This is an optimization exercise on Yosys and OpenROAD, whose aim is small area, not a production implementation.
RTL that was checked went through simulation tests only; none was proved equivalent to the original.
The series may have gaps, and a smaller design here may also do less where the tests do not look.
The RTL of runs 2 to 7 was laid out without a check of its function.
The flow treats the clock pin as an ideal source, which a real chip does not have.
No activity file was given, so power comes from the tool's default toggle rates.

### PDN straps and rails, run 1

Pins as bars on the die edge. Tap cells in gray.
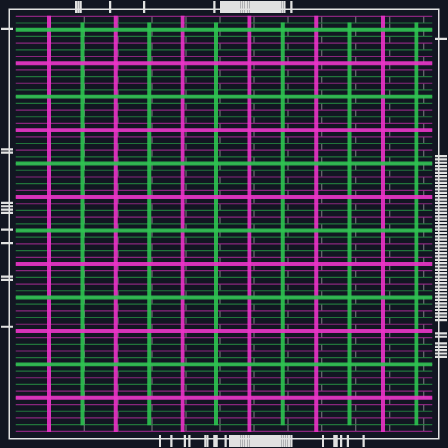
### Placed cells, one color a class, run 1

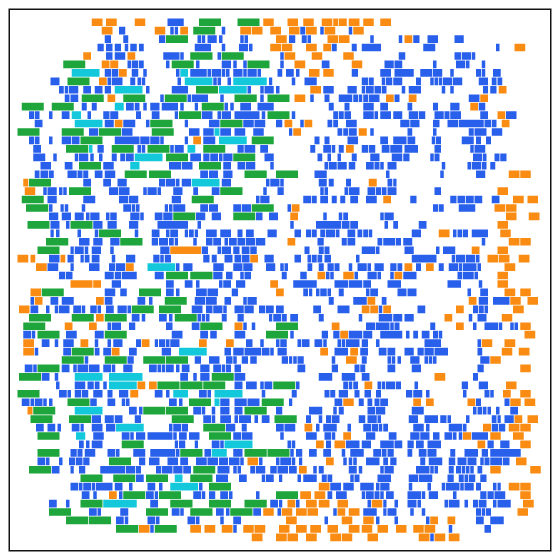
### Clock network drawn from the DEF, run 1

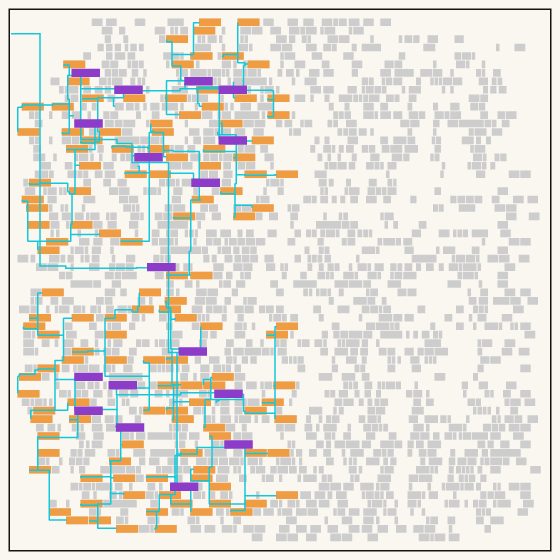
<file path="run.sh">
#!/bin/bash
# synth_recipe.tcl (not shown) runs the flow's synth.tcl, then flattens the netlist and writes it again
# the make line also repeats each setting of config.mk as NAME=value (left out here)
make -C /OpenROAD-flow-scripts/flow DESIGN_CONFIG=/design/flow/config.mk WORK_HOME=/design/flow/orfs CLKGATE_MAP_FILE= SYNTH_SCRIPT=/design/flow/synth_recipe.tcl finish
</file>
<file path="config.mk">
export PLATFORM = sky130hd
export DESIGN_NAME = alu_datamem_top
export DESIGN_NICKNAME = alu_datamem_top
export VERILOG_FILES = /design/flow/design.v
export SDC_FILE = /design/flow/constraint.sdc
export NUM_CORES = 4
export LEC_CHECK = 0
export CAP_MARGIN = 20
export CORE_MARGIN = 2
export CORE_UTILIZATION = 40
export SLEW_MARGIN = 20
</file>
<file path="constraint.sdc">
create_clock -name core_clock -period 10.0 [get_ports {clk}]
set_input_delay 2.0000 -clock core_clock [delete_from_list [all_inputs] [get_ports {clk}]]
set_output_delay 2.0000 -clock core_clock [all_outputs]
set_load 0.01 [all_outputs]
</file>
<file path="design.v">
`timescale 1ns / 1ps
module TwoToOneMux(
input logic [15:0] a, b,
input logic sel_mux,
output logic [15:0] out
    );
    always_comb
        if (sel_mux)
            out = b;
        else
            out = a;
endmodule
`timescale 1ns / 1ps
module alu(
input logic signed [15:0] a,
input logic [15:0] b,
input logic [3:0] s,
output logic ovf, take_branch,
output logic [15:0] f
    );
    always_comb
        case(s)
            0 : begin
                   f = a + b;
                   take_branch = 0;
                   if ((a[15] & b[15] & ~f[15]) | (~a[15] & ~b[15] & f[15]))
                        ovf = 1;
                   else
                        ovf = 0;
                end
            1 : begin
                    f = ~b;
                    take_branch = 0;
                    ovf = 0;
                end
            2 : begin
                    f = a & b;
                    take_branch = 0;
                    ovf = 0;
                end
            3 : begin
                    f = a | b;
                    take_branch = 0;
                    ovf = 0;
                end
            4 : begin
                    f = a >>> b;
                    take_branch = 0;
                    ovf = 0;
                end
            5 : begin
                    f = a << b;
                    take_branch = 0;
                    ovf = 0;
                end
            6 : begin
                    f = 0;
                    if (a == 0)
                        take_branch = 1;
                    else
                        take_branch = 0;
                    ovf = 0;
                end
            7 : begin
                    f = 0;
                    if (a != 0)
                        take_branch = 1;
                    else
                        take_branch = 0;
                    ovf = 0;
                end
            default : begin
                        f = a ^ b;
                        take_branch = 0;
                        ovf = 0;
                    end
            endcase
endmodule
`timescale 1ns / 1ps
module regfile(
input logic rst, clk, wr_en,
input logic [2:0] rd0_addr, rd1_addr, wr_addr,
input logic [15:0] wr_data,
output logic [15:0] rd0_data, rd1_data);
    (* mem2reg *) reg [15:0] mem [0:7];
    always @ (posedge clk)
    begin
        if (rst)
            for (int i = 0; i < 8; i = i + 1)
                begin
                    mem[i] <= 0;
                end
       else if (wr_en)
        mem[wr_addr] <= wr_data;
    end
        assign rd0_data = mem[rd0_addr];
        assign rd1_data = mem[rd1_addr];
endmodule
`timescale 1ns / 1ps
module alu_datamem_top(input clk,	 
        input logic reset,
        input logic RegWrite,
        input logic [15:0] alu_input2_instr_src,
        input logic ALUSrc1, ALUSrc2,
        input logic [3:0] ALUOp,
        input logic MemToReg,
        input logic [2:0] regfile_ReadAddress1,	 
        input logic [2:0] regfile_ReadAddress2,	 
        input logic [2:0] regfile_WriteAddress,	 
        input logic [15:0] DataMemOut,
		output logic ovf_ctrl,
		output logic take_branch,
        output logic [15:0] alu_output,          
        output logic [15:0] regfile_WriteData,
        output logic [15:0] regfile_ReadData1,
        output logic [15:0] regfile_ReadData2,   
        output logic [15:0] alu_input1,
        output logic [15:0] alu_input2
    );
    logic alu_ovf_flag, alu_take_branch;
    logic [15:0] zero_register;
    assign zero_register = 16'd0;
	assign ovf_ctrl = alu_ovf_flag;
	assign take_branch = alu_take_branch;
    regfile reg1(.rst(reset),.clk(clk),.wr_en(RegWrite),.rd0_addr(regfile_ReadAddress1),
    .rd1_addr(regfile_ReadAddress2),.wr_addr(regfile_WriteAddress),
    .wr_data(regfile_WriteData),.rd0_data(regfile_ReadData1),.rd1_data(regfile_ReadData2)
    );
    TwoToOneMux mux1(.a(regfile_ReadData1),.b(zero_register),.sel_mux(ALUSrc1),.out(alu_input1));
    TwoToOneMux mux2(.a(regfile_ReadData2),.b(alu_input2_instr_src),.sel_mux(ALUSrc2),.out(alu_input2));
    alu sixteenbit_alu(
        .s(ALUOp),
        .a(alu_input1),
        .b(alu_input2),
        .f(alu_output),
        .ovf(alu_ovf_flag),
        .take_branch(alu_take_branch)
        );
    TwoToOneMux mux3(.a(alu_output),.b(DataMemOut),.sel_mux(MemToReg),.out(regfile_WriteData));
endmodule
</file>
==> flow_summary.toml, run 1 <==
[timing]
worst_slew_pin_slew_ns = 1.05
post-route-period-util_pct = 95.5
finalSetupViolations = 0
rsz0062_at_grt = "no"
relSlewSlack_pct = 29.3
slew_violations = 0

[pwr]
pwr-share-seq_pct = 30.9
finalPower_uw = 1750
switching_share_pct = 34.7
comb_power_uw = 562
p_switching_uw = 609
pg_seq_uw = 543

[global_routing]
grt_max_degree = 105
grt_pass1_wl_mm = 82.6
antenna_found_initial = 0
grt_pass1_vias = 12600

[layout]
final_nets = 1722
diodes = 0
nFillCells = 2916
largest_reg_flops = 128
nFlopsAndLatches = 128
dominant_cells = "multi-input gates"
clock_buffers = 20
syn_to_final_growth_pct = 22.6
multi_input_area_share_pct = 57.0
final_common_cell = "nor2_1"
signal_buffer_area_fraction_pct = 15.1

[synthesis]
synth_area_mm2 = 0.0116
avgSynthCellArea_um2 = 7.64
synth_compound_area_share_pct = 33.2
netlist_instances = 1511
synth_async_sr_flop_share_pct = 0
synth_top_family_by_area = "compound AO/OA/AOI/OAI gates"
synth_cell_types = 95

[worst_hold_path]
hold_class = "reg -> reg"
hold_start = "reg1.mem[4][14]"
min_to = "reg1.mem[4][14]"

[detailed_routing]
dr_total_vias = 13300
wl_per_cell_um = 27.5
first_pass_iters = 6
drt-met1-wl_mm = 22.0
wl_mm = 56.0

[clock_tree]
cts-root-buf = "clkbuf_16"
numCtsBuffers = 17
clk_pin_slew_worst_paths_ns = 0.06
htreeDepth = 4

[worst_setup_path]
cp.arrival_ns = 7.55
path_buf_inv = 5
path_max_fanout = 14
cp_slowest_cell = "clkdlybuf4s50_1"
worstSetupEndpointType = "output pin"
path_delay_family = "buffers and inverters"
path_class = "in -> out"

[run_status]
status = "no timing/DRC/antenna violations"

[place]
dp.cells = 2002
dp_hpwl_mm = 42.3
About 'PDN straps and rails':
[magenta] VSS
[green] VDD
signal pins: 149
tap cells: 384
met1 rails: 63
rows: 62
Die W: 174 um
VDD IR-drop max: 119 uV

About 'Placed cells, one color a class':
[orange] other buffers and delay cells | cells: 234 | share of their area: 16%
[green] flip-flops | cells: 128 | share of their area: 19%
[cyan] clock drivers and dummy loads | cells: 32 | share of their area: 4.5%
[blue] all other logic | cells: 1257 | share of their area: 61%

About 'Clock network drawn from the DEF':
[orange] flip-flops | count: 128
[purple] cells driving clock nets | count: 17
[cyan] clock wires | length: 1740 um
routed clock nets: 18
worst clock skew: 0.00979 ns
clock network fraction of design power: 37.0%
Worst-Skew Late Latency: 0.43 ns
power in the clock group: 650 uW

## run 1: metal layers
metal  track usage (%)  vias to the layer above
met4              20.2                        0
met3              5.36                      157
met1              46.3                     6406
met5                 0                        -
li1                  -                     5944
met2              58.3                      822
## run 1: worst max path at each step
| stage | from | endpoint | slack (ns) | cells after the start |
|---|---|---|---|---|
| floorplan | regfile_ReadAddress2[2] | regfile_WriteData[14] | 1.94 | 20 |
| global placement | regfile_ReadAddress1[2] | regfile_WriteData[0] | 0.61 | 15 |
| detailed placement | regfile_ReadAddress1[2] | regfile_WriteData[8] | 0.65 | 21 |
| CTS | regfile_ReadAddress1[2] | regfile_WriteData[8] | 0.64 | 21 |
| global route | regfile_ReadAddress1[2] | regfile_WriteData[9] | 0.23 | 16 |
| finish | regfile_ReadAddress1[2] | regfile_WriteData[6] | 0.45 | 21 |
## run 1: per-stage QoR
step | cell area [um2] | hold slack, ns
after floorplan | 11600 | 0.467
after global placement | 13500 | 0.489
after detailed placement | 13500 | 0.498
after CTS | 14100 | 0.506
after global routing | 14200 | 0.531
final | 14200 | 0.504
--- run 2 (changed files replaced; the others as in run 1) ---
==> design.v <==
`timescale 1ns / 1ps
module TwoToOneMux(
input logic [15:0] a, b,
input logic sel_mux,
output logic [15:0] out
    );
    always_comb
        if (sel_mux)
            out = b;
        else
            out = a;
endmodule
module wb_bit(
input logic f, dmem, sel, rst,
output logic wd, wdz
    );
    assign wd  = sel ? dmem : f;
    assign wdz = wd & ~rst;
endmodule
module muxi(
input logic a, b, s,
output logic y
    );
    assign y = ~(s ? b : a);
endmodule
`timescale 1ns / 1ps
module alu_ctl(
input logic [3:0] s,
input logic big,                  
output logic add, sel_x, sel_g, sel_nb, sra, sll, op6, op7
    );
    assign add    = (s == 4'd0);
    assign sel_nb = (s == 4'd1);
    assign sel_g  = (s == 4'd2) | (s == 4'd3);
    assign sel_x  = (s == 4'd0) | (s == 4'd3) | s[3];
    assign sra    = (s == 4'd4);
    assign sll    = (s == 4'd5) & ~big;
    assign op6    = (s == 4'd6);
    assign op7    = (s == 4'd7);
endmodule
module sh_amt(
input logic [15:0] b,
output logic [3:0] amt,
output logic big
    );
    assign big = |b[15:4];
    assign amt = b[3:0] | {4{big}};
endmodule
module slice_p(
input logic a, b, cin, add, sel_x, sel_g, sel_nb, yrn, yln, sra, sll,
output logic f, coutn
    );
    logic p, g, x;
    assign p = a ^ b;
    assign g = a & b;
    assign coutn = ~((add & g) | (p & cin));
    assign x = p ^ cin;
    assign f = (x & sel_x) | (g & sel_g) | (~b & sel_nb) | (~yrn & sra) | (~yln & sll);
endmodule
module slice_n(
input logic a, b, cinn, add, sel_x, sel_g, sel_nb, yrn, yln, sra, sll,
output logic f, cout
    );
    logic p, g, x;
    assign p = a ^ b;
    assign g = a & b;
    assign cout = (add & g) | (p & ~cinn);
    assign x = p ^ ~cinn;
    assign f = (x & sel_x) | (g & sel_g) | (~b & sel_nb) | (~yrn & sra) | (~yln & sll);
endmodule
module slice_0(
input logic a, b, add, sel_x, sel_g, sel_nb, yrn, yln, sra, sll,
output logic f, coutn
    );
    logic p, g;
    assign p = a ^ b;
    assign g = a & b;
    assign coutn = ~(add & g);
    assign f = (p & sel_x) | (g & sel_g) | (~b & sel_nb) | (~yrn & sra) | (~yln & sll);
endmodule
module br_flag(
input logic [15:0] a,
input logic op6, op7,
output logic take_branch
    );
    logic z;
    assign z = ~|a;
    assign take_branch = (op6 & z) | (op7 & ~z);
endmodule
module ovf_flag(
input logic c15n, c16,
output logic ovf
    );
    assign ovf = ~c15n ^ c16;
endmodule
module rshift(
input logic [15:0] rn,
input logic [3:0] amt,
input logic fill,
output logic [15:0] yn
    );
    logic fill_n;
    assign fill_n = ~fill;
    logic [15:0] l0, l1, l2;
    genvar i;
    for (i = 0; i < 16; i = i + 1) begin : g
        muxi m0(.a(rn[i]), .b(i + 1 < 16 ? rn[i + 1] : fill_n), .s(amt[0]), .y(l0[i]));
        muxi m1(.a(l0[i]), .b(i + 2 < 16 ? l0[i + 2] : fill),   .s(amt[1]), .y(l1[i]));
        muxi m2(.a(l1[i]), .b(i + 4 < 16 ? l1[i + 4] : fill_n), .s(amt[2]), .y(l2[i]));
        muxi m3(.a(l2[i]), .b(i + 8 < 16 ? l2[i + 8] : fill),   .s(amt[3]), .y(yn[i]));
    end
endmodule
module alu(
input logic signed [15:0] a,
input logic [15:0] b,
input logic [3:0] s,
output logic ovf, take_branch,
output logic [15:0] f
    );
    logic add, sel_x, sel_g, sel_nb, sra, sll, op6, op7, big;
    logic [3:0] amt;
    logic [15:0] rn, yn;
    logic [16:0] c;    
    sh_amt  u_amt(.b(b), .amt(amt), .big(big));
    alu_ctl u_ctl(.s(s), .big(big), .add(add), .sel_x(sel_x), .sel_g(sel_g), .sel_nb(sel_nb),
                  .sra(sra), .sll(sll), .op6(op6), .op7(op7));
    genvar i;
    for (i = 0; i < 16; i = i + 1) begin : grev
        muxi r(.a(a[i]), .b(a[15 - i]), .s(s[0]), .y(rn[i]));
    end
    rshift u_sh(.rn(rn), .amt(amt), .fill(a[15] & sra), .yn(yn));
    assign c[0] = 1'b0;    
    slice_0 s0(.a(a[0]), .b(b[0]), .add(add), .sel_x(sel_x), .sel_g(sel_g), .sel_nb(sel_nb),
               .yrn(yn[0]), .yln(yn[15]), .sra(sra), .sll(sll), .f(f[0]), .coutn(c[1]));
    for (i = 1; i < 16; i = i + 1) begin : gs
        if (i % 2 == 1) begin : o
            slice_n sl(.a(a[i]), .b(b[i]), .cinn(c[i]), .add(add), .sel_x(sel_x), .sel_g(sel_g),
                       .sel_nb(sel_nb), .yrn(yn[i]), .yln(yn[15 - i]), .sra(sra), .sll(sll),
                       .f(f[i]), .cout(c[i + 1]));
        end else begin : e
            slice_p sl(.a(a[i]), .b(b[i]), .cin(c[i]), .add(add), .sel_x(sel_x), .sel_g(sel_g),
                       .sel_nb(sel_nb), .yrn(yn[i]), .yln(yn[15 - i]), .sra(sra), .sll(sll),
                       .f(f[i]), .coutn(c[i + 1]));
        end
    end
    ovf_flag u_ovf(.c15n(c[15]), .c16(c[16]), .ovf(ovf));
    br_flag  u_br(.a(a), .op6(op6), .op7(op7), .take_branch(take_branch));
endmodule
`timescale 1ns / 1ps
module rdec(
input logic [2:0] a,
output logic [7:0] s
    );
    always_comb
        for (int i = 0; i < 8; i = i + 1)
            s[i] = (a == i);
endmodule
module wdec(
input logic [2:0] a,
input logic en, rst,
output logic [7:0] s
    );
    always_comb
        for (int i = 0; i < 8; i = i + 1)
            s[i] = rst | (en & (a == i));
endmodule
module rmux8(
input logic [7:0] d,
input logic [7:0] s,
output logic y
    );
    assign y = |(d & s);
endmodule
module rport(
input logic [127:0] q,
input logic [2:0] addr,
output logic [15:0] data
    );
    logic [7:0] s;
    rdec dec(.a(addr), .s(s));
    genvar b;
    for (b = 0; b < 16; b = b + 1) begin : g
        rmux8 m(.d({q[112+b], q[96+b], q[80+b], q[64+b], q[48+b], q[32+b], q[16+b], q[b]}),
                .s(s), .y(data[b]));
    end
endmodule
`timescale 1ns / 1ps
module alu_datamem_top(input clk,	 
        input logic reset,
        input logic RegWrite,
        input logic [15:0] alu_input2_instr_src,
        input logic ALUSrc1, ALUSrc2,
        input logic [3:0] ALUOp,
        input logic MemToReg,
        input logic [2:0] regfile_ReadAddress1,	 
        input logic [2:0] regfile_ReadAddress2,	 
        input logic [2:0] regfile_WriteAddress,	 
        input logic [15:0] DataMemOut,
		output logic ovf_ctrl,
		output logic take_branch,
        output logic [15:0] alu_output,          
        output logic [15:0] regfile_WriteData,
        output logic [15:0] regfile_ReadData1,
        output logic [15:0] regfile_ReadData2,   
        output logic [15:0] alu_input1,
        output logic [15:0] alu_input2
    );
    (* mem2reg *) reg [15:0] mem [0:7];
    logic [7:0] we;
    logic [15:0] wdz;
    logic [127:0] q;
    wdec wdecode(.a(regfile_WriteAddress), .en(RegWrite), .rst(reset), .s(we));
    always @(posedge clk)
        for (int i = 0; i < 8; i = i + 1)
            if (we[i])
                mem[i] <= wdz;
    always_comb
        for (int i = 0; i < 8; i = i + 1)
            q[16 * i +: 16] = mem[i];
    rport rp1(.q(q), .addr(regfile_ReadAddress1), .data(regfile_ReadData1));
    rport rp2(.q(q), .addr(regfile_ReadAddress2), .data(regfile_ReadData2));
    assign alu_input1 = regfile_ReadData1 & {16{~ALUSrc1}};
    TwoToOneMux mux2(.a(regfile_ReadData2),.b(alu_input2_instr_src),.sel_mux(ALUSrc2),.out(alu_input2));
    alu sixteenbit_alu(
        .s(ALUOp),
        .a(alu_input1),
        .b(alu_input2),
        .f(alu_output),
        .ovf(ovf_ctrl),
        .take_branch(take_branch)
        );
    genvar i;
    for (i = 0; i < 16; i = i + 1) begin : gwb
        wb_bit w(.f(alu_output[i]), .dmem(DataMemOut[i]), .sel(MemToReg), .rst(reset),
                 .wd(regfile_WriteData[i]), .wdz(wdz[i]));
    end
endmodule
==> config.mk <==
export PLATFORM = sky130hd
export DESIGN_NAME = alu_datamem_top
export DESIGN_NICKNAME = alu_datamem_top
export VERILOG_FILES = /design/flow/design.v
export SDC_FILE = /design/flow/constraint.sdc
export NUM_CORES = 4
export LEC_CHECK = 0
export CAP_MARGIN = 20
export CORE_MARGIN = 2
export CORE_UTILIZATION = 40
export SLEW_MARGIN = 20
export SYNTH_HIERARCHICAL = 1
export SYNTH_MINIMUM_KEEP_SIZE = 0
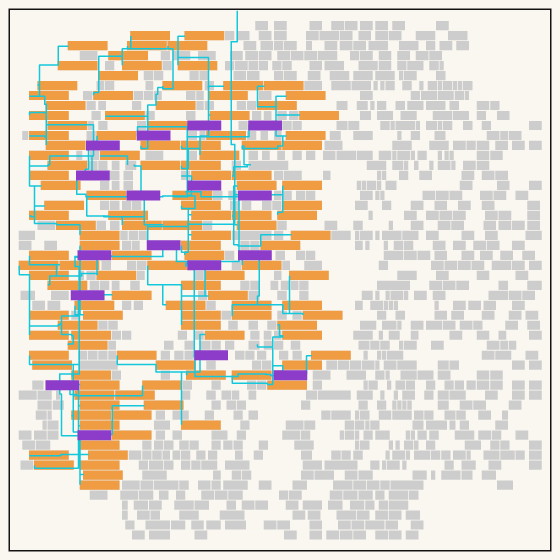
*Clock network drawn from the DEF, run 2*
[cyan] clock wires | length: 1440 um
[orange] flip-flops | count: 128
[purple] cells driving clock nets | count: 17
routed clock nets: 18

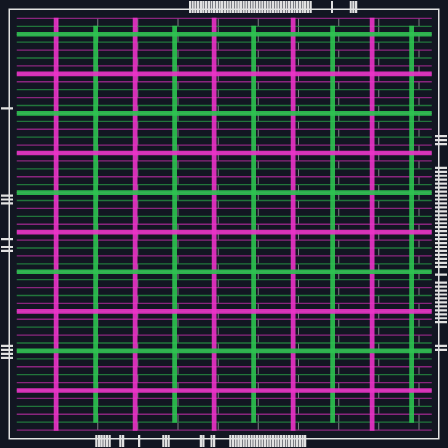
*PDN straps and rails, run 2*
Pins as bars on the die edge. Tap cells in gray.
[magenta] VSS
[green] VDD
tap cells: 270
met1 rails: 53
rows: 52
met5 straps: 10
met4 straps: 10
core area: 0.0202 mm2
Die W: 147 um

==> run 2 against run 1 <==
The layout now fails its checks (setup timing). Global-route usage down 9.1 points. Sequential cell count unchanged. Clock skew is 0.00060 ns higher. Utilization rose by 8.5 points. Critical endpoint is now regfile_WriteData[15].
==> flow_summary.toml, run 2 <==
[global_routing]
grt_use_met2_pct = 46.8
grt_pass1_wl_mm = 44.3
met1_usage_pct = 35.2
grt_pass1_vias = 7347
busiest_layer = "met2"
grt_use_met3_pct = 3.76
antenna_found_initial = 0

[worst_setup_path]
path_max_fanout = 6
path_delay_family = "adder cells"
path_buf_inv = 10
path_class = "in -> out"

[layout]
syn_to_final_growth_pct = 43.2
final_common_cell = "a22oi_1"

[clock_tree]
numCtsBuffers = 17
htreeDepth = 4
clk_pin_slew_worst_paths_ns = 0.06
clk_latency_ns = 0.42

[timing]
finalSetupViolations = 8
worst_slew_pin_slew_ns = 1.15
relSlewSlack_pct = 23.2
hold_slack_ns = 1.61
rsz0062_at_grt = "yes"
worst_slack_ns = -0.927

[pwr]
comb_power_uw = 520
p_switching_uw = 511
ir_drop_uv = 153
p_clk_uw = 615
switching_share_pct = 28.1
pg_seq_uw = 684

[synthesis]
synth_area_mm2 = 0.00819
netlist_instances = 643
synth_async_sr_flop_share_pct = 0
synth_compound_area_share_pct = 17.4
synth_top_family_by_area = "compound AO/OA/AOI/OAI gates"

[detailed_routing]
wl_per_cell_um = 24.6
dr_total_vias = 7239
wl_mm = 29.8
first_pass_iters = 5

[run_status]
status = "complete, but fails checks"
violations = "setup timing"

[place]
placed_cell_area_mm2 = 0.0109
dp.cells = 1162
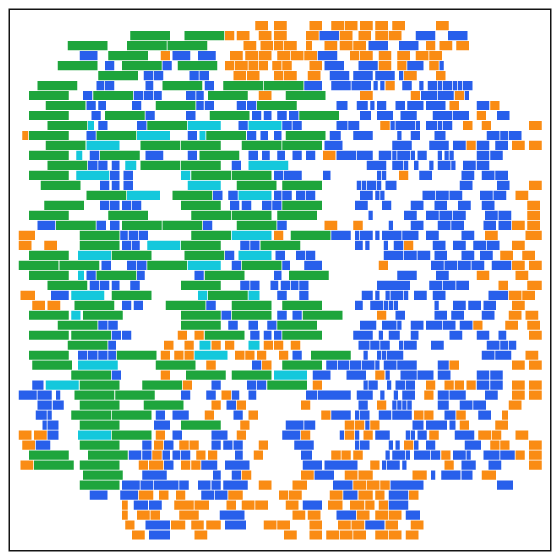
*Placed cells, one color a class, run 2*
[blue] all other logic | cells: 510 | share of their area: 40%
[green] flip-flops | cells: 128 | share of their area: 34%
[orange] other buffers and delay cells | cells: 269 | share of their area: 21%
[cyan] clock drivers and dummy loads | cells: 31 | share of their area: 5.2%
Util after Layout: 58.1%
fraction of area in registers: 32.8%
num rows: 52

[run 2: timing repair]
item | 4_1_cts | 5_1_grt
pin swaps | 19 | 17
setup endpoints to repair | 13 | 12
gates resized for setup | 90 | 14
buffers inserted | 11 | 5
[run 2: area by class of cell]
type / instances / area [um2]
Fill cell: 1653 / 8450
Multi-Input combinational cell: 451 / 4320
Sequential cell: 128 / 3840
Timing Repair Buffer: 269 / 2410
Clock buffer: 17 / 425
Tap cell: 270 / 338
Inverter: 59 / 221
Clock inverter: 14 / 168
[run 2: path summary, 6_finish.rpt]
path	start	endpoint	slack, ns	cells after the start
worst min-delay path	mem[7][1]	mem[4][1]	1.61	8
worst max register to register	mem[2][1]	mem[2][15]	2.51	45
worst min register to register	mem[7][1]	mem[4][1]	1.61	8
worst max-delay path	regfile_ReadAddress1[2]	regfile_WriteData[15]	-0.93	47
[run 2: cells by family (layout without fill, tap and decap cells)]
logic type,count (synthesis),in the layout
compound gates,184,184
buf+inv,64,359
xor+xnor,2,2
simple gates,121,121
mux,113,113
flops,128,128
fa+ha+maj,31,31
--- run 3 (changed files replaced; the others as in run 2) ---
==> design.v <==
`timescale 1ns / 1ps
module TwoToOneMux(
input logic [15:0] a, b,
input logic sel_mux,
output logic [15:0] out
    );
    always_comb
        if (sel_mux)
            out = b;
        else
            out = a;
endmodule
module wb_bit(
input logic f, dmem, sel, rst,
output logic wd, wdz
    );
    assign wd  = sel ? dmem : f;
    assign wdz = wd & ~rst;
endmodule
module g_and2(input logic a, b, output logic y);
    assign y = a & b;
endmodule
module g_nand2(input logic a, b, output logic y);
    assign y = ~(a & b);
endmodule
module g_nand3(input logic a, b, c, output logic y);
    assign y = ~(a & b & c);
endmodule
module g_xor2(input logic a, b, output logic y);
    assign y = a ^ b;
endmodule
module g_xnor2(input logic a, b, output logic y);
    assign y = ~(a ^ b);
endmodule
module g_ha(input logic a, b, output logic s, c);
    assign s = a ^ b;
    assign c = a & b;
endmodule
module g_a21oi(input logic a1, a2, b1, output logic y);
    assign y = ~((a1 & a2) | b1);
endmodule
module g_o21ai(input logic a1, a2, b1, output logic y);
    assign y = ~((a1 | a2) & b1);
endmodule
module g_a22oi(input logic a1, a2, b1, b2, output logic y);
    assign y = ~((a1 & a2) | (b1 & b2));
endmodule
module g_a2bb2oi(input logic a1n, a2n, b1, b2, output logic y);
    assign y = ~((~a1n & ~a2n) | (b1 & b2));
endmodule
module g_a222oi(input logic a1, a2, b1, b2, c1, c2, output logic y);
    assign y = ~((a1 & a2) | (b1 & b2) | (c1 & c2));
endmodule
module g_mux2(input logic a, b, s, output logic y);
    assign y = s ? b : a;
endmodule
module g_mux2i(input logic a, b, s, output logic y);
    assign y = ~(s ? b : a);
endmodule
`timescale 1ns / 1ps
module alu_ctl(
input logic [3:0] s,
input logic big,                  
output logic add, sel_x, sel_g, sel_nbn, sra, sll, op6, op7
    );
    assign add     = (s == 4'd0);
    assign sel_nbn = (s != 4'd1);
    assign sel_g   = (s == 4'd2) | (s == 4'd3);
    assign sel_x   = (s == 4'd0) | (s == 4'd3) | s[3];
    assign sra     = (s == 4'd4);
    assign sll     = (s == 4'd5) & ~big;
    assign op6     = (s == 4'd6);
    assign op7     = (s == 4'd7);
endmodule
module sh_amt(
input logic [15:0] b,
output logic [3:0] amt,
output logic big
    );
    assign big = |b[15:4];
    assign amt = b[3:0] | {4{big}};
endmodule
module out_sel(
input logic x, sel_x, g, sel_g, yl, sll, b, sel_nbn, yr, sra,
output logic f
    );
    logic n0, n1;
    g_a222oi u0(.a1(x), .a2(sel_x), .b1(g), .b2(sel_g), .c1(yl), .c2(sll), .y(n0));
    g_a2bb2oi u1(.a1n(b), .a2n(sel_nbn), .b1(yr), .b2(sra), .y(n1));
    g_nand2 u2(.a(n0), .b(n1), .y(f));
endmodule
module slice_0(
input logic a, b, add, sel_x, sel_g, sel_nbn, yr, yl, sra, sll,
output logic f, coutn
    );
    logic p, g;
    g_ha    u_pg(.a(a), .b(b), .s(p), .c(g));
    g_nand2 u_c(.a(g), .b(add), .y(coutn));
    out_sel u_o(.x(p), .sel_x(sel_x), .g(g), .sel_g(sel_g), .yl(yl), .sll(sll),
                .b(b), .sel_nbn(sel_nbn), .yr(yr), .sra(sra), .f(f));
endmodule
module slice_e(
input logic a, b, cin, add, sel_x, sel_g, sel_nbn, yr, yl, sra, sll,
output logic f, coutn
    );
    logic p, g, gk, x;
    g_ha    u_pg(.a(a), .b(b), .s(p), .c(g));
    g_and2  u_gk(.a(g), .b(add), .y(gk));
    g_a21oi u_c(.a1(p), .a2(cin), .b1(gk), .y(coutn));
    g_xor2  u_x(.a(p), .b(cin), .y(x));
    out_sel u_o(.x(x), .sel_x(sel_x), .g(g), .sel_g(sel_g), .yl(yl), .sll(sll),
                .b(b), .sel_nbn(sel_nbn), .yr(yr), .sra(sra), .f(f));
endmodule
module slice_o(
input logic a, b, cinn, add, sel_x, sel_g, sel_nbn, yr, yl, sra, sll,
output logic f, cout
    );
    logic pn, g, gkn, x;
    g_xnor2 u_p(.a(a), .b(b), .y(pn));
    g_and2  u_g(.a(a), .b(b), .y(g));
    g_nand2 u_gk(.a(g), .b(add), .y(gkn));
    g_o21ai u_c(.a1(pn), .a2(cinn), .b1(gkn), .y(cout));
    g_xor2  u_x(.a(pn), .b(cinn), .y(x));
    out_sel u_o(.x(x), .sel_x(sel_x), .g(g), .sel_g(sel_g), .yl(yl), .sll(sll),
                .b(b), .sel_nbn(sel_nbn), .yr(yr), .sra(sra), .f(f));
endmodule
module br_flag(
input logic [15:0] a,
input logic op6, op7,
output logic take_branch
    );
    logic z;
    assign z = ~|a;
    assign take_branch = (op6 & z) | (op7 & ~z);
endmodule
module rshift(
input logic [15:0] r,
input logic [3:0] amt,
input logic fill,
output logic [15:0] y
    );
    logic fill_n;
    assign fill_n = ~fill;
    logic [15:0] l0, l1, l2;
    genvar i;
    for (i = 0; i < 16; i = i + 1) begin : g
        g_mux2i m0(.a(r[i]),  .b(i + 1 < 16 ? r[i + 1] : fill),    .s(amt[0]), .y(l0[i]));
        g_mux2i m1(.a(l0[i]), .b(i + 2 < 16 ? l0[i + 2] : fill_n), .s(amt[1]), .y(l1[i]));
        g_mux2i m2(.a(l1[i]), .b(i + 4 < 16 ? l1[i + 4] : fill),   .s(amt[2]), .y(l2[i]));
        g_mux2i m3(.a(l2[i]), .b(i + 8 < 16 ? l2[i + 8] : fill_n), .s(amt[3]), .y(y[i]));
    end
endmodule
module alu(
input logic signed [15:0] a,
input logic [15:0] b,
input logic [3:0] s,
output logic ovf, take_branch,
output logic [15:0] f
    );
    logic add, sel_x, sel_g, sel_nbn, sra, sll, op6, op7, big;
    logic [3:0] amt;
    logic [15:0] r, y;
    logic [16:1] c;    
    sh_amt  u_amt(.b(b), .amt(amt), .big(big));
    alu_ctl u_ctl(.s(s), .big(big), .add(add), .sel_x(sel_x), .sel_g(sel_g), .sel_nbn(sel_nbn),
                  .sra(sra), .sll(sll), .op6(op6), .op7(op7));
    genvar i;
    for (i = 0; i < 16; i = i + 1) begin : grev
        g_mux2 rv(.a(a[i]), .b(a[15 - i]), .s(s[0]), .y(r[i]));
    end
    rshift u_sh(.r(r), .amt(amt), .fill(a[15] & ~s[0]), .y(y));
    slice_0 s0(.a(a[0]), .b(b[0]), .add(add), .sel_x(sel_x), .sel_g(sel_g), .sel_nbn(sel_nbn),
               .yr(y[0]), .yl(y[15]), .sra(sra), .sll(sll), .f(f[0]), .coutn(c[1]));
    for (i = 1; i < 16; i = i + 1) begin : gs
        if (i % 2 == 1) begin : o
            slice_o sl(.a(a[i]), .b(b[i]), .cinn(c[i]), .add(add), .sel_x(sel_x), .sel_g(sel_g),
                       .sel_nbn(sel_nbn), .yr(y[i]), .yl(y[15 - i]), .sra(sra), .sll(sll),
                       .f(f[i]), .cout(c[i + 1]));
        end else begin : e
            slice_e sl(.a(a[i]), .b(b[i]), .cin(c[i]), .add(add), .sel_x(sel_x), .sel_g(sel_g),
                       .sel_nbn(sel_nbn), .yr(y[i]), .yl(y[15 - i]), .sra(sra), .sll(sll),
                       .f(f[i]), .coutn(c[i + 1]));
        end
    end
    g_xnor2 u_ovf(.a(c[15]), .b(c[16]), .y(ovf));
    br_flag u_br(.a(a), .op6(op6), .op7(op7), .take_branch(take_branch));
endmodule
`timescale 1ns / 1ps
module rdec(
input logic [2:0] a,
output logic [7:0] s
    );
    always_comb
        for (int i = 0; i < 8; i = i + 1)
            s[i] = (a == i);
endmodule
module wdec(
input logic [2:0] a,
input logic en, rst,
output logic [7:0] s
    );
    always_comb
        for (int i = 0; i < 8; i = i + 1)
            s[i] = rst | (en & (a == i));
endmodule
module rmux8(
input logic [7:0] d,
input logic [7:0] s,
output logic y
    );
    logic n0, n1, n2;
    g_a222oi u0(.a1(d[0]), .a2(s[0]), .b1(d[1]), .b2(s[1]), .c1(d[2]), .c2(s[2]), .y(n0));
    g_a222oi u1(.a1(d[3]), .a2(s[3]), .b1(d[4]), .b2(s[4]), .c1(d[5]), .c2(s[5]), .y(n1));
    g_a22oi  u2(.a1(d[6]), .a2(s[6]), .b1(d[7]), .b2(s[7]), .y(n2));
    g_nand3  u3(.a(n0), .b(n1), .c(n2), .y(y));
endmodule
module rport(
input logic [127:0] q,
input logic [2:0] addr,
output logic [15:0] data
    );
    logic [7:0] s;
    rdec dec(.a(addr), .s(s));
    genvar b;
    for (b = 0; b < 16; b = b + 1) begin : g
        rmux8 m(.d({q[112+b], q[96+b], q[80+b], q[64+b], q[48+b], q[32+b], q[16+b], q[b]}),
                .s(s), .y(data[b]));
    end
endmodule
`timescale 1ns / 1ps
module alu_datamem_top(input clk,	 
        input logic reset,
        input logic RegWrite,
        input logic [15:0] alu_input2_instr_src,
        input logic ALUSrc1, ALUSrc2,
        input logic [3:0] ALUOp,
        input logic MemToReg,
        input logic [2:0] regfile_ReadAddress1,	 
        input logic [2:0] regfile_ReadAddress2,	 
        input logic [2:0] regfile_WriteAddress,	 
        input logic [15:0] DataMemOut,
		output logic ovf_ctrl,
		output logic take_branch,
        output logic [15:0] alu_output,          
        output logic [15:0] regfile_WriteData,
        output logic [15:0] regfile_ReadData1,
        output logic [15:0] regfile_ReadData2,   
        output logic [15:0] alu_input1,
        output logic [15:0] alu_input2
    );
    (* mem2reg *) reg [15:0] mem [0:7];
    logic [7:0] we;
    logic [15:0] wdz;
    logic [127:0] q;
    wdec wdecode(.a(regfile_WriteAddress), .en(RegWrite), .rst(reset), .s(we));
    always @(posedge clk)
        for (int i = 0; i < 8; i = i + 1)
            if (we[i])
                mem[i] <= wdz;
    always_comb
        for (int i = 0; i < 8; i = i + 1)
            q[16 * i +: 16] = mem[i];
    rport rp1(.q(q), .addr(regfile_ReadAddress1), .data(regfile_ReadData1));
    rport rp2(.q(q), .addr(regfile_ReadAddress2), .data(regfile_ReadData2));
    assign alu_input1 = regfile_ReadData1 & {16{~ALUSrc1}};
    TwoToOneMux mux2(.a(regfile_ReadData2),.b(alu_input2_instr_src),.sel_mux(ALUSrc2),.out(alu_input2));
    alu sixteenbit_alu(
        .s(ALUOp),
        .a(alu_input1),
        .b(alu_input2),
        .f(alu_output),
        .ovf(ovf_ctrl),
        .take_branch(take_branch)
        );
    genvar i;
    for (i = 0; i < 16; i = i + 1) begin : gwb
        wb_bit w(.f(alu_output[i]), .dmem(DataMemOut[i]), .sel(MemToReg), .rst(reset),
                 .wd(regfile_WriteData[i]), .wdz(wdz[i]));
    end
endmodule
==> config.mk <==
export PLATFORM = sky130hd
export DESIGN_NAME = alu_datamem_top
export DESIGN_NICKNAME = alu_datamem_top
export VERILOG_FILES = /design/flow/design.v
export SDC_FILE = /design/flow/constraint.sdc
export NUM_CORES = 4
export LEC_CHECK = 0
export CAP_MARGIN = 20
export CORE_MARGIN = 2
export CORE_UTILIZATION = 40
export CTS_BUF_LIST = sky130_fd_sc_hd__clkbuf_4
export SLEW_MARGIN = 20
export SYNTH_HIERARCHICAL = 1
export SYNTH_MINIMUM_KEEP_SIZE = 0
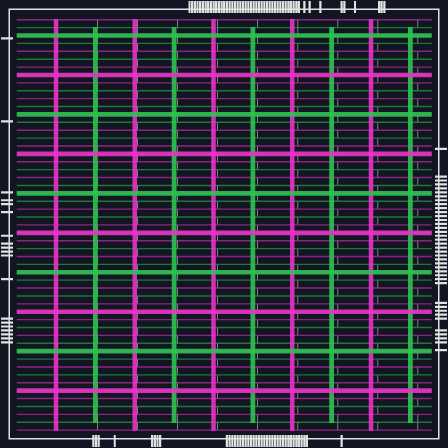
*PDN straps and rails, run 3*
Pins as bars on the die edge. Tap cells in gray.
[green] VDD
[magenta] VSS
met4 straps: 10
rows: 52
tap cells: 270
VDD IR-drop max: 118 uV
Die H: 148 um
core area: 0.0202 mm2
Die W: 148 um

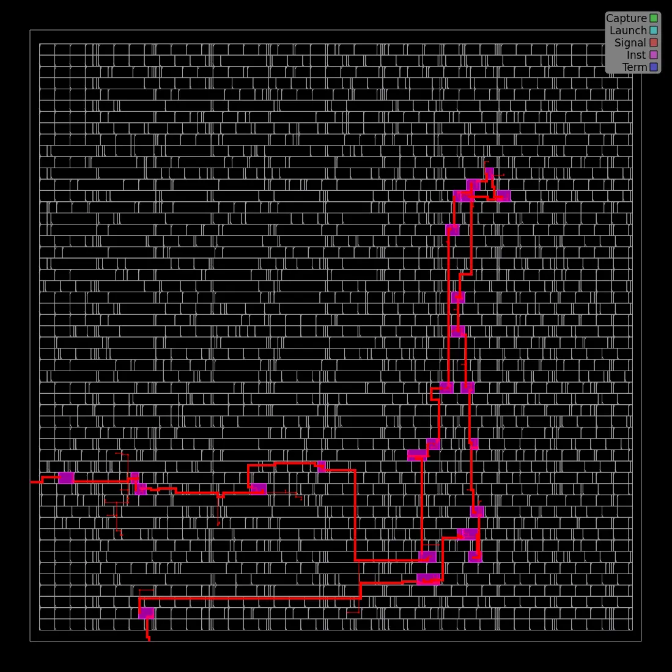
*Critical path on the layout, run 3*
shortest period the worst path allows: 9.71 ns
final setup margin: 0.295 ns
setup TNS: 0 ns
Util after Layout: 53.4%

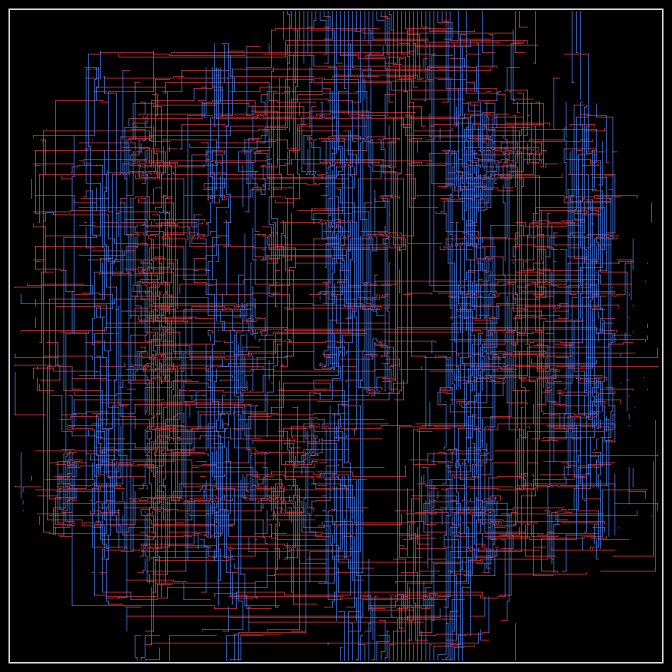
*Routed metal, one color a layer, run 3*
Two of the layers only.
[red] met1 | wire length: 11400 um
[blue] met2 | wire length: 14400 um
WL final: 29.1 mm
gr usage total: 26.4%

==> run 3 against run 2 <==
The run now finishes clean. Critical path depth decreased by 22. Design area decreased by 7.7%. Fmax increased by 13%. Combinational power decreased by 3%. Sequential share of layout area increased by 2.8 points.
==> flow_summary.toml, run 3 <==
[run_status]
status = "no timing/DRC/antenna violations"

[worst_setup_path]
critPathLaunchType = "input pin"
cp.depth = 25
worstSetupEndpointType = "output pin"
r2r_end = "mem[5][15]"
cp_slowest_cell = "clkdlybuf4s50_1"
worstReg2RegStart = "mem[0][2]"
critPathCapture = "regfile_WriteData[15]"
cp.arrival_ns = 7.71
path_class = "in -> out"
regToRegSetupSlack_ns = 4.83
path_delay_family = "compound AO/OA/AOI/OAI gates"
path_max_fanout = 8
critPathLaunch = "regfile_ReadAddress2[2]"
path_buf_inv = 3
required_ns = 8.00
worst-r2r-cell-count = 22

[place]
dp_hpwl_mm = 21.5
placed_cell_area_mm2 = 0.0104
dp.cells = 1041
dpl_worst_slack_ns = 0.102

[global_routing]
grt_pass1_vias = 6924
gr-total-overflow = 0
grt_max_degree = 24
antenna_found_initial = 1
grt_pass1_wl_mm = 43.1

[timing]
post-route-period-util_pct = 97.1
hold_slack_ns = 1.61
finalSetupViolations = 0
worst_slew_pin_slew_ns = 1.02
slew_violations = 0
rsz0062_at_grt = "no"
skew_ns = 0.0173
finalHoldViolations = 0
relSlewSlack_pct = 32.0

[detailed_routing]
drc_errors = 0
ant_nets = 0
dr_total_vias = 6816
wl_per_cell_um = 27.1
first_pass_iters = 10
vias_per_cell = 6.35

[synthesis]
synth_compound_area_share_pct = 19.8
synth-main-ff-cell = "edfxtp_1"
netlist_instances = 577
synth_warnings = 10
avgSynthCellArea_um2 = 14.3
yosys.cell_count.top_type = "edfxtp_1"
syn-num-nets = 636
synth_seq_area_share_pct = 46.7
synthSimpleGateAreaFrac_pct = 12.6
synth_cell_types = 41
synth_top_family_by_area = "compound AO/OA/AOI/OAI gates"
synth_async_sr_flop_share_pct = 0
synthAdderAreaFrac_pct = 1.22
synth_area_mm2 = 0.00824

[floorplan]
rows = 52
start_util_pct = 40.7

[layout]
nFillCells = 1704
multi_input_area_mm2 = 0.00440
final_common_cell = "clkdlybuf4s50_1"
stdcell_area_mm2 = 0.0108
regArea_mm2 = 0.00384
final_nets = 849
largest_reg_flops = 128
syn_to_final_growth_pct = 31.3

[worst_hold_path]
min_to = "mem[6][2]"
whs_path_depth = 8
hold_class = "reg -> reg"
hold_start = "mem[4][2]"

[clock_tree]
post_cts_resize_count = 0
clk_pin_slew_worst_paths_ns = 0.11
cts_tree = "yes"
numCtsBuffers = 17
htreeDepth = 4
cts-root-buf = "clkbuf_4"
clk_latency_ns = 0.53
post-cts-setup-buffers = 0

[pwr]
finalPower_uw = 1630
## run 3: changes by cell type in the layout (fill, tap and decap cells not counted), sizes merged, moves of 14 or more
cell and change:
and2 +14, a22oi -112, xor2 +15, nand3 +32, nand4 -32, ha -23
clkdlybuf4s50 +17, mux2 +16, a222oi +64, buf -86, inv -56, a2bb2oi +16
mux2i -16
## run 3: routing by layer
layer	share of wire (%)	vias up	global-route usage [%]
met4	2.1	0	8.56
li1	-	2968	-
met2	50	425	44.9
met3	9.0	53	3.83
met5	0	-	0
met1	39	3370	34.9
## run 3: cells by family after synthesis
family | Yosys count
AO/OA/AOI/OAI | 152
AND/OR/NAND/NOR | 144
flip-flops | 128
multiplexers | 113
XOR/XNOR | 25
adder cells (fa/ha/maj) | 8
buffers and inverters | 7
## run 3: power breakdown
group | internal [uW] | switching (uW)
sequential | 654 | 29.8
clock | 251 | 192
combinational | 244 | 258
total | 1150 | 480
## run 3: final cells by class
class / instances / share of cell area [%]
Inverter: 3 / 0.104
Clock inverter: 14 / 2.20
Timing Repair Buffer: 198 / 17.1
Clock buffer: 18 / 1.25
Sequential cell: 128 / 35.5
Multi-Input combinational cell: 442 / 40.7
Antenna cell: 1 / 0.0231
Tap cell: 270 / 3.12
==> run 4, diff against run 3 <==
==> flow/run.sh (new file) <==
#!/bin/bash
# Standard ORFS flow, with two changes to how the layout is made:
#  - before floorplan, combinational cells are set to their smallest drive strength
#    (downsize.tcl); the flow's repair steps size up what timing and loads need;
#  - port buffers are the smallest buffer cell.
set -uo pipefail
F=$PWD/flow
bash standard.sh PRE_FLOORPLAN_TCL=$F/downsize.tcl \
  "BUFFER_PORTS_ARGS=-buffer_cell sky130_fd_sc_hd__buf_1" finish > make_finish.log 2>&1
==> flow/downsize.tcl (new file) <==
# Before floorplan: put every combinational cell at the smallest drive strength of its
# function (the repair steps later size up whatever timing, slew or load needs).
set n 0
foreach inst [get_cells *] {
  set ref [get_property $inst ref_name]
  if { ![regexp {^(sky130_fd_sc_hd__[a-z0-9]+)_([0-9]+)$} $ref -> base drive] } { continue }
  set lc [get_lib_cells $ref]
  if { [get_property $lc is_sequential] } { continue }
  set best $ref
  set best_area [get_property $lc area]
  set best_drive $drive
  foreach cand [get_lib_cells ${base}_*] {
    set cname [get_property $cand name]
    if { ![regexp {^sky130_fd_sc_hd__[a-z0-9]+_([0-9]+)$} $cname -> cdrive] } { continue }
    if { [get_property $cand dont_use] } { continue }
    set a [get_property $cand area]
    if { $a < $best_area - 1e-6 || ($a < $best_area + 1e-6 && $cdrive > $best_drive && $a <= [get_property $lc area]) } {
      set best $cname
      set best_area $a
      set best_drive $cdrive
    }
  }
  if { $best ne $ref } {
    replace_cell $inst $best
    incr n
  }
}
puts "downsize: replaced $n cells"
==> standard.sh (new file) <==
#!/bin/bash
# synth_recipe.tcl (not shown) runs the flow's synth.tcl, then flattens the netlist and writes it again
# the make line also repeats each setting of config.mk as NAME=value (left out here)
make -C /OpenROAD-flow-scripts/flow DESIGN_CONFIG=/design/flow/config.mk WORK_HOME=/design/flow/orfs CLKGATE_MAP_FILE= SYNTH_SCRIPT=/design/flow/synth_recipe.tcl "${@:-finish}"
removed: run.sh
==> run 4 against run 3 <==
The run now fails in floorplan (2_1_floorplan).
==> flow_summary.toml, run 4 <==
[run_status]
stop_error = "Error: floorplan.tcl, 5 liberty_cell objects do not have a is_sequential property."
failed_stage = "floorplan (2_1_floorplan)"
status = "aborted with a tool error"

[synthesis]
synth_warnings = 10
==> run 5, diff against run 4 <==
--- a/flow/downsize.tcl
+++ b/flow/downsize.tcl
@@ -5,6 +5,6 @@
   set ref [get_property $inst ref_name]
   if { ![regexp {^(sky130_fd_sc_hd__[a-z0-9]+)_([0-9]+)$} $ref -> base drive] } { continue }
+  if { [regexp {__(s?e?s?df|s?dl|conb|tap|fill|decap|diode)} $ref] } { continue }
   set lc [get_lib_cells $ref]
-  if { [get_property $lc is_sequential] } { continue }
   set best $ref
   set best_area [get_property $lc area]
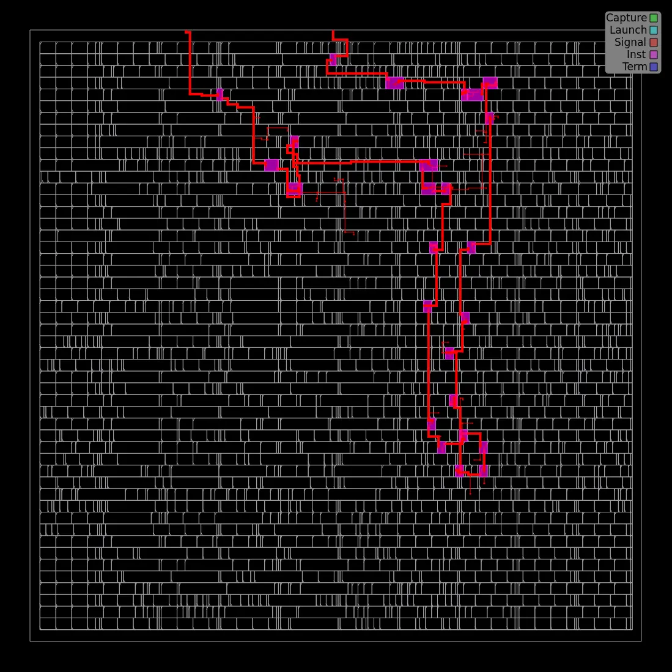
*Critical path on the layout, run 5*
shortest period the worst path allows: 9.54 ns
final setup margin: 0.457 ns
Util after Layout: 48.2%
Non-Filler Instances: 1017

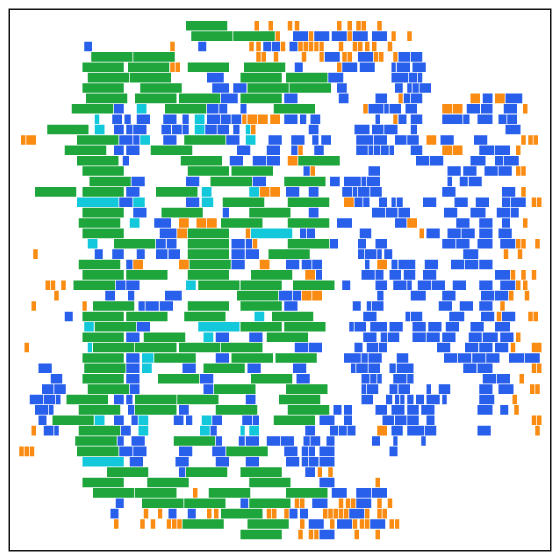
*Placed cells, one color a class, run 5*
[cyan] clock drivers and dummy loads | cells: 32 | share of their area: 3.7%
[green] flip-flops | cells: 128 | share of their area: 44%
[blue] all other logic | cells: 445 | share of their area: 43%
[orange] other buffers and delay cells | cells: 177 | share of their area: 8.9%
core area: 0.0186 mm2
num rows: 50
fraction of area in registers: 42.8%
final instance area: 0.00898 mm2

==> run 5 against run 4 <==
Now clean on timing, DRC and antenna.
==> flow_summary.toml, run 5 <==
[run_status]
status = "no timing/DRC/antenna violations"

[worst_setup_path]
critPathLaunch = "regfile_ReadAddress2[2]"
path_max_fanout = 8
path_class = "in -> out"
cp_slowest_cell = "a222oi_1"
critPathLaunchType = "input pin"
required_ns = 8.00
worstReg2RegStart = "mem[0][0]"

[synthesis]
syn-num-nets = 636
synth_warnings = 10
netlist_instances = 577

[layout]
nFillCells = 1709
regArea_mm2 = 0.00384
multi_input_comb_cells = 442
final_nets = 828
clk_share_pct = 3.55
signal_buffer_area_fraction_pct = 8.61
non_clock_inverter_count = 3
diodes = 1
multi_input_area_share_pct = 41.7
nFlopsAndLatches = 128
final_common_cell = "buf_1"

[timing]
finalHoldViolations = 0
relSlewSlack_pct = 26.7
fin_tns_setup_ns = 0
skew_ns = 0.0219
post-route-period-util_pct = 95.4
rsz0062_at_grt = "no"
worst_slew_pin_slew_ns = 1.10

[detailed_routing]
drc_errors = 0
first_pass_iters = 10
wl_per_cell_um = 26.7

[global_routing]
gr-total-overflow = 0
grt_pass1_wl_mm = 39.7
grt_usage_pct = 26.5

[floorplan]
die_h_um = 141
start_util_pct = 40.6

[pwr]
p_clk_share_pct = 27.0
power_leader = "registers"
pwr-share-seq_pct = 47.6
pg_seq_uw = 680
ir_drop_uv = 94.0
p_clk_uw = 386

[clock_tree]
cts_tree = "yes"
clk_latency_ns = 0.53
post_cts_resize_count = 0
clk_pin_slew_worst_paths_ns = 0.12

[place]
dp_hpwl_mm = 20.1

[worst_hold_path]
hold_start = "mem[7][0]"
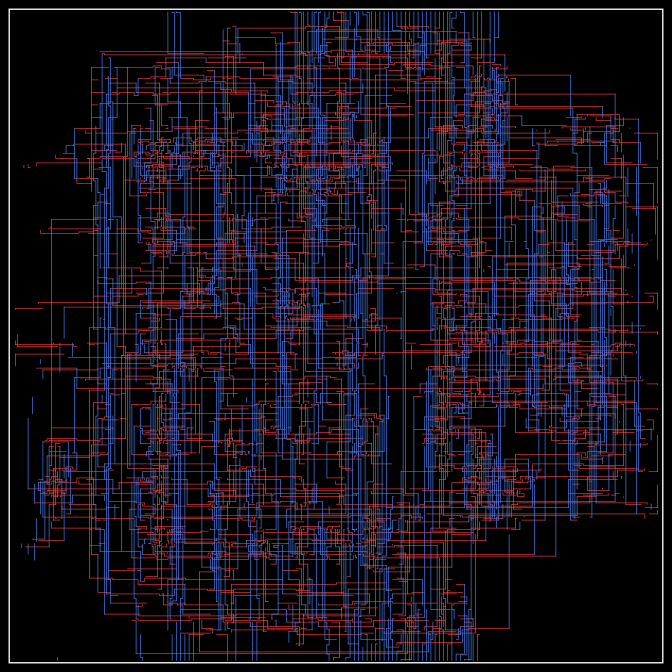
*Routed metal, one color a layer, run 5*
Two of the layers only.
[blue] met2 | wire length: 13400 um
[red] met1 | wire length: 10700 um
WL final: 27.1 mm
vias: 6709

==> run 5: worst register-to-register path: cells and delay by family, from the launching register on <==
family	cells	cell delay (ns)
xor+xnor	1	0.12
fa+ha+maj	1	0.20
simple gates	4	0.61
compound gates	16	3.49
flops	1	0.43
mux	2	0.63
==> run 5: per-layer routing <==
layer  GRT usage, %  up-vias  wire (um)
met5              0        -          0
met4           8.89        0        716
met3           4.69       44       2230
met2           45.5      401      13400
met1           33.9     3330      10700
li1               -     2934          -
==> run 5: path summary, 6_finish.rpt <==
path / end / slack, ns / depth (start not counted)
max: regfile_WriteData[15] / 0.46 / 25
min: mem[6][0] / 1.70 / 7
max reg2reg: mem[7][15] / 4.22 / 24
min reg2reg: mem[6][0] / 1.70 / 7
==> run 5: through the flow <==
stage | setup slack, ns | instance area, um2 | hold WS (ns) | util [%] | cells
floorplan | 0.990 | 7560 | 1.67 | - | 577
global route | 0.101 | 8980 | 1.77 | 48.2 | 1017
finish | 0.457 | 8980 | 1.70 | 48.2 | 1017
detailed placement | 0.577 | 8660 | 1.69 | 46.5 | 984
CTS | 0.576 | 8980 | 1.69 | 48.2 | 1016
global placement | 0.717 | 8660 | 1.64 | 46.4 | 984
==> run 6, diff against run 5 <==
==> flow/run.sh (replaced) <==
#!/bin/bash
# Standard ORFS flow, with these changes to how the layout is made:
#  - before floorplan, combinational cells are set to their smallest drive strength
#    (downsize.tcl); the flow's repair steps size up what timing and loads need;
#  - port buffers are the smallest buffer cell;
#  - clock tree synthesis without dummy balancing loads.
set -uo pipefail
F=$PWD/flow
bash standard.sh PRE_FLOORPLAN_TCL=$F/downsize.tcl \
  "BUFFER_PORTS_ARGS=-buffer_cell sky130_fd_sc_hd__buf_1" \
  "CTS_ARGS=-sink_clustering_enable -repair_clock_nets -buf_list sky130_fd_sc_hd__clkbuf_4 -dont_use_dummy_load" \
  finish > make_finish.log 2>&1
--- a/config.mk
+++ b/config.mk
@@ -8,6 +8,6 @@
 export CAP_MARGIN = 20
 export CORE_MARGIN = 2
-export CORE_UTILIZATION = 40
-export CTS_BUF_LIST = sky130_fd_sc_hd__clkbuf_4
+export CORE_UTILIZATION = 60
+export GPL_TIMING_DRIVEN = 0
 export SLEW_MARGIN = 20
 export SYNTH_HIERARCHICAL = 1
==> run 6 against run 5 <==
Highest routed layer unchanged. Utilization up 23 points. Sequential share of layout area up 0.31 points. Count of clock-buffer cells in the layout unchanged. Global-route usage up 12 points. Wire length down 2.4%. Final cell count down 6.8%. Clock skew up 0.010 ns. Critical path depth up 1. Clock power down 42%. Critical endpoint unchanged. Largest power group unchanged. Register-to-register slack worse by 0.04 ns. Fmax down 0.84%. Die area down 32%.
==> flow_summary.toml, run 6 <==
[pwr]
pg_seq_uw = 679
p_leak_uw = 0.00356
p_switching_uw = 412
switching_share_pct = 32.4
finalPower_uw = 1270
p_clk_uw = 225
p_per_area_mw_per_mm2 = 143
power_frac_comb_pct = 29.0
ir_drop_uv = 147
p_int_uw = 861
comb_power_uw = 369
p_clk_share_pct = 17.7
pwr-share-seq_pct = 53.3
power_leader = "registers"

[timing]
fmax_mhz = 104
fin_tns_setup_ns = 0
hold_slack_ns = 1.64
post-route-period-util_pct = 96.2
finalSetupViolations = 0
period_minus_slack_ns = 9.62
worst_slew_pin_slew_ns = 1.13
relSlewSlack_pct = 24.4
slew_violations = 0
skew_ns = 0.0321
finalHoldViolations = 0

[worst_hold_path]
min_to = "mem[4][8]"
whs_path_depth = 7
hold_class = "reg -> reg"
hold_start = "mem[4][8]"

[layout]
reg_top3 = "mem x128"
final_cell_mix = "141 x buf_1, 128 x edfxtp_1, 80 x a222oi_1, 64 x mux2i_1, 49 x mux2_2"
diodes = 0
largest_register = "mem"
final_nets = 837
largest_reg_flops = 128
final_core_util_pct = 71.6
final_common_cell = "buf_1"
drive_gt1_share_pct = 18.6

[worst_setup_path]
critPathLaunchType = "input pin"
cp.arrival_ns = 7.62
regToRegSetupSlack_ns = 4.18
slowest_delay_ns = 0.55
worst-r2r-cell-count = 23
required_ns = 8.00
path_buf_inv = 2
path_common_cell = "o21ai_1"
path_delay_family = "compound AO/OA/AOI/OAI gates"
r2r_end = "mem[7][15]"
worstSetupEndpointType = "output pin"
path_max_fanout = 16
worstReg2RegStart = "mem[0][1]"
cp_slowest_cell = "and3b_4"
path_class = "in -> out"

[floorplan]
die_h_um = 116
die_x_um = 116
die_area_mm2 = 0.0135
start_util_pct = 60.7
rows = 41
io_pins = 149

[detailed_routing]
drtIter0Drc = 1252
wl_per_cell_um = 27.9
first_pass_iters = 10
ant_nets = 0
vias_per_cell = 7.20
drc_errors = 0
wl_mm = 26.4
dr_total_vias = 6829

[place]
dp_hpwl_mm = 18.1
portBuffers = 147
placed_cell_area_mm2 = 0.00850
place_congestion = 0.948
dpl_worst_slack_ns = -0.289
dp.cells = 910

[global_routing]
grt_usage_pct = 38.9
antenna_found_initial = 0
gr-total-overflow = 0
grt_max_degree = 25
grt_pass1_wl_mm = 37.7
grt_pass1_vias = 6499

[clock_tree]
numCtsBuffers = 17
clk_latency_ns = 0.53
cts-root-buf = "clkbuf_4"
ctsHoldBuffers = 0
numClockSinks = 128
clk_pin_slew_worst_paths_ns = 0.09
post_cts_resize_count = 25
post-cts-setup-buffers = 5
cts_tree = "yes"
cts_buffer_depth = 2
htreeDepth = 4

[synthesis]
syn-num-nets = 636
synth_warnings = 10
netlist_instances = 577

[flow_run]
cap_violations = 0

[run_status]
status = "no timing/DRC/antenna violations"
==> run 6: how the worst max path moves through the flow <==
stage | to | from | cells past startpoint | slack (ns)
after floorplan | regfile_WriteData[15] | regfile_ReadAddress1[2] | 24 | 0.99
after global routing | regfile_WriteData[15] | regfile_ReadAddress1[1] | 27 | -0.01
after detailed placement | regfile_WriteData[15] | regfile_ReadAddress2[2] | 27 | -0.29
final | regfile_WriteData[15] | regfile_ReadAddress2[0] | 26 | 0.38
after CTS | regfile_WriteData[15] | regfile_ReadAddress2[1] | 26 | 0.008
after global placement | regfile_WriteData[15] | regfile_ReadAddress1[2] | 26 | -1.61
==> run 6: cell type report <==
| class | instances | area [um2] |
|---|---|---|
| clock buffers | 17 | 128 |
| fillers | 942 | 3540 |
| well taps | 172 | 215 |
| inverters | 3 | 11.3 |
| plain buffers | 4 | 15.0 |
| flip-flops and latches | 128 | 3840 |
| multi-input cells | 442 | 3860 |
| repair buffers | 182 | 850 |
==> run 6: per-layer routing <==
layer  part of all wire (%)  wire length, um  track usage, %  up-vias
met1                     35             9280            49.2     3285
met2                     48            12800            63.0      535
met3                     12             3290            9.39       86
met4                    4.0             1060            19.6        0
li1                       -                -               -     2923
met5                      0                0               0        -
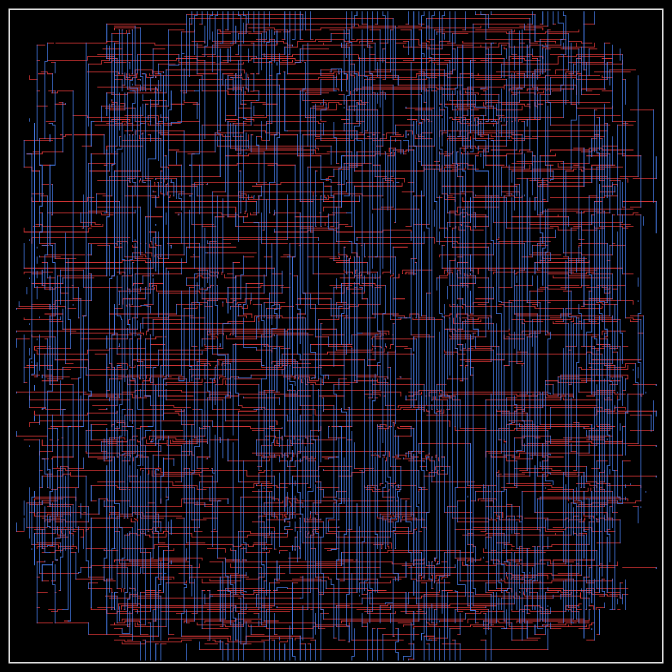
*Routed metal, one color a layer, run 6*
Two of the layers only.
[red] met1 | wire length: 9280 um
[blue] met2 | wire length: 12800 um

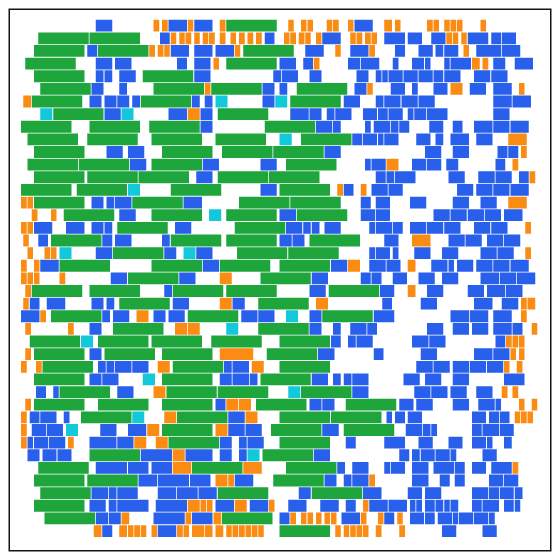
*Placed cells, one color a class, run 6*
[cyan] cells driving clock nets | cells: 17 | share of their area: 1.5%
[green] flip-flops | cells: 128 | share of their area: 44%
[blue] all other logic | cells: 445 | share of their area: 44%
[orange] other buffers and delay cells | cells: 186 | share of their area: 9.9%
core area: 0.0125 mm2
final instance area: 0.00892 mm2

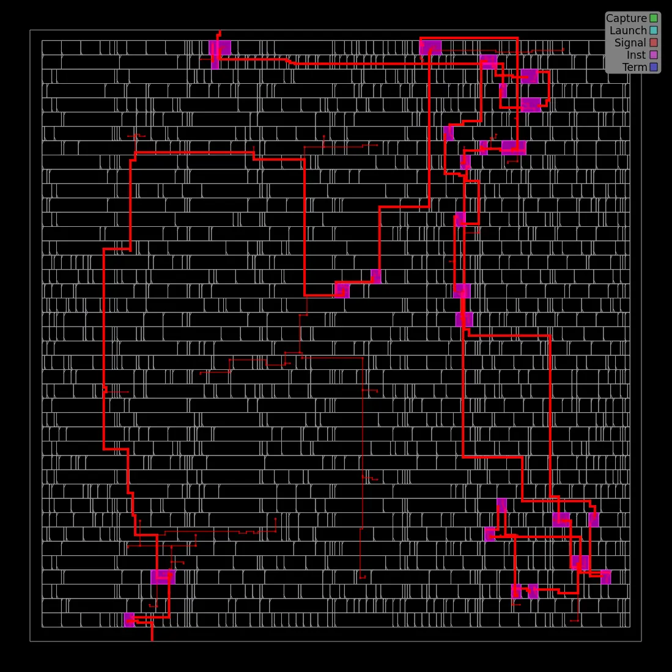
*Critical path on the layout, run 6*
final setup margin: 0.376 ns
Non-Filler Instances: 948

==> run 7, diff against run 6 <==
--- a/design.v
+++ b/design.v
@@ -58,4 +58,16 @@
     assign y = ~(s ? b : a);
 endmodule
+module g_a21boi(input logic a1, a2, b1n, output logic y);
+    assign y = ~((a1 & a2) | ~b1n);
+endmodule
+module g_nor2b(input logic a, bn, output logic y);
+    assign y = ~(a | ~bn);
+endmodule
+module g_a221oi(input logic a1, a2, b1, b2, c1, output logic y);
+    assign y = ~((a1 & a2) | (b1 & b2) | c1);
+endmodule
+module g_a21o(input logic a1, a2, b1, output logic y);
+    assign y = (a1 & a2) | b1;
+endmodule
 `timescale 1ns / 1ps
 module alu_ctl(
@@ -73,11 +85,60 @@
     assign op7     = (s == 4'd7);
 endmodule
-module sh_amt(
+module sh_ctl(
 input logic [15:0] b,
-output logic [3:0] amt,
-output logic big
+input logic s0, a15,
+output logic big,
+output logic [3:0] ka,           
+output logic [3:0] kb,           
+output logic f1, f2, f3,         
+output logic amt3, amt3n, fc     
+    );
+    logic [3:0] amt;
+    logic fill;
+    assign big  = |b[15:4];
+    assign amt  = b[3:0] | {4{big}};
+    assign fill = a15 & ~s0;
+    assign ka = {s0 & amt[0], s0 & ~amt[0], ~s0 & amt[0], ~s0 & ~amt[0]};
+    assign kb = {amt[2] & amt[1], amt[2] & ~amt[1], ~amt[2] & amt[1], ~amt[2] & ~amt[1]};
+    assign f1 = ~fill & (amt[1] | amt[2]);
+    assign f2 = ~fill & amt[2];
+    assign f3 = ~fill & amt[2] & amt[1];
+    assign amt3  = amt[3];
+    assign amt3n = ~amt[3];
+    assign fc = fill & amt[3];
+endmodule
+module shifter(
+input logic [15:0] a,
+input logic [3:0] ka, kb,
+input logic f1, f2, f3, amt3, amt3n, fc, s0n,
+output logic [15:0] y
     );
-    assign big = |b[15:4];
-    assign amt = b[3:0] | {4{big}};
+    logic [15:0] lan, lb, n1, n2;
+    genvar i;
+    for (i = 0; i < 15; i = i + 1) begin : l1
+        g_a222oi u0(.a1(a[i]), .a2(ka[0]), .b1(a[i + 1]), .b2(ka[1]), .c1(a[15 - i]), .c2(ka[2]), .y(n1[i]));
+        g_a21boi u1(.a1(a[14 - i]), .a2(ka[3]), .b1n(n1[i]), .y(lan[i]));
+    end
+    g_a22oi l1_15(.a1(a[15]), .a2(s0n), .b1(a[0]), .b2(ka[2]), .y(lan[15]));
+    for (i = 0; i < 16; i = i + 1) begin : l2
+        if (i < 10) begin : a4
+            g_a222oi u0(.a1(lan[i]), .a2(kb[0]), .b1(lan[i + 2]), .b2(kb[1]), .c1(lan[i + 4]), .c2(kb[2]), .y(n2[i]));
+            g_a21boi u1(.a1(lan[i + 6]), .a2(kb[3]), .b1n(n2[i]), .y(lb[i]));
+        end else if (i < 12) begin : a3
+            g_a222oi u0(.a1(lan[i]), .a2(kb[0]), .b1(lan[i + 2]), .b2(kb[1]), .c1(lan[i + 4]), .c2(kb[2]), .y(n2[i]));
+            g_nor2b  u1(.a(f3), .bn(n2[i]), .y(lb[i]));
+        end else if (i < 14) begin : a2
+            g_a221oi u0(.a1(lan[i]), .a2(kb[0]), .b1(lan[i + 2]), .b2(kb[1]), .c1(f2), .y(lb[i]));
+        end else begin : a1
+            g_a21oi  u0(.a1(lan[i]), .a2(kb[0]), .b1(f1), .y(lb[i]));
+        end
+    end
+    for (i = 0; i < 16; i = i + 1) begin : l3
+        if (i < 8) begin : m
+            g_mux2 u(.a(lb[i]), .b(lb[i + 8]), .s(amt3), .y(y[i]));
+        end else begin : e
+            g_a21o u(.a1(lb[i]), .a2(amt3n), .b1(fc), .y(y[i]));
+        end
+    end
 endmodule
 module out_sel(
@@ -134,21 +195,4 @@
     assign take_branch = (op6 & z) | (op7 & ~z);
 endmodule
-module rshift(
-input logic [15:0] r,
-input logic [3:0] amt,
-input logic fill,
-output logic [15:0] y
-    );
-    logic fill_n;
-    assign fill_n = ~fill;
-    logic [15:0] l0, l1, l2;
-    genvar i;
-    for (i = 0; i < 16; i = i + 1) begin : g
-        g_mux2i m0(.a(r[i]),  .b(i + 1 < 16 ? r[i + 1] : fill),    .s(amt[0]), .y(l0[i]));
-        g_mux2i m1(.a(l0[i]), .b(i + 2 < 16 ? l0[i + 2] : fill_n), .s(amt[1]), .y(l1[i]));
-        g_mux2i m2(.a(l1[i]), .b(i + 4 < 16 ? l1[i + 4] : fill),   .s(amt[2]), .y(l2[i]));
-        g_mux2i m3(.a(l2[i]), .b(i + 8 < 16 ? l2[i + 8] : fill_n), .s(amt[3]), .y(y[i]));
-    end
-endmodule
 module alu(
 input logic signed [15:0] a,
@@ -159,15 +203,15 @@
     );
     logic add, sel_x, sel_g, sel_nbn, sra, sll, op6, op7, big;
-    logic [3:0] amt;
-    logic [15:0] r, y;
+    logic [3:0] ka, kb;
+    logic f1, f2, f3, amt3, amt3n, fc;
+    logic [15:0] y;
     logic [16:1] c;    
-    sh_amt  u_amt(.b(b), .amt(amt), .big(big));
+    sh_ctl  u_shc(.b(b), .s0(s[0]), .a15(a[15]), .big(big), .ka(ka), .kb(kb),
+                  .f1(f1), .f2(f2), .f3(f3), .amt3(amt3), .amt3n(amt3n), .fc(fc));
     alu_ctl u_ctl(.s(s), .big(big), .add(add), .sel_x(sel_x), .sel_g(sel_g), .sel_nbn(sel_nbn),
                   .sra(sra), .sll(sll), .op6(op6), .op7(op7));
+    shifter u_sh(.a(a), .ka(ka), .kb(kb), .f1(f1), .f2(f2), .f3(f3), .amt3(amt3), .amt3n(amt3n),
+                 .fc(fc), .s0n(~s[0]), .y(y));
     genvar i;
-    for (i = 0; i < 16; i = i + 1) begin : grev
-        g_mux2 rv(.a(a[i]), .b(a[15 - i]), .s(s[0]), .y(r[i]));
-    end
-    rshift u_sh(.r(r), .amt(amt), .fill(a[15] & ~s[0]), .y(y));
     slice_0 s0(.a(a[0]), .b(b[0]), .add(add), .sel_x(sel_x), .sel_g(sel_g), .sel_nbn(sel_nbn),
                .yr(y[0]), .yl(y[15]), .sra(sra), .sll(sll), .f(f[0]), .coutn(c[1]));
--- a/config.mk
+++ b/config.mk
@@ -8,5 +8,5 @@
 export CAP_MARGIN = 20
 export CORE_MARGIN = 2
-export CORE_UTILIZATION = 60
+export CORE_UTILIZATION = 55
 export GPL_TIMING_DRIVEN = 0
 export SLEW_MARGIN = 20
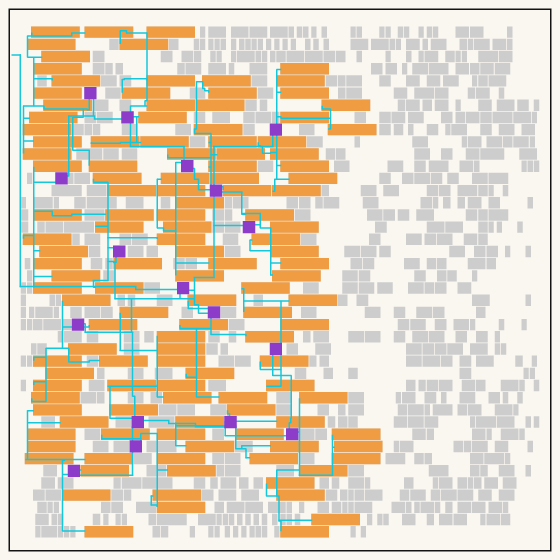
*Clock network drawn from the DEF, run 7*
[cyan] clock wires | length: 1280 um
[purple] cells driving clock nets | count: 17
[orange] flip-flops | count: 128
routed clock nets: 18
power in the clock group: 229 uW
clock network fraction of design power: 18.0%

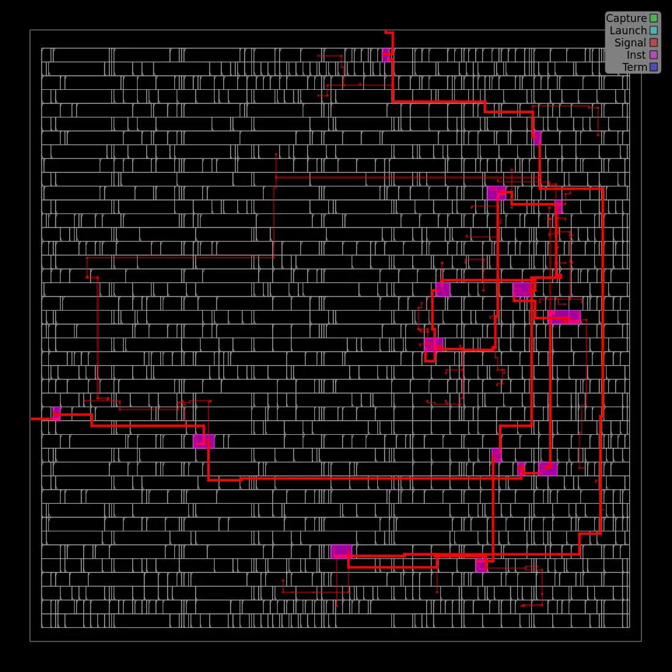
*Critical path on the layout, run 7*
Non-Filler Instances: 950
shortest period the worst path allows: 9.69 ns
Util after Layout: 66.3%
final setup margin: 0.311 ns

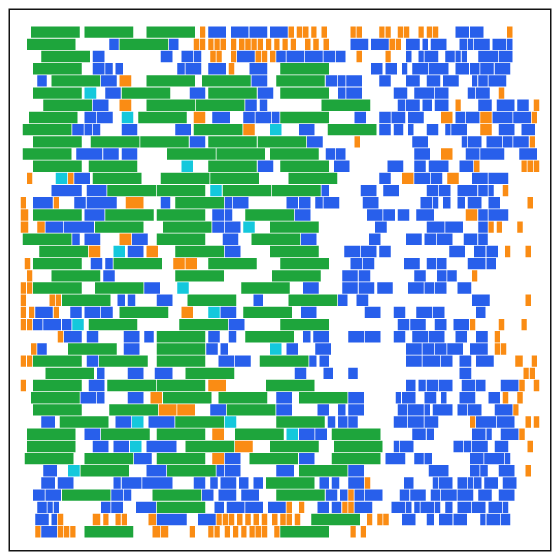
*Placed cells, one color a class, run 7*
[blue] all other logic | cells: 451 | share of their area: 44%
[orange] other buffers and delay cells | cells: 177 | share of their area: 9.2%
[cyan] cells driving clock nets | cells: 17 | share of their area: 1.5%
[green] flip-flops | cells: 128 | share of their area: 45%
final instance area: 0.00878 mm2
fraction of area in registers: 43.8%
core area: 0.0132 mm2
num rows: 42

==> run 7 against run 6 <==
Count of clock-buffer cells in the layout did not move. Sequential power about the same. Utilization down 5.3 points.
==> flow_summary.toml, run 7 <==
[worst_setup_path]
required_ns = 8.00
path_common_cell = "buf_1"
path_buf_inv = 4
path_delay_family = "simple AND/OR/NAND/NOR gates"
worstSetupEndpointType = "output pin"
path_max_fanout = 15
cp.arrival_ns = 7.69
slowest_delay_ns = 0.84
cp_slowest_cell = "buf_1"
critPathLaunchType = "input pin"
crit_chain = "buf_1, buf_1, mux2_2, nor4_1, nand3_1, buf_1, nor3_2, a222oi_1, a21boi_1, a222oi_1, nor2b_1, mux2_2, a222oi_1, nand2_1, mux2_2, buf_1"
path_class = "in -> out"

[detailed_routing]
ant_nets = 0
wl_per_cell_um = 29.5
route.met2.wl_mm = 13.3
top_layer = "met4"
first_pass_iters = 10
vias_per_cell = 7.55
drc_errors = 0
met3_length_mm = 3.50
dr_total_vias = 7173
drtIter0Drc = 1641
drt-met1-wl_mm = 10.2
wl_mm = 28.0

[pwr]
p_leak_uw = 0.00311
finalPower_uw = 1280
ir_drop_uv = 98.7
p_per_area_mw_per_mm2 = 145

[floorplan]
die_area_mm2 = 0.0145
io_pins = 149
die_x_um = 121
die_h_um = 121
start_util_pct = 56.4

[layout]
drive_gt1_share_pct = 17.3
nFillCells = 1054
largest_reg_flops = 128
regArea_mm2 = 0.00384
multi_input_area_mm2 = 0.00379
final_cell_mix = "143 x buf_1, 128 x edfxtp_1, 107 x a222oi_1, 41 x mux2_2"
final_common_cell = "buf_1"
final_nets = 834
reg_top3 = "mem x128"
largest_register = "mem"

[clock_tree]
cts-root-buf = "clkbuf_4"
numCtsBuffers = 17
clk_pin_slew_worst_paths_ns = 0.10
post_cts_resize_count = 14
numClockSinks = 128
cts_tree = "yes"
cts_buffer_depth = 2
post-cts-setup-buffers = 0
ctsHoldBuffers = 0
clk_latency_ns = 0.54
htreeDepth = 4

[synthesis]
netlist_instances = 584
syn-num-nets = 643
synth_warnings = 10

[worst_hold_path]
hold_class = "reg -> reg"

[global_routing]
grt_usage_pct = 37.5
grt_use_met2_pct = 60.2
antenna_found_initial = 1
grt_max_degree = 18
busiest_layer = "met2"
gr-total-overflow = 0
grt_pass1_wl_mm = 39.7
grt_pass1_vias = 6605
met1_usage_pct = 48.3
grt_use_met3_pct = 9.39

[place]
place_congestion = 0.942
dp_hpwl_mm = 18.9
portBuffers = 147

[timing]
finalSetupViolations = 0
fmax_mhz = 103
post-route-period-util_pct = 96.9
worst_slew_pin_slew_ns = 1.12
finalHoldViolations = 0
slew_violations = 0
hold_slack_ns = 1.71
relSlewSlack_pct = 25.2
skew_ns = 0.0441
rsz0062_at_grt = "no"

[flow_run]
cap_violations = 0

[run_status]
status = "no timing/DRC/antenna violations"
==> run 7: report_power, final <==
group / switching [uW] / internal (uW)
Combinational: 244 / 123
Clock: 152 / 77.5
Sequential: 24.8 / 654
==> run 7: final cells by class <==
type                    count  area share [%]
diodes                      1          0.0285
plain buffers               5           0.214
clock buffers              17            1.45
inverters                   3           0.128
multi-input cells         448            43.1
flip-flops and latches    128            43.8
well taps                 176            2.51
repair buffers            172            8.75
==> run 7: path summary, 6_finish.rpt <==
kind,slack [ns],from,to,depth (start not counted)
worst max register to register,4.15,mem[0][9],mem[3][12],16
worst min-delay path,1.71,mem[4][11],mem[3][11],7
worst max-delay path,0.31,ALUSrc2,regfile_WriteData[12],16
worst min register to register,1.71,mem[4][11],mem[3][11],7
==> run 7: metrics by stage <==
stage                     instances  setup TNS [ns]  instance area, um2  setup WS (ns)
after CTS                       939               0                8640         0.0156
after floorplan                 584               0                7470          0.961
after global placement          907          -14.36                8240          -1.50
after detailed placement        922          -0.163                8470         -0.163
final                           950               0                8780          0.311
after global routing            950               0                8780         0.0111
## Run 8: files that changed since run 7, shown whole
==> design.v <==
`timescale 1ns / 1ps
module TwoToOneMux(
input logic [15:0] a, b,
input logic sel_mux,
output logic [15:0] out
    );
    always_comb
        if (sel_mux)
            out = b;
        else
            out = a;
endmodule
module wb_bit(
input logic f, dmem, sel, rst,
output logic wd, wdz
    );
    assign wd  = sel ? dmem : f;
    assign wdz = wd & ~rst;
endmodule
module g_and2(input logic a, b, output logic y);
    assign y = a & b;
endmodule
module g_nand2(input logic a, b, output logic y);
    assign y = ~(a & b);
endmodule
module g_nand3(input logic a, b, c, output logic y);
    assign y = ~(a & b & c);
endmodule
module g_xor2(input logic a, b, output logic y);
    assign y = a ^ b;
endmodule
module g_xnor2(input logic a, b, output logic y);
    assign y = ~(a ^ b);
endmodule
module g_ha(input logic a, b, output logic s, c);
    assign s = a ^ b;
    assign c = a & b;
endmodule
module g_a21oi(input logic a1, a2, b1, output logic y);
    assign y = ~((a1 & a2) | b1);
endmodule
module g_o21ai(input logic a1, a2, b1, output logic y);
    assign y = ~((a1 | a2) & b1);
endmodule
module g_a22oi(input logic a1, a2, b1, b2, output logic y);
    assign y = ~((a1 & a2) | (b1 & b2));
endmodule
module g_a2bb2oi(input logic a1n, a2n, b1, b2, output logic y);
    assign y = ~((~a1n & ~a2n) | (b1 & b2));
endmodule
module g_a222oi(input logic a1, a2, b1, b2, c1, c2, output logic y);
    assign y = ~((a1 & a2) | (b1 & b2) | (c1 & c2));
endmodule
module g_mux2(input logic a, b, s, output logic y);
    assign y = s ? b : a;
endmodule
module g_mux2i(input logic a, b, s, output logic y);
    assign y = ~(s ? b : a);
endmodule
module g_a21boi(input logic a1, a2, b1n, output logic y);
    assign y = ~((a1 & a2) | ~b1n);
endmodule
module g_nor2b(input logic a, bn, output logic y);
    assign y = ~(a | ~bn);
endmodule
module g_a221oi(input logic a1, a2, b1, b2, c1, output logic y);
    assign y = ~((a1 & a2) | (b1 & b2) | c1);
endmodule
module g_a21o(input logic a1, a2, b1, output logic y);
    assign y = (a1 & a2) | b1;
endmodule
module g_a22o(input logic a1, a2, b1, b2, output logic y);
    assign y = (a1 & a2) | (b1 & b2);
endmodule
module g_nand2b(input logic an, b, output logic y);
    assign y = ~(~an & b);
endmodule
module g_o21bai(input logic a1, a2, b1n, output logic y);
    assign y = ~((a1 | a2) & ~b1n);
endmodule
`timescale 1ns / 1ps
module alu_ctl(
input logic [3:0] s,
input logic big,                  
input logic a15,
output logic add, sel_x, sel_g, sel_nbn, sra, sll, op6, op7,
output logic satn                 
    );
    assign add     = (s == 4'd0);
    assign sel_nbn = (s != 4'd1);
    assign sel_g   = (s == 4'd2) | (s == 4'd3);
    assign sel_x   = (s == 4'd0) | (s == 4'd3) | s[3];
    assign sra     = (s == 4'd4) & ~big;
    assign satn    = ~((s == 4'd4) & big & a15);
    assign sll     = (s == 4'd5) & ~big;
    assign op6     = (s == 4'd6);
    assign op7     = (s == 4'd7);
endmodule
module sh_ctl(
input logic [15:0] b,
input logic s0, a15,
output logic big,
output logic [3:0] ka,           
output logic [3:0] kb,           
output logic f1, f2, f3,         
output logic amt3, amt3n, fc     
    );
    logic [3:0] amt;
    logic fill;
    assign big  = |b[15:4];
    assign amt  = b[3:0];
    assign fill = a15 & ~s0;
    assign ka = {s0 & amt[0], s0 & ~amt[0], ~s0 & amt[0], ~s0 & ~amt[0]};
    assign kb = {amt[2] & amt[1], amt[2] & ~amt[1], ~amt[2] & amt[1], ~amt[2] & ~amt[1]};
    assign f1 = ~fill & (amt[1] | amt[2]);
    assign f2 = ~fill & amt[2];
    assign f3 = ~fill & amt[2] & amt[1];
    assign amt3  = amt[3];
    assign amt3n = ~amt[3];
    assign fc = fill & amt[3];
endmodule
module shifter(
input logic [15:0] a,
input logic [3:0] ka, kb,
input logic f1, f2, f3, amt3, amt3n, fc, s0n,
output logic [15:0] y
    );
    logic [15:0] lan, lb, n1, n2;
    genvar i;
    for (i = 0; i < 15; i = i + 1) begin : l1
        g_a222oi u0(.a1(a[i]), .a2(ka[0]), .b1(a[i + 1]), .b2(ka[1]), .c1(a[15 - i]), .c2(ka[2]), .y(n1[i]));
        g_a21boi u1(.a1(a[14 - i]), .a2(ka[3]), .b1n(n1[i]), .y(lan[i]));
    end
    g_a22oi l1_15(.a1(a[15]), .a2(s0n), .b1(a[0]), .b2(ka[2]), .y(lan[15]));
    for (i = 0; i < 16; i = i + 1) begin : l2
        if (i < 10) begin : a4
            g_a222oi u0(.a1(lan[i]), .a2(kb[0]), .b1(lan[i + 2]), .b2(kb[1]), .c1(lan[i + 4]), .c2(kb[2]), .y(n2[i]));
            g_a21boi u1(.a1(lan[i + 6]), .a2(kb[3]), .b1n(n2[i]), .y(lb[i]));
        end else if (i < 12) begin : a3
            g_a222oi u0(.a1(lan[i]), .a2(kb[0]), .b1(lan[i + 2]), .b2(kb[1]), .c1(lan[i + 4]), .c2(kb[2]), .y(n2[i]));
            g_nor2b  u1(.a(f3), .bn(n2[i]), .y(lb[i]));
        end else if (i < 14) begin : a2
            g_a221oi u0(.a1(lan[i]), .a2(kb[0]), .b1(lan[i + 2]), .b2(kb[1]), .c1(f2), .y(lb[i]));
        end else begin : a1
            g_a21oi  u0(.a1(lan[i]), .a2(kb[0]), .b1(f1), .y(lb[i]));
        end
    end
    for (i = 0; i < 16; i = i + 1) begin : l3
        if (i < 8) begin : m
            g_mux2 u(.a(lb[i]), .b(lb[i + 8]), .s(amt3), .y(y[i]));
        end else begin : e
            g_a21o u(.a1(lb[i]), .a2(amt3n), .b1(fc), .y(y[i]));
        end
    end
endmodule
module out_sel(
input logic x, sel_x, g, sel_g, yl, sll, b, sel_nbn, yr, sra, satn,
output logic f
    );
    logic n0, n1;
    g_a222oi u0(.a1(x), .a2(sel_x), .b1(g), .b2(sel_g), .c1(yl), .c2(sll), .y(n0));
    g_a2bb2oi u1(.a1n(b), .a2n(sel_nbn), .b1(yr), .b2(sra), .y(n1));
    g_nand3 u2(.a(n0), .b(n1), .c(satn), .y(f));
endmodule
module pair_0(
input logic [1:0] a, b,
input logic add, sel_x, sel_g, sel_nbn, sra, sll, satn,
input logic [1:0] yr, yl,
output logic [1:0] f,
output logic c2
    );
    logic [1:0] p, g, x;
    logic gk0;
    g_ha   u_pg0(.a(a[0]), .b(b[0]), .s(p[0]), .c(g[0]));
    g_ha   u_pg1(.a(a[1]), .b(b[1]), .s(p[1]), .c(g[1]));
    g_and2 u_gk0(.a(g[0]), .b(add), .y(gk0));
    g_a22o u_c2(.a1(add), .a2(g[1]), .b1(p[1]), .b2(gk0), .y(c2));
    assign x[0] = p[0];
    g_xor2 u_x1(.a(p[1]), .b(gk0), .y(x[1]));
    out_sel u_o0(.x(x[0]), .sel_x(sel_x), .g(g[0]), .sel_g(sel_g), .yl(yl[0]), .sll(sll),
                 .b(b[0]), .sel_nbn(sel_nbn), .yr(yr[0]), .sra(sra), .satn(satn), .f(f[0]));
    out_sel u_o1(.x(x[1]), .sel_x(sel_x), .g(g[1]), .sel_g(sel_g), .yl(yl[1]), .sll(sll),
                 .b(b[1]), .sel_nbn(sel_nbn), .yr(yr[1]), .sra(sra), .satn(satn), .f(f[1]));
endmodule
module pair_e(
input logic [1:0] a, b,
input logic cin, add, sel_x, sel_g, sel_nbn, sra, sll, satn,
input logic [1:0] yr, yl,
output logic [1:0] f,
output logic c1n, c2n
    );
    logic [1:0] p, g, x;
    logic gk0, pp;
    g_ha    u_pg0(.a(a[0]), .b(b[0]), .s(p[0]), .c(g[0]));
    g_ha    u_pg1(.a(a[1]), .b(b[1]), .s(p[1]), .c(g[1]));
    g_and2  u_gk0(.a(g[0]), .b(add), .y(gk0));
    logic gg;
    g_a22o  u_gg(.a1(add), .a2(g[1]), .b1(p[1]), .b2(gk0), .y(gg));
    g_and2  u_pp(.a(p[0]), .b(p[1]), .y(pp));
    g_a21oi u_c2(.a1(pp), .a2(cin), .b1(gg), .y(c2n));
    g_a21oi u_c1(.a1(p[0]), .a2(cin), .b1(gk0), .y(c1n));
    g_xor2  u_x0(.a(p[0]), .b(cin), .y(x[0]));
    g_xnor2 u_x1(.a(p[1]), .b(c1n), .y(x[1]));
    out_sel u_o0(.x(x[0]), .sel_x(sel_x), .g(g[0]), .sel_g(sel_g), .yl(yl[0]), .sll(sll),
                 .b(b[0]), .sel_nbn(sel_nbn), .yr(yr[0]), .sra(sra), .satn(satn), .f(f[0]));
    out_sel u_o1(.x(x[1]), .sel_x(sel_x), .g(g[1]), .sel_g(sel_g), .yl(yl[1]), .sll(sll),
                 .b(b[1]), .sel_nbn(sel_nbn), .yr(yr[1]), .sra(sra), .satn(satn), .f(f[1]));
endmodule
module pair_o(
input logic [1:0] a, b,
input logic cinn, add, sel_x, sel_g, sel_nbn, sra, sll, satn,
input logic [1:0] yr, yl,
output logic [1:0] f,
output logic c1, c2
    );
    logic pn0, g0, gk0, p1, g1, ppn, ggn;
    logic [1:0] x;
    g_xnor2  u_p0(.a(a[0]), .b(b[0]), .y(pn0));
    g_and2   u_g0(.a(a[0]), .b(b[0]), .y(g0));
    g_and2   u_gk0(.a(g0), .b(add), .y(gk0));
    g_ha     u_pg1(.a(a[1]), .b(b[1]), .s(p1), .c(g1));
    g_a22oi  u_gg(.a1(add), .a2(g1), .b1(p1), .b2(gk0), .y(ggn));
    g_nand2b u_pp(.an(pn0), .b(p1), .y(ppn));
    g_o21ai  u_c2(.a1(ppn), .a2(cinn), .b1(ggn), .y(c2));
    g_o21bai u_c1(.a1(pn0), .a2(cinn), .b1n(gk0), .y(c1));
    g_xor2   u_x0(.a(pn0), .b(cinn), .y(x[0]));
    g_xor2   u_x1(.a(p1), .b(c1), .y(x[1]));
    out_sel u_o0(.x(x[0]), .sel_x(sel_x), .g(g0), .sel_g(sel_g), .yl(yl[0]), .sll(sll),
                 .b(b[0]), .sel_nbn(sel_nbn), .yr(yr[0]), .sra(sra), .satn(satn), .f(f[0]));
    out_sel u_o1(.x(x[1]), .sel_x(sel_x), .g(g1), .sel_g(sel_g), .yl(yl[1]), .sll(sll),
                 .b(b[1]), .sel_nbn(sel_nbn), .yr(yr[1]), .sra(sra), .satn(satn), .f(f[1]));
endmodule
module br_flag(
input logic [15:0] a,
input logic op6, op7,
output logic take_branch
    );
    logic z;
    assign z = ~|a;
    assign take_branch = (op6 & z) | (op7 & ~z);
endmodule
module alu(
input logic signed [15:0] a,
input logic [15:0] b,
input logic [3:0] s,
output logic ovf, take_branch,
output logic [15:0] f
    );
    logic add, sel_x, sel_g, sel_nbn, sra, sll, op6, op7, big, satn;
    logic [3:0] ka, kb;
    logic f1, f2, f3, amt3, amt3n, fc;
    logic [15:0] y;
    sh_ctl  u_shc(.b(b), .s0(s[0]), .a15(a[15]), .big(big), .ka(ka), .kb(kb),
                  .f1(f1), .f2(f2), .f3(f3), .amt3(amt3), .amt3n(amt3n), .fc(fc));
    alu_ctl u_ctl(.s(s), .big(big), .a15(a[15]), .satn(satn), .add(add), .sel_x(sel_x), .sel_g(sel_g), .sel_nbn(sel_nbn),
                  .sra(sra), .sll(sll), .op6(op6), .op7(op7));
    shifter u_sh(.a(a), .ka(ka), .kb(kb), .f1(f1), .f2(f2), .f3(f3), .amt3(amt3), .amt3n(amt3n),
                 .fc(fc), .s0n(~s[0]), .y(y));
    genvar i;
    logic [16:1] c;
    pair_0 p0(.a(a[1:0]), .b(b[1:0]), .add(add), .sel_x(sel_x), .sel_g(sel_g), .sel_nbn(sel_nbn),
              .sra(sra), .sll(sll), .satn(satn), .yr(y[1:0]), .yl({y[14], y[15]}), .f(f[1:0]), .c2(c[2]));
    for (i = 2; i < 16; i = i + 2) begin : gp
        if (i % 4 == 2) begin : e
            pair_e pr(.a(a[i + 1:i]), .b(b[i + 1:i]), .cin(c[i]), .add(add), .sel_x(sel_x),
                      .sel_g(sel_g), .sel_nbn(sel_nbn), .sra(sra), .sll(sll), .satn(satn),
                      .yr(y[i + 1:i]), .yl({y[14 - i], y[15 - i]}), .f(f[i + 1:i]),
                      .c1n(c[i + 1]), .c2n(c[i + 2]));
        end else begin : o
            pair_o pr(.a(a[i + 1:i]), .b(b[i + 1:i]), .cinn(c[i]), .add(add), .sel_x(sel_x),
                      .sel_g(sel_g), .sel_nbn(sel_nbn), .sra(sra), .sll(sll), .satn(satn),
                      .yr(y[i + 1:i]), .yl({y[14 - i], y[15 - i]}), .f(f[i + 1:i]),
                      .c1(c[i + 1]), .c2(c[i + 2]));
        end
    end
    g_xor2 u_ovf(.a(c[15]), .b(c[16]), .y(ovf));
    br_flag u_br(.a(a), .op6(op6), .op7(op7), .take_branch(take_branch));
endmodule
`timescale 1ns / 1ps
module rdec(
input logic [2:0] a,
output logic [7:0] s
    );
    always_comb
        for (int i = 0; i < 8; i = i + 1)
            s[i] = (a == i);
endmodule
module wdec(
input logic [2:0] a,
input logic en, rst,
output logic [7:0] s
    );
    always_comb
        for (int i = 0; i < 8; i = i + 1)
            s[i] = rst | (en & (a == i));
endmodule
module rmux8(
input logic [7:0] d,
input logic [7:0] s,
output logic y
    );
    logic n0, n1, n2;
    g_a222oi u0(.a1(d[0]), .a2(s[0]), .b1(d[1]), .b2(s[1]), .c1(d[2]), .c2(s[2]), .y(n0));
    g_a222oi u1(.a1(d[3]), .a2(s[3]), .b1(d[4]), .b2(s[4]), .c1(d[5]), .c2(s[5]), .y(n1));
    g_a22oi  u2(.a1(d[6]), .a2(s[6]), .b1(d[7]), .b2(s[7]), .y(n2));
    g_nand3  u3(.a(n0), .b(n1), .c(n2), .y(y));
endmodule
module rport(
input logic [127:0] q,
input logic [2:0] addr,
output logic [15:0] data
    );
    logic [7:0] s;
    rdec dec(.a(addr), .s(s));
    genvar b;
    for (b = 0; b < 16; b = b + 1) begin : g
        rmux8 m(.d({q[112+b], q[96+b], q[80+b], q[64+b], q[48+b], q[32+b], q[16+b], q[b]}),
                .s(s), .y(data[b]));
    end
endmodule
`timescale 1ns / 1ps
module alu_datamem_top(input clk,	 
        input logic reset,
        input logic RegWrite,
        input logic [15:0] alu_input2_instr_src,
        input logic ALUSrc1, ALUSrc2,
        input logic [3:0] ALUOp,
        input logic MemToReg,
        input logic [2:0] regfile_ReadAddress1,	 
        input logic [2:0] regfile_ReadAddress2,	 
        input logic [2:0] regfile_WriteAddress,	 
        input logic [15:0] DataMemOut,
		output logic ovf_ctrl,
		output logic take_branch,
        output logic [15:0] alu_output,          
        output logic [15:0] regfile_WriteData,
        output logic [15:0] regfile_ReadData1,
        output logic [15:0] regfile_ReadData2,   
        output logic [15:0] alu_input1,
        output logic [15:0] alu_input2
    );
    (* mem2reg *) reg [15:0] mem [0:7];
    logic [7:0] we;
    logic [15:0] wdz;
    logic [127:0] q;
    wdec wdecode(.a(regfile_WriteAddress), .en(RegWrite), .rst(reset), .s(we));
    always @(posedge clk)
        for (int i = 0; i < 8; i = i + 1)
            if (we[i])
                mem[i] <= wdz;
    always_comb
        for (int i = 0; i < 8; i = i + 1)
            q[16 * i +: 16] = mem[i];
    rport rp1(.q(q), .addr(regfile_ReadAddress1), .data(regfile_ReadData1));
    rport rp2(.q(q), .addr(regfile_ReadAddress2), .data(regfile_ReadData2));
    assign alu_input1 = regfile_ReadData1 & {16{~ALUSrc1}};
    TwoToOneMux mux2(.a(regfile_ReadData2),.b(alu_input2_instr_src),.sel_mux(ALUSrc2),.out(alu_input2));
    alu sixteenbit_alu(
        .s(ALUOp),
        .a(alu_input1),
        .b(alu_input2),
        .f(alu_output),
        .ovf(ovf_ctrl),
        .take_branch(take_branch)
        );
    genvar i;
    for (i = 0; i < 16; i = i + 1) begin : gwb
        wb_bit w(.f(alu_output[i]), .dmem(DataMemOut[i]), .sel(MemToReg), .rst(reset),
                 .wd(regfile_WriteData[i]), .wdz(wdz[i]));
    end
endmodule
==> flow/run.sh <==
#!/bin/bash
# Standard ORFS flow, with these changes to how the layout is made:
#  - before floorplan, combinational cells are set to their smallest drive strength
#    (downsize.tcl); the flow's repair steps size up what timing and loads need;
#  - port buffers are the smallest buffer cell;
#  - clock tree synthesis without dummy balancing loads, and clock buffers whose
#    flip-flop clock pins see a high slew are sized up (clkfix.tcl).
set -uo pipefail
F=$PWD/flow
bash standard.sh PRE_FLOORPLAN_TCL=$F/downsize.tcl POST_CTS_TCL=$F/clkfix.tcl \
  "BUFFER_PORTS_ARGS=-buffer_cell sky130_fd_sc_hd__buf_1" \
  "CTS_ARGS=-sink_clustering_enable -repair_clock_nets -buf_list sky130_fd_sc_hd__clkbuf_4 -dont_use_dummy_load" \
  finish > make_finish.log 2>&1
==> flow/clkfix.tcl <==
estimate_parasitics -placement
set nfix 0
foreach inst [get_cells *] {
  set ref [get_property $inst ref_name]
  if { ![regexp {clkbuf_(\d+)$} $ref -> drv] } { continue }
  set opin [get_pins -of_objects $inst -filter "direction == output"]
  set worst 0
  foreach p [get_pins -of_objects [get_nets -of_objects $opin] -filter "direction == input"] {
    set s [get_property $p slew_max]
    if { $s > $worst } { set worst $s }
  }
  if { $worst > 0.10 } {
    set next [expr { $drv < 8 ? 8 : 16 }]
    if { $next != $drv } {
      replace_cell $inst sky130_fd_sc_hd__clkbuf_$next
      incr nfix
    }
  }
}
puts "clkfix: resized $nfix clock buffers"
if { $nfix > 0 } {
  detailed_placement
  check_placement -verbose
}
==> config.mk <==
export PLATFORM = sky130hd
export DESIGN_NAME = alu_datamem_top
export DESIGN_NICKNAME = alu_datamem_top
export VERILOG_FILES = /design/flow/design.v
export SDC_FILE = /design/flow/constraint.sdc
export NUM_CORES = 4
export LEC_CHECK = 0
export CAP_MARGIN = 5
export CORE_MARGIN = 2
export CORE_UTILIZATION = 50
export GPL_TIMING_DRIVEN = 0
export SETUP_SLACK_MARGIN = 0.1
export SLEW_MARGIN = 5
export SYNTH_HIERARCHICAL = 1
export SYNTH_MINIMUM_KEEP_SIZE = 0
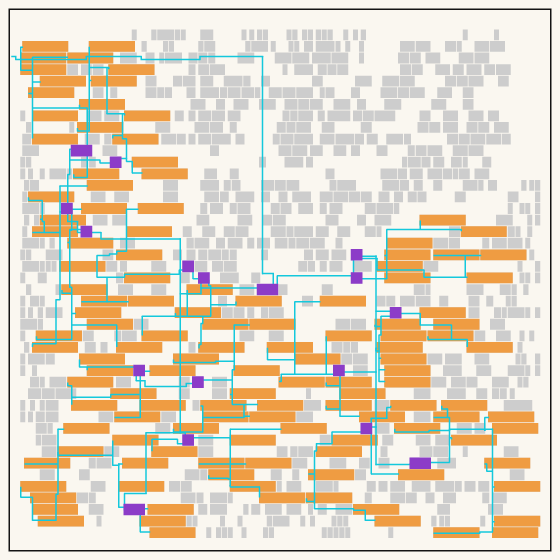
*Clock network drawn from the DEF, run 8*
[orange] flip-flops | count: 128
[cyan] clock wires | length: 1510 um
[purple] cells driving clock nets | count: 17
flops lie: spread over the die
clock network fraction of design power: 18.9%
power in the clock group: 259 uW

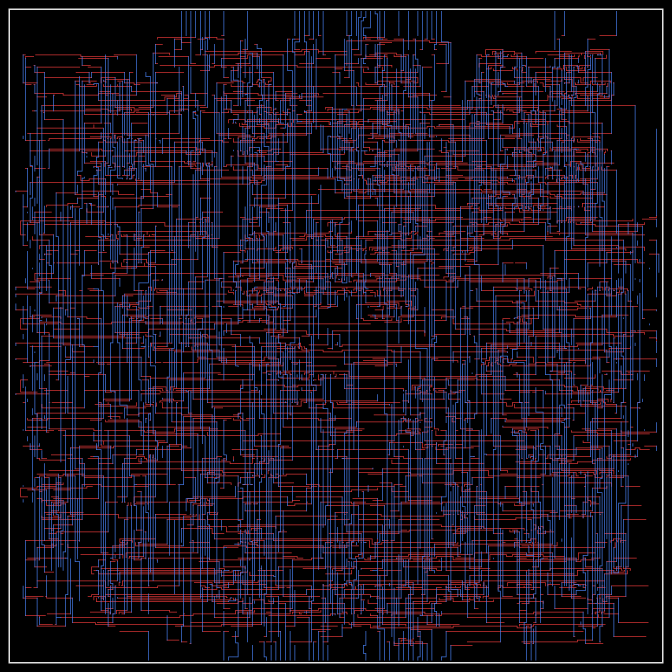
*Routed metal, one color a layer, run 8*
Two of the layers only.
[blue] met2 | wire length: 13200 um
[red] met1 | wire length: 11000 um

==> run 8 against run 7 <==
Still clean. Non-clock buffer count decreased by 12. Synthesized cell count increased by 0.68%. Wire length rose by 2.0%. First-iteration DRC count is 16% lower. Register-to-register slack improved by 0.27 ns. Via count shrank 1.1%. Count of clock-buffer cells in the layout is the same. Design area is 1.0% lower. Global-route usage is 2.3 points lower. Critical path depth increased by 3.
==> flow_summary.toml, run 8 <==
[place]
placed_cell_area_mm2 = 0.00850
place_congestion = 0.913
portBuffers = 146
dp_hpwl_mm = 19.9

[detailed_routing]
drc_errors = 0
first_pass_iters = 9
vias_per_cell = 7.49
wl_per_cell_um = 30.2
drtIter0Drc = 1384
dr_total_vias = 7093
ant_nets = 0

[layout]
diodes = 0
nFillCells = 1227
final_cell_mix = "151 x buf_1, 128 x edfxtp_1, 107 x a222oi_1, 49 x nand3_1, 41 x mux2_2"
stdcell_area_mm2 = 0.00869
final_common_cell = "buf_1"
drive_gt1_share_pct = 12.7
largest_reg_flops = 128

[floorplan]
start_util_pct = 51.6
io_pins = 149
core_mm2 = 0.0146
die_h_um = 127
die_area_mm2 = 0.0161
rows = 44
die_x_um = 127

[worst_setup_path]
required_ns = 8.00
cp.arrival_ns = 7.69
path_delay_family = "compound AO/OA/AOI/OAI gates"
path_common_cell = "a21oi_1"
slowest_delay_ns = 0.74
worstSetupEndpointType = "output pin"
regToRegSetupSlack_ns = 4.42
path_max_fanout = 8

[flow_run]
cap_violations = 0

[worst_hold_path]
hold_class = "reg -> reg"

[timing]
relSlewSlack_pct = 9.22
rsz0062_at_grt = "no"
finalSetupViolations = 0
slew_violations = 0
finalHoldViolations = 0
worst_slew_pin_slew_ns = 1.36
worst_slack_ns = 0.308
fmax_mhz = 103
post-route-period-util_pct = 96.9
skew_ns = 0.0346

[pwr]
finalPower_uw = 1370
ir_drop_uv = 98.0

[global_routing]
grt_pass1_wl_mm = 41.9
antenna_found_initial = 0
grt_max_degree = 18

[clock_tree]
clk_pin_slew_worst_paths_ns = 0.09
clk_latency_ns = 0.42
numClockSinks = 128

[run_status]
status = "no timing/DRC/antenna violations"

[synthesis]
netlist_instances = 588
syn-num-nets = 652
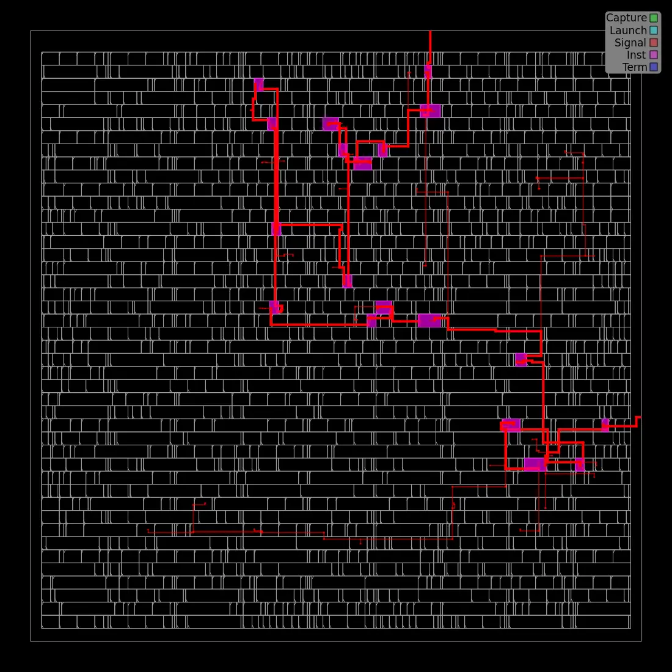
*Critical path on the layout, run 8*
Non-Filler Instances: 947
Util after Layout: 59.3%

run 8: cell type report:
class                           count  area share, %
Sequential cell                   128           44.2
Multi-Input combinational cell    449           43.0
Timing Repair Buffer              158           7.60
Tap cell                          184           2.65
Clock buffer                       17           1.76
Buffer                              7          0.533
Inverter                            4          0.173
run 8: layer usage:
layer | wire [um] | part of all wire [%] | vias to the layer above | track usage (%)
li1 | - | - | 3017 | -
met1 | 11000 | 38 | 3470 | 47.4
met2 | 13200 | 46 | 530 | 55.0
met3 | 3240 | 11 | 76 | 7.76
met4 | 1120 | 3.9 | 0 | 15.4
met5 | 0 | 0 | - | 0
run 8: path summary, 6_finish.rpt:
path / start / to / cells after the start
max: regfile_ReadAddress1[1] / regfile_WriteData[15] / 19
min: mem[7][9] / mem[7][9] / 7
max reg2reg: mem[0][0] / mem[2][15] / 18
min reg2reg: mem[7][9] / mem[7][9] / 7
run 8: report_power, final:
group	internal (uW)	switching, uW
Sequential	654	24.9
Clock	95.9	163
Combinational	154	281
Total	904	469
run 8: per-stage QoR:
stage	std cells	TNS [ns]
after global placement	918	-5.79
after global routing	947	0
after floorplan	588	0
final	947	0
after detailed placement	930	0
==> run 9, diff against run 8 <==
--- a/config.mk
+++ b/config.mk
@@ -6,10 +6,10 @@
 export NUM_CORES = 4
 export LEC_CHECK = 0
-export CAP_MARGIN = 5
+export CAP_MARGIN = 20
 export CORE_MARGIN = 2
 export CORE_UTILIZATION = 50
 export GPL_TIMING_DRIVEN = 0
 export SETUP_SLACK_MARGIN = 0.1
-export SLEW_MARGIN = 5
+export SLEW_MARGIN = 20
 export SYNTH_HIERARCHICAL = 1
 export SYNTH_MINIMUM_KEEP_SIZE = 0
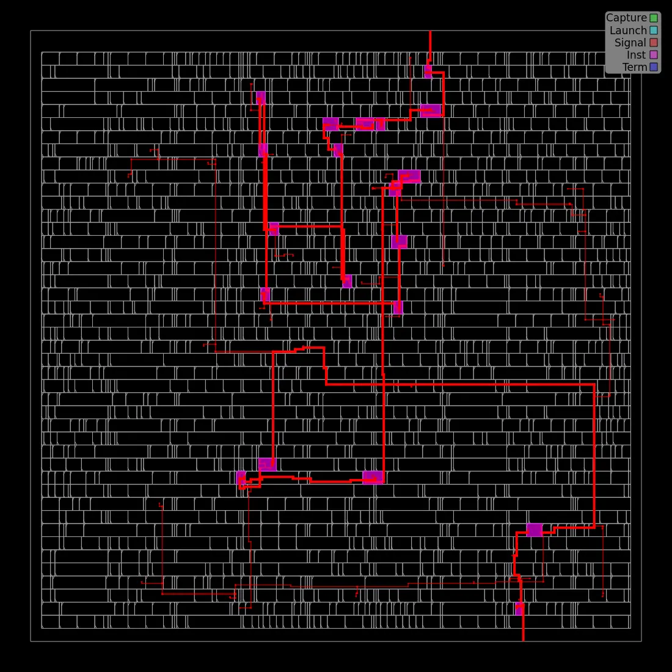
*Critical path on the layout, run 9*
Non-Filler Instances: 951
shortest period the worst path allows: 9.59 ns
Util after Layout: 59.4%
final setup margin: 0.412 ns

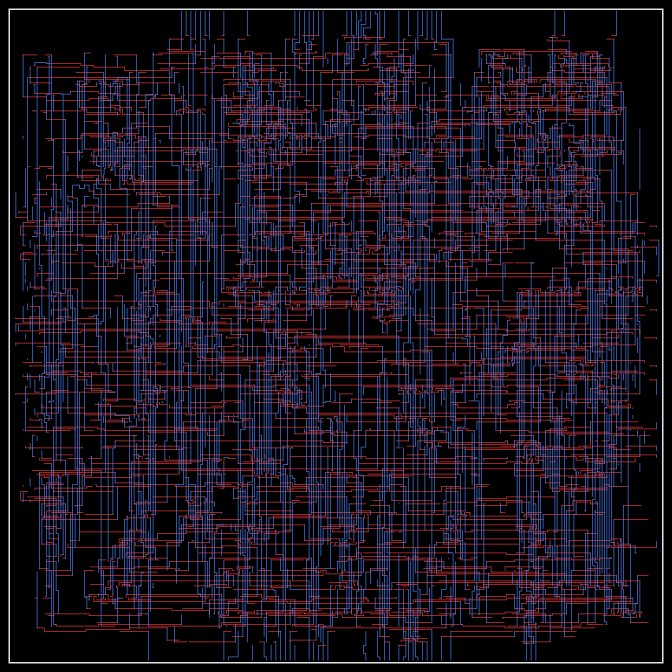
*Routed metal, one color a layer, run 9*
Two of the layers only.
[blue] met2 | wire length: 13100 um
[red] met1 | wire length: 10900 um

==> run 9 against run 8 <==
Still clean. Non-clock buffer count rose by 4. Sequential cell count unchanged. Setup slack improved by 0.10 ns. Sequential power hardly changed. Critical path type unchanged. Critical endpoint unchanged. Largest power group unchanged.
==> flow_summary.toml, run 9 <==
[place]
dpl_worst_slack_ns = 0.331
dp_hpwl_mm = 19.9
portBuffers = 146
placed_cell_area_mm2 = 0.00852

[pwr]
p_switching_uw = 463
ir_drop_uv = 98.4
p_leak_uw = 0.00307
pwr-share-seq_pct = 49.5
p_int_uw = 908
switching_share_pct = 33.8
p_clk_share_pct = 18.8
power_frac_comb_pct = 31.7

[layout]
final_cell_mix = "150 x buf_1, 128 x edfxtp_1, 107 x a222oi_1, 49 x nand3_1, 41 x mux2_2"
stdcell_area_mm2 = 0.00870
nFillCells = 1263
largest_register = "mem"
diodes = 0
drive_gt1_share_pct = 13.4
final_nets = 833
largest_reg_flops = 128

[global_routing]
busiest_layer = "met2"
met1_usage_pct = 47.0
grt_usage_pct = 34.9
grt_pass1_vias = 6836
grt_use_met3_pct = 7.72
grt_use_met2_pct = 55.1
grt_max_degree = 18
antenna_found_initial = 0
grt_pass1_wl_mm = 41.4

[flow_run]
cap_violations = 0

[detailed_routing]
ant_nets = 0
wl_per_cell_um = 29.8
vias_per_cell = 7.50
route.met2.wl_mm = 13.1
top_layer = "met4"
met3_length_mm = 3.28
drtIter0Drc = 1285
first_pass_iters = 11

[worst_setup_path]
worstSetupEndpointType = "output pin"
cp.arrival_ns = 7.59
path_class = "in -> out"
path_common_cell = "a21oi_1"
cp_slowest_cell = "and3b_1"
crit_chain = "buf_1, and3b_1, a222oi_1, nand3_1, mux2_2, ha_1, and2_1, a22o_1, a21oi_1, o21ai_1, a21oi_1, o21ai_1, a21oi_1, o21ai_1, a21oi_1, xnor2_1, a222oi_1, nand3_1, mux2_2, buf_1"
path_buf_inv = 2
required_ns = 8.00
slowest_delay_ns = 0.58

[timing]
rsz0062_at_grt = "no"
skew_ns = 0.0357
slew_violations = 0
relSlewSlack_pct = 22.5
fmax_mhz = 104
worst_slew_pin_slew_ns = 1.16
finalHoldViolations = 0
finalSetupViolations = 0
hold_slack_ns = 1.71

[synthesis]
synth_warnings = 10
syn-num-nets = 652
netlist_instances = 588

[clock_tree]
numClockSinks = 128
cts_tree = "yes"
clk_pin_slew_worst_paths_ns = 0.09
clk_latency_ns = 0.42

[floorplan]
start_util_pct = 51.6
die_x_um = 127
die_h_um = 127
rows = 44
core_mm2 = 0.0146

[worst_hold_path]
hold_class = "reg -> reg"

[run_status]
status = "no timing/DRC/antenna violations"
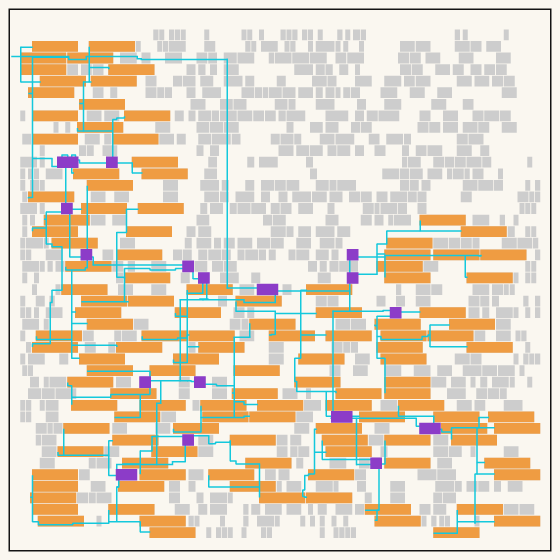
*Clock network drawn from the DEF, run 9*
[orange] flip-flops | count: 128
[purple] cells driving clock nets | count: 17
[cyan] clock wires | length: 1430 um
routed clock nets: 18
flops lie: spread over the die

[run 9: power groups by stage]
stage          clock network [uW]  logic [uW]  registers (uW)
2_1_floorplan                   0         266             682
3_3_place_gp                    0         411             687
3_5_place_dp                    0         422             691
5_1_grt                       288         460             685
6_report                      258         434             679
[run 9: worst paths after layout]
path | end | cells past startpoint | slack [ns] | startpoint
worst max-delay path | regfile_WriteData[15] | 20 | 0.41 | regfile_ReadAddress2[2]
worst min-delay path | mem[6][9] | 7 | 1.71 | mem[7][9]
worst max register to register | mem[3][15] | 18 | 4.39 | mem[0][0]
worst min register to register | mem[6][9] | 7 | 1.71 | mem[7][9]
[run 9: cell type report]
cell class | instances | area, um2 | share of cell area [%]
inverter | 4 | 15.0 | 0.173
timing repair buffer | 162 | 671 | 7.71
tap | 184 | 230 | 2.65
clock buffer | 17 | 159 | 1.83
buffer | 7 | 46.3 | 0.532
multi-input combinational | 449 | 3740 | 42.9
sequential | 128 | 3840 | 44.2
[run 9: stage by stage]
step / std cells / power [uW] / util (%)
floorplan: 588 / 948 / -
global route: 951 / 1430 / 59.4
global placement: 918 / 1100 / 56.9
detailed placement: 934 / 1110 / 58.2
finish: 951 / 1370 / 59.4
==> run 10, diff against run 9 <==
--- a/design.v
+++ b/design.v
@@ -79,4 +79,13 @@
     assign y = ~((a1 | a2) & ~b1n);
 endmodule
+module g_inv(input logic a, output logic y);
+    assign y = ~a;
+endmodule
+module g_and3(input logic a, b, c, output logic y);
+    assign y = a & b & c;
+endmodule
+module g_or2(input logic a, b, output logic y);
+    assign y = a | b;
+endmodule
 `timescale 1ns / 1ps
 module alu_ctl(
@@ -87,13 +96,22 @@
 output logic satn                 
     );
-    assign add     = (s == 4'd0);
-    assign sel_nbn = (s != 4'd1);
-    assign sel_g   = (s == 4'd2) | (s == 4'd3);
-    assign sel_x   = (s == 4'd0) | (s == 4'd3) | s[3];
-    assign sra     = (s == 4'd4) & ~big;
-    assign satn    = ~((s == 4'd4) & big & a15);
-    assign sll     = (s == 4'd5) & ~big;
-    assign op6     = (s == 4'd6);
-    assign op7     = (s == 4'd7);
+    logic lo00, hi00, is4, is5, u_x, v_nb, w_nb, sat;
+    assign lo00 = ~s[1] & ~s[0];
+    assign hi00 = ~s[3] & ~s[2];
+    assign is4  = ~s[3] & s[2] & ~s[1] & ~s[0];
+    assign is5  = ~s[3] & s[2] & ~s[1] & s[0];
+    assign u_x  = ~s[2] & ~(s[1] ^ s[0]);
+    assign v_nb = s[3] | s[2];
+    assign w_nb = s[1] | ~s[0];
+    assign sat  = is4 & big;
+    assign op6  = (s == 4'd6);
+    assign op7  = (s == 4'd7);
+    g_and2  u_add(.a(hi00), .b(lo00), .y(add));
+    g_or2   u_nb(.a(v_nb), .b(w_nb), .y(sel_nbn));
+    g_and3  u_g(.a(~s[3]), .b(~s[2]), .c(s[1]), .y(sel_g));
+    g_or2   u_selx(.a(s[3]), .b(u_x), .y(sel_x));
+    g_and2  u_sra(.a(is4), .b(~big), .y(sra));
+    g_and2  u_sll(.a(is5), .b(~big), .y(sll));
+    g_nand2 u_sat(.a(sat), .b(a15), .y(satn));
 endmodule
 module sh_ctl(
@@ -282,7 +300,12 @@
 output logic [7:0] s
     );
-    always_comb
-        for (int i = 0; i < 8; i = i + 1)
-            s[i] = (a == i);
+    logic [2:0] an;
+    genvar i;
+    for (i = 0; i < 3; i = i + 1) begin : gi
+        g_inv u(.a(a[i]), .y(an[i]));
+    end
+    for (i = 0; i < 8; i = i + 1) begin : gs
+        g_and3 u(.a(i & 1 ? a[0] : an[0]), .b(i & 2 ? a[1] : an[1]), .c(i & 4 ? a[2] : an[2]), .y(s[i]));
+    end
 endmodule
 module wdec(
--- a/config.mk
+++ b/config.mk
@@ -6,10 +6,10 @@
 export NUM_CORES = 4
 export LEC_CHECK = 0
-export CAP_MARGIN = 20
+export CAP_MARGIN = 5
 export CORE_MARGIN = 2
 export CORE_UTILIZATION = 50
 export GPL_TIMING_DRIVEN = 0
 export SETUP_SLACK_MARGIN = 0.1
-export SLEW_MARGIN = 20
+export SLEW_MARGIN = 5
 export SYNTH_HIERARCHICAL = 1
 export SYNTH_MINIMUM_KEEP_SIZE = 0
==> run 10 against run 9 <==
Critical path depth down 1. Die area up 0.82%. Global-route usage up 0.15 points. Largest cell class unchanged. Largest power group unchanged. Highest routed layer unchanged.
==> flow_summary.toml, run 10 <==
[layout]
final_common_cell = "buf_1"
largest_register = "mem"
final_cell_mix = "151 x buf_1, 128 x edfxtp_1, 107 x a222oi_1, 49 x nand3_1, 41 x mux2_2"
final_nets = 839
drive_gt1_share_pct = 10.9
final_cell_count_no_fill = 957
reg_top3 = "mem x128"
diodes = 0
stdcell_area_mm2 = 0.00857
largest_reg_flops = 128

[place]
dpl_worst_slack_ns = 0.460
placed_cell_area_mm2 = 0.00840
dp.cells = 940
dp_hpwl_mm = 19.1
portBuffers = 147
place_congestion = 0.932

[detailed_routing]
drtIter0Drc = 1131
drt-met1-wl_mm = 11.3
wl_mm = 28.7
route.met2.wl_mm = 13.2
ant_nets = 0
met3_length_mm = 3.34
drc_errors = 0
first_pass_iters = 9
top_layer = "met4"
vias_per_cell = 7.51

[run_status]
status = "no timing/DRC/antenna violations"

[timing]
finalSetupViolations = 0
skew_ns = 0.0390
slew_violations = 0
finalHoldViolations = 0
fin_tns_setup_ns = 0
worst_slew_pin_slew_ns = 1.25
hold_slack_ns = 1.79
post-route-period-util_pct = 95.8
fmax_mhz = 104
relSlewSlack_pct = 17.0
period_minus_slack_ns = 9.58

[worst_setup_path]
regToRegSetupSlack_ns = 4.42
path_max_fanout = 16
critPathLaunch = "regfile_ReadAddress1[0]"
critPathLaunchType = "input pin"
worstReg2RegStart = "mem[0][0]"
critPathCapture = "regfile_WriteData[15]"
path_class = "in -> out"
r2r_end = "mem[7][15]"
worstSetupEndpointType = "output pin"
cp.arrival_ns = 7.58
worst-r2r-cell-count = 18
required_ns = 8.00

[worst_hold_path]
min_to = "mem[5][5]"
hold_class = "reg -> reg"
whs_path_depth = 7
hold_start = "mem[7][5]"

[floorplan]
die_area_mm2 = 0.0162
core_mm2 = 0.0150
die_x_um = 127
rows = 45
io_pins = 149
die_h_um = 127
start_util_pct = 50.6

[global_routing]
grt_use_met2_pct = 53.7
busiest_layer = "met2"
grt_max_degree = 18
grt_pass1_vias = 6742
antenna_found_initial = 0
gr-total-overflow = 0
met1_usage_pct = 49.1
grt_pass1_wl_mm = 42.0
grt_use_met3_pct = 7.54

[flow_run]
cap_violations = 0

[pwr]
ir_drop_uv = 100
finalPower_uw = 1360
p_leak_uw = 0.00308
p_per_area_mw_per_mm2 = 159

[clock_tree]
cts_tree = "yes"
numClockSinks = 128
clk_pin_slew_worst_paths_ns = 0.07
clk_latency_ns = 0.41

[synthesis]
synth_warnings = 9
syn-num-nets = 673
netlist_instances = 605
## run 10: cell types whose count changed in the layout (fill, tap and decap cells not counted), sizes merged, moves of 3 or more
cell,change
and3,+16
inv,+13
buf,-16
and3b,-6
nor3b,-8
ha,+4
and2,+3
## run 10: critical path, cell delays in order
cell,delay [ns]
buf_1,0.16
and3_1,0.92
a222oi_1,0.20
nand3_1,0.19
nor2b_1,0.54
ha_1,0.37
a22o_1,0.21
a21oi_1,0.29
o21ai_1,0.20
a21oi_1,0.36
o21ai_1,0.24
a21oi_2,0.31
o21ai_1,0.19
a21oi_1,0.26
xnor2_1,0.11
a222oi_1,0.35
nand3_1,0.18
mux2_2,0.35
buf_1,0.14
## run 10: power by group
group,total [uW],internal (uW),switching [uW],leakage [uW]
clock,246,95.9,151,0.0000886
sequential,679,654,24.2,0.00132
combinational,435,150,284,0.00168
total,1360,900,459,0.00308
## run 10: layout make-up
| cell class | instances | area (um2) |
|---|---|---|
| plain buffers | 5 | 28.8 |
| well taps | 188 | 235 |
| flip-flops and latches | 128 | 3840 |
| multi-input cells | 455 | 3690 |
| clock buffers | 17 | 153 |
| inverters | 17 | 63.8 |
| repair buffers | 147 | 552 |
| fillers | 1302 | 6460 |
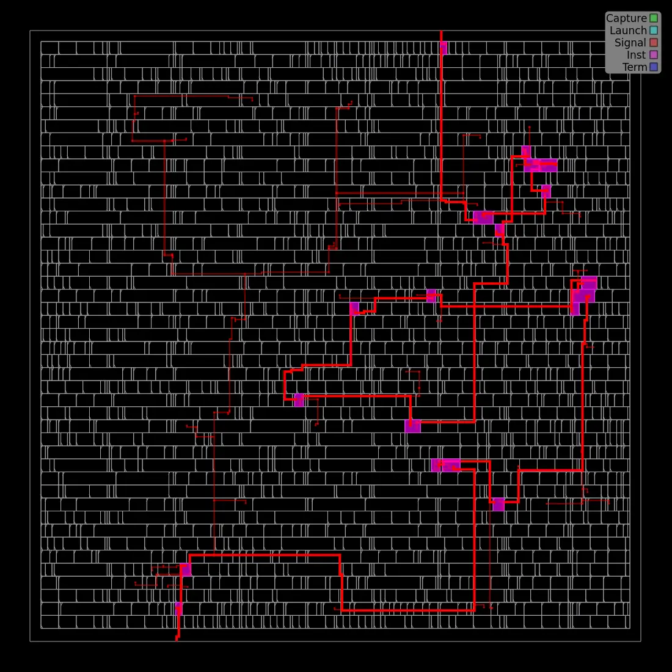
*Critical path on the layout, run 10*
Util after Layout: 57.0%
final setup margin: 0.417 ns

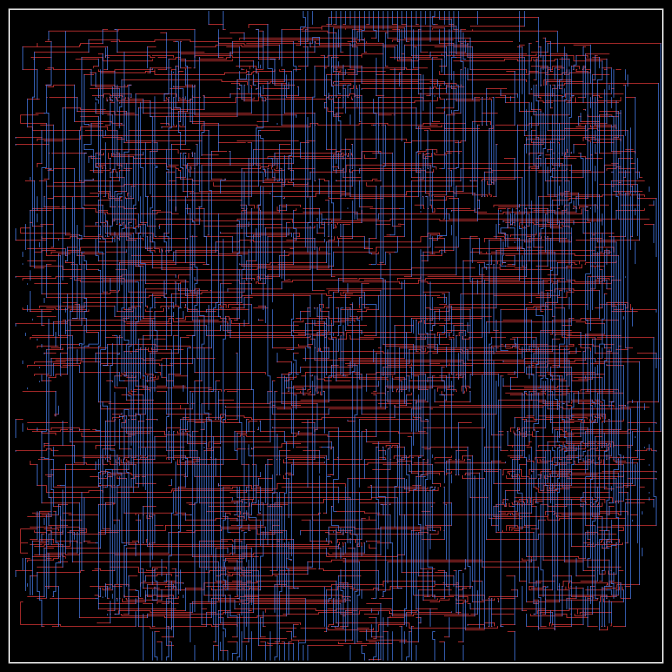
*Routed metal, one color a layer, run 10*
Two of the layers only.
[blue] met2 | wire length: 13200 um
[red] met1 | wire length: 11300 um
drt wl/cell: 30.0 um
gr usage total: 35.0%
vias: 7188

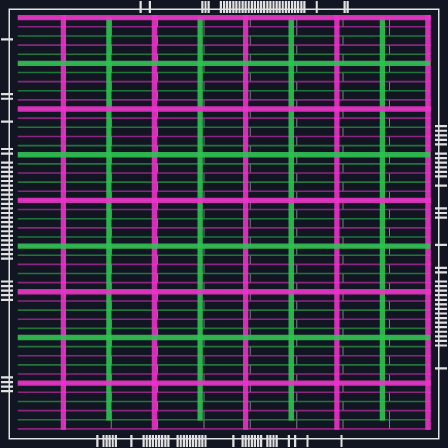
*PDN straps and rails, run 10*
Pins as bars on the die edge. Tap cells in gray.
[magenta] VSS
[green] VDD
met5 straps: 9
tap cells: 188
met1 rails: 46
signal pins: 149


## Gallery

Placed cells, one color a class.
picture 1
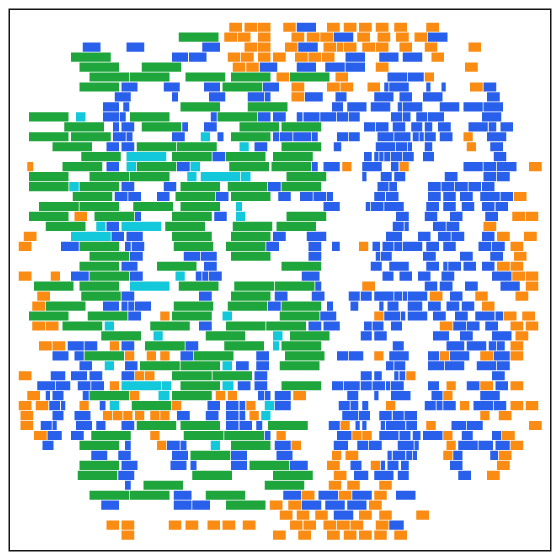
picture 2
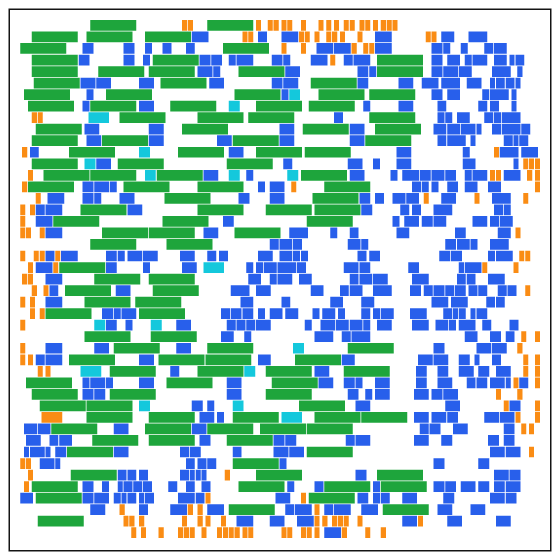
picture 3
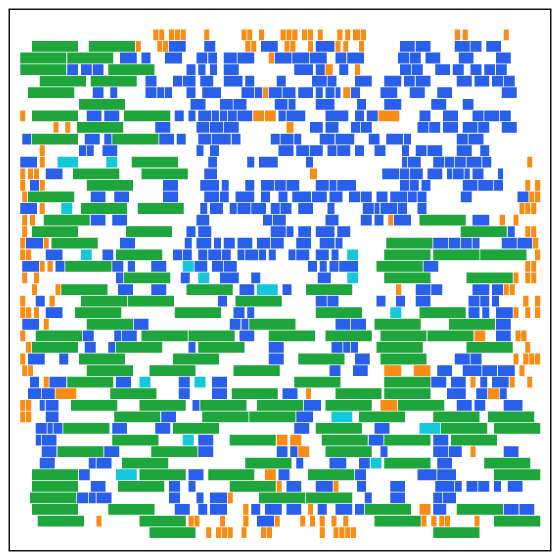
run 3: picture 1
run 9: picture 3
run 10: picture 2


==> layout pictures side by side <==
Routed metal, one color a layer.
Two of the layers only.
shot_01.png
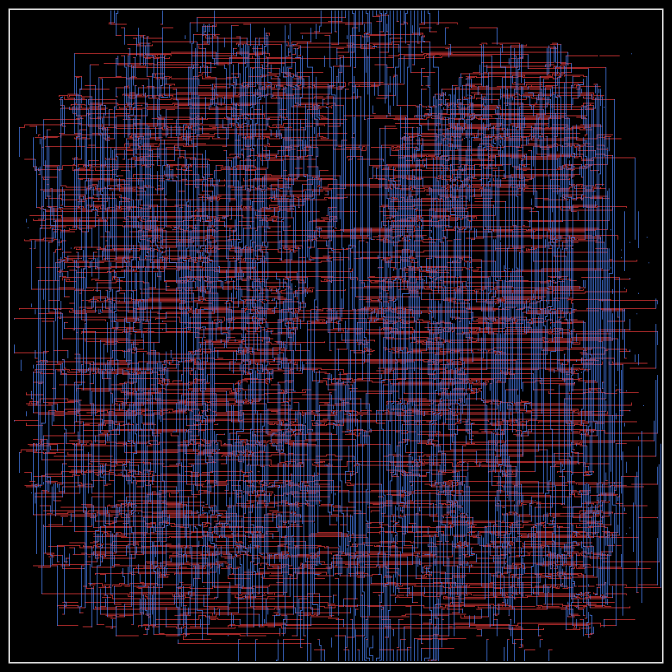
shot_02.png
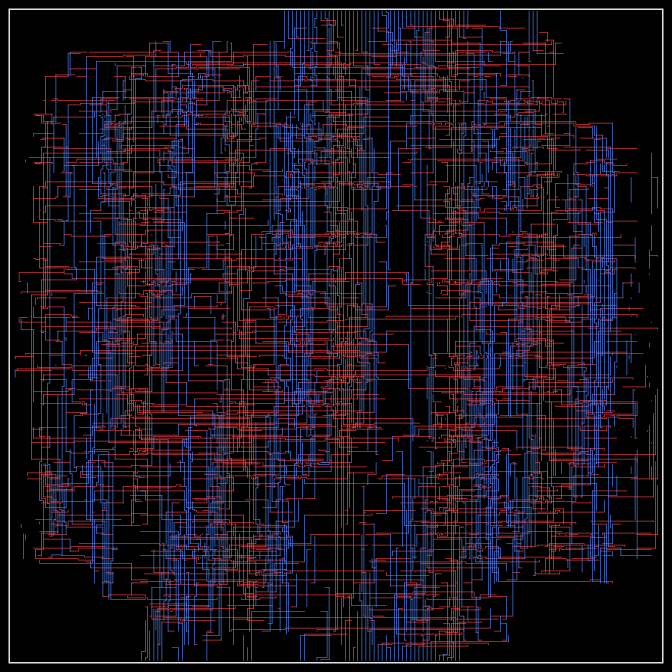
shot_03.png
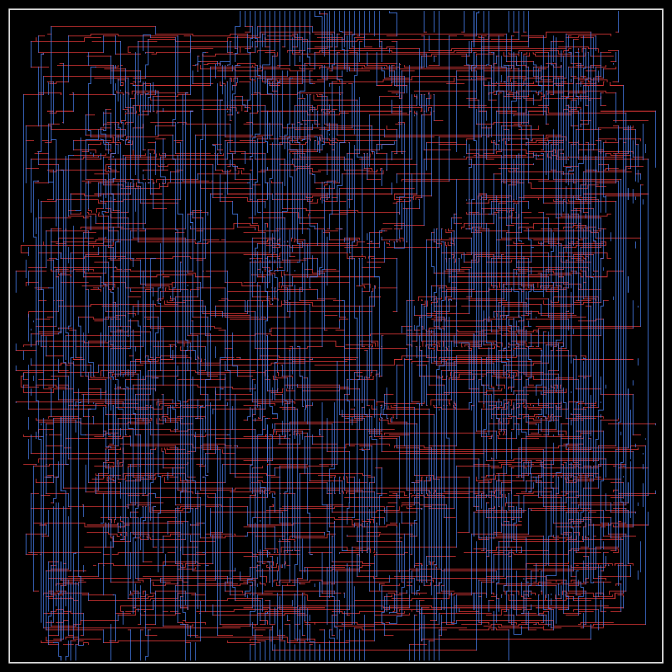
shot_03.png: run 7
shot_01.png: run 1
shot_02.png: run 2

re-timing with driven ports:
How much do the figures lean on ideal ports? The routed layouts below were timed once more, with nothing changed but the port constraints. Step 1: set_driving_cell puts a clkbuf_16 on clk and a buf_2 on each other input, an assumption about the parent block. Step 2 adds t to the input delays and takes it off the output delays; t is the mean of the earliest and latest rising clock arrival at the registers after step 1. Input paths then give back, and output paths get back, about the clock's delay inside the block. Slacks: ideal ports / drivers / drivers and shift; pairs: ideal ports / drivers.
run | t (ns) | setup WS [ns] | hold WS [ns] | latest minus earliest clock arrival (ns)
run 1 | 0.465 | 0.451 / 0.428 / 0.428 | 0.504 / 0.504 / 0.504 | 0.010 / 0.010
run 2 | 0.451 | -0.927 / -0.962 / -0.962 | 1.607 / 1.607 / 1.607 | 0.010 / 0.010
run 3 | 0.561 | 0.295 / 0.270 / 0.270 | 1.613 / 1.613 / 1.613 | 0.017 / 0.018
run 5 | 0.551 | 0.457 / 0.422 / 0.422 | 1.699 / 1.699 / 1.699 | 0.022 / 0.022
run 6 | 0.543 | 0.376 / 0.352 / 0.352 | 1.639 / 1.639 / 1.639 | 0.032 / 0.032
run 7 | 0.552 | 0.311 / 0.286 / 0.286 | 1.708 / 1.708 / 1.708 | 0.045 / 0.044
run 8 | 0.445 | 0.308 / 0.279 / 0.279 | 1.724 / 1.724 / 1.724 | 0.035 / 0.035
run 9 | 0.440 | 0.412 / 0.386 / 0.386 | 1.712 / 1.712 / 1.712 | 0.036 / 0.036
run 10 | 0.426 | 0.417 / 0.392 / 0.392 | 1.791 / 1.791 / 1.791 | 0.039 / 0.039
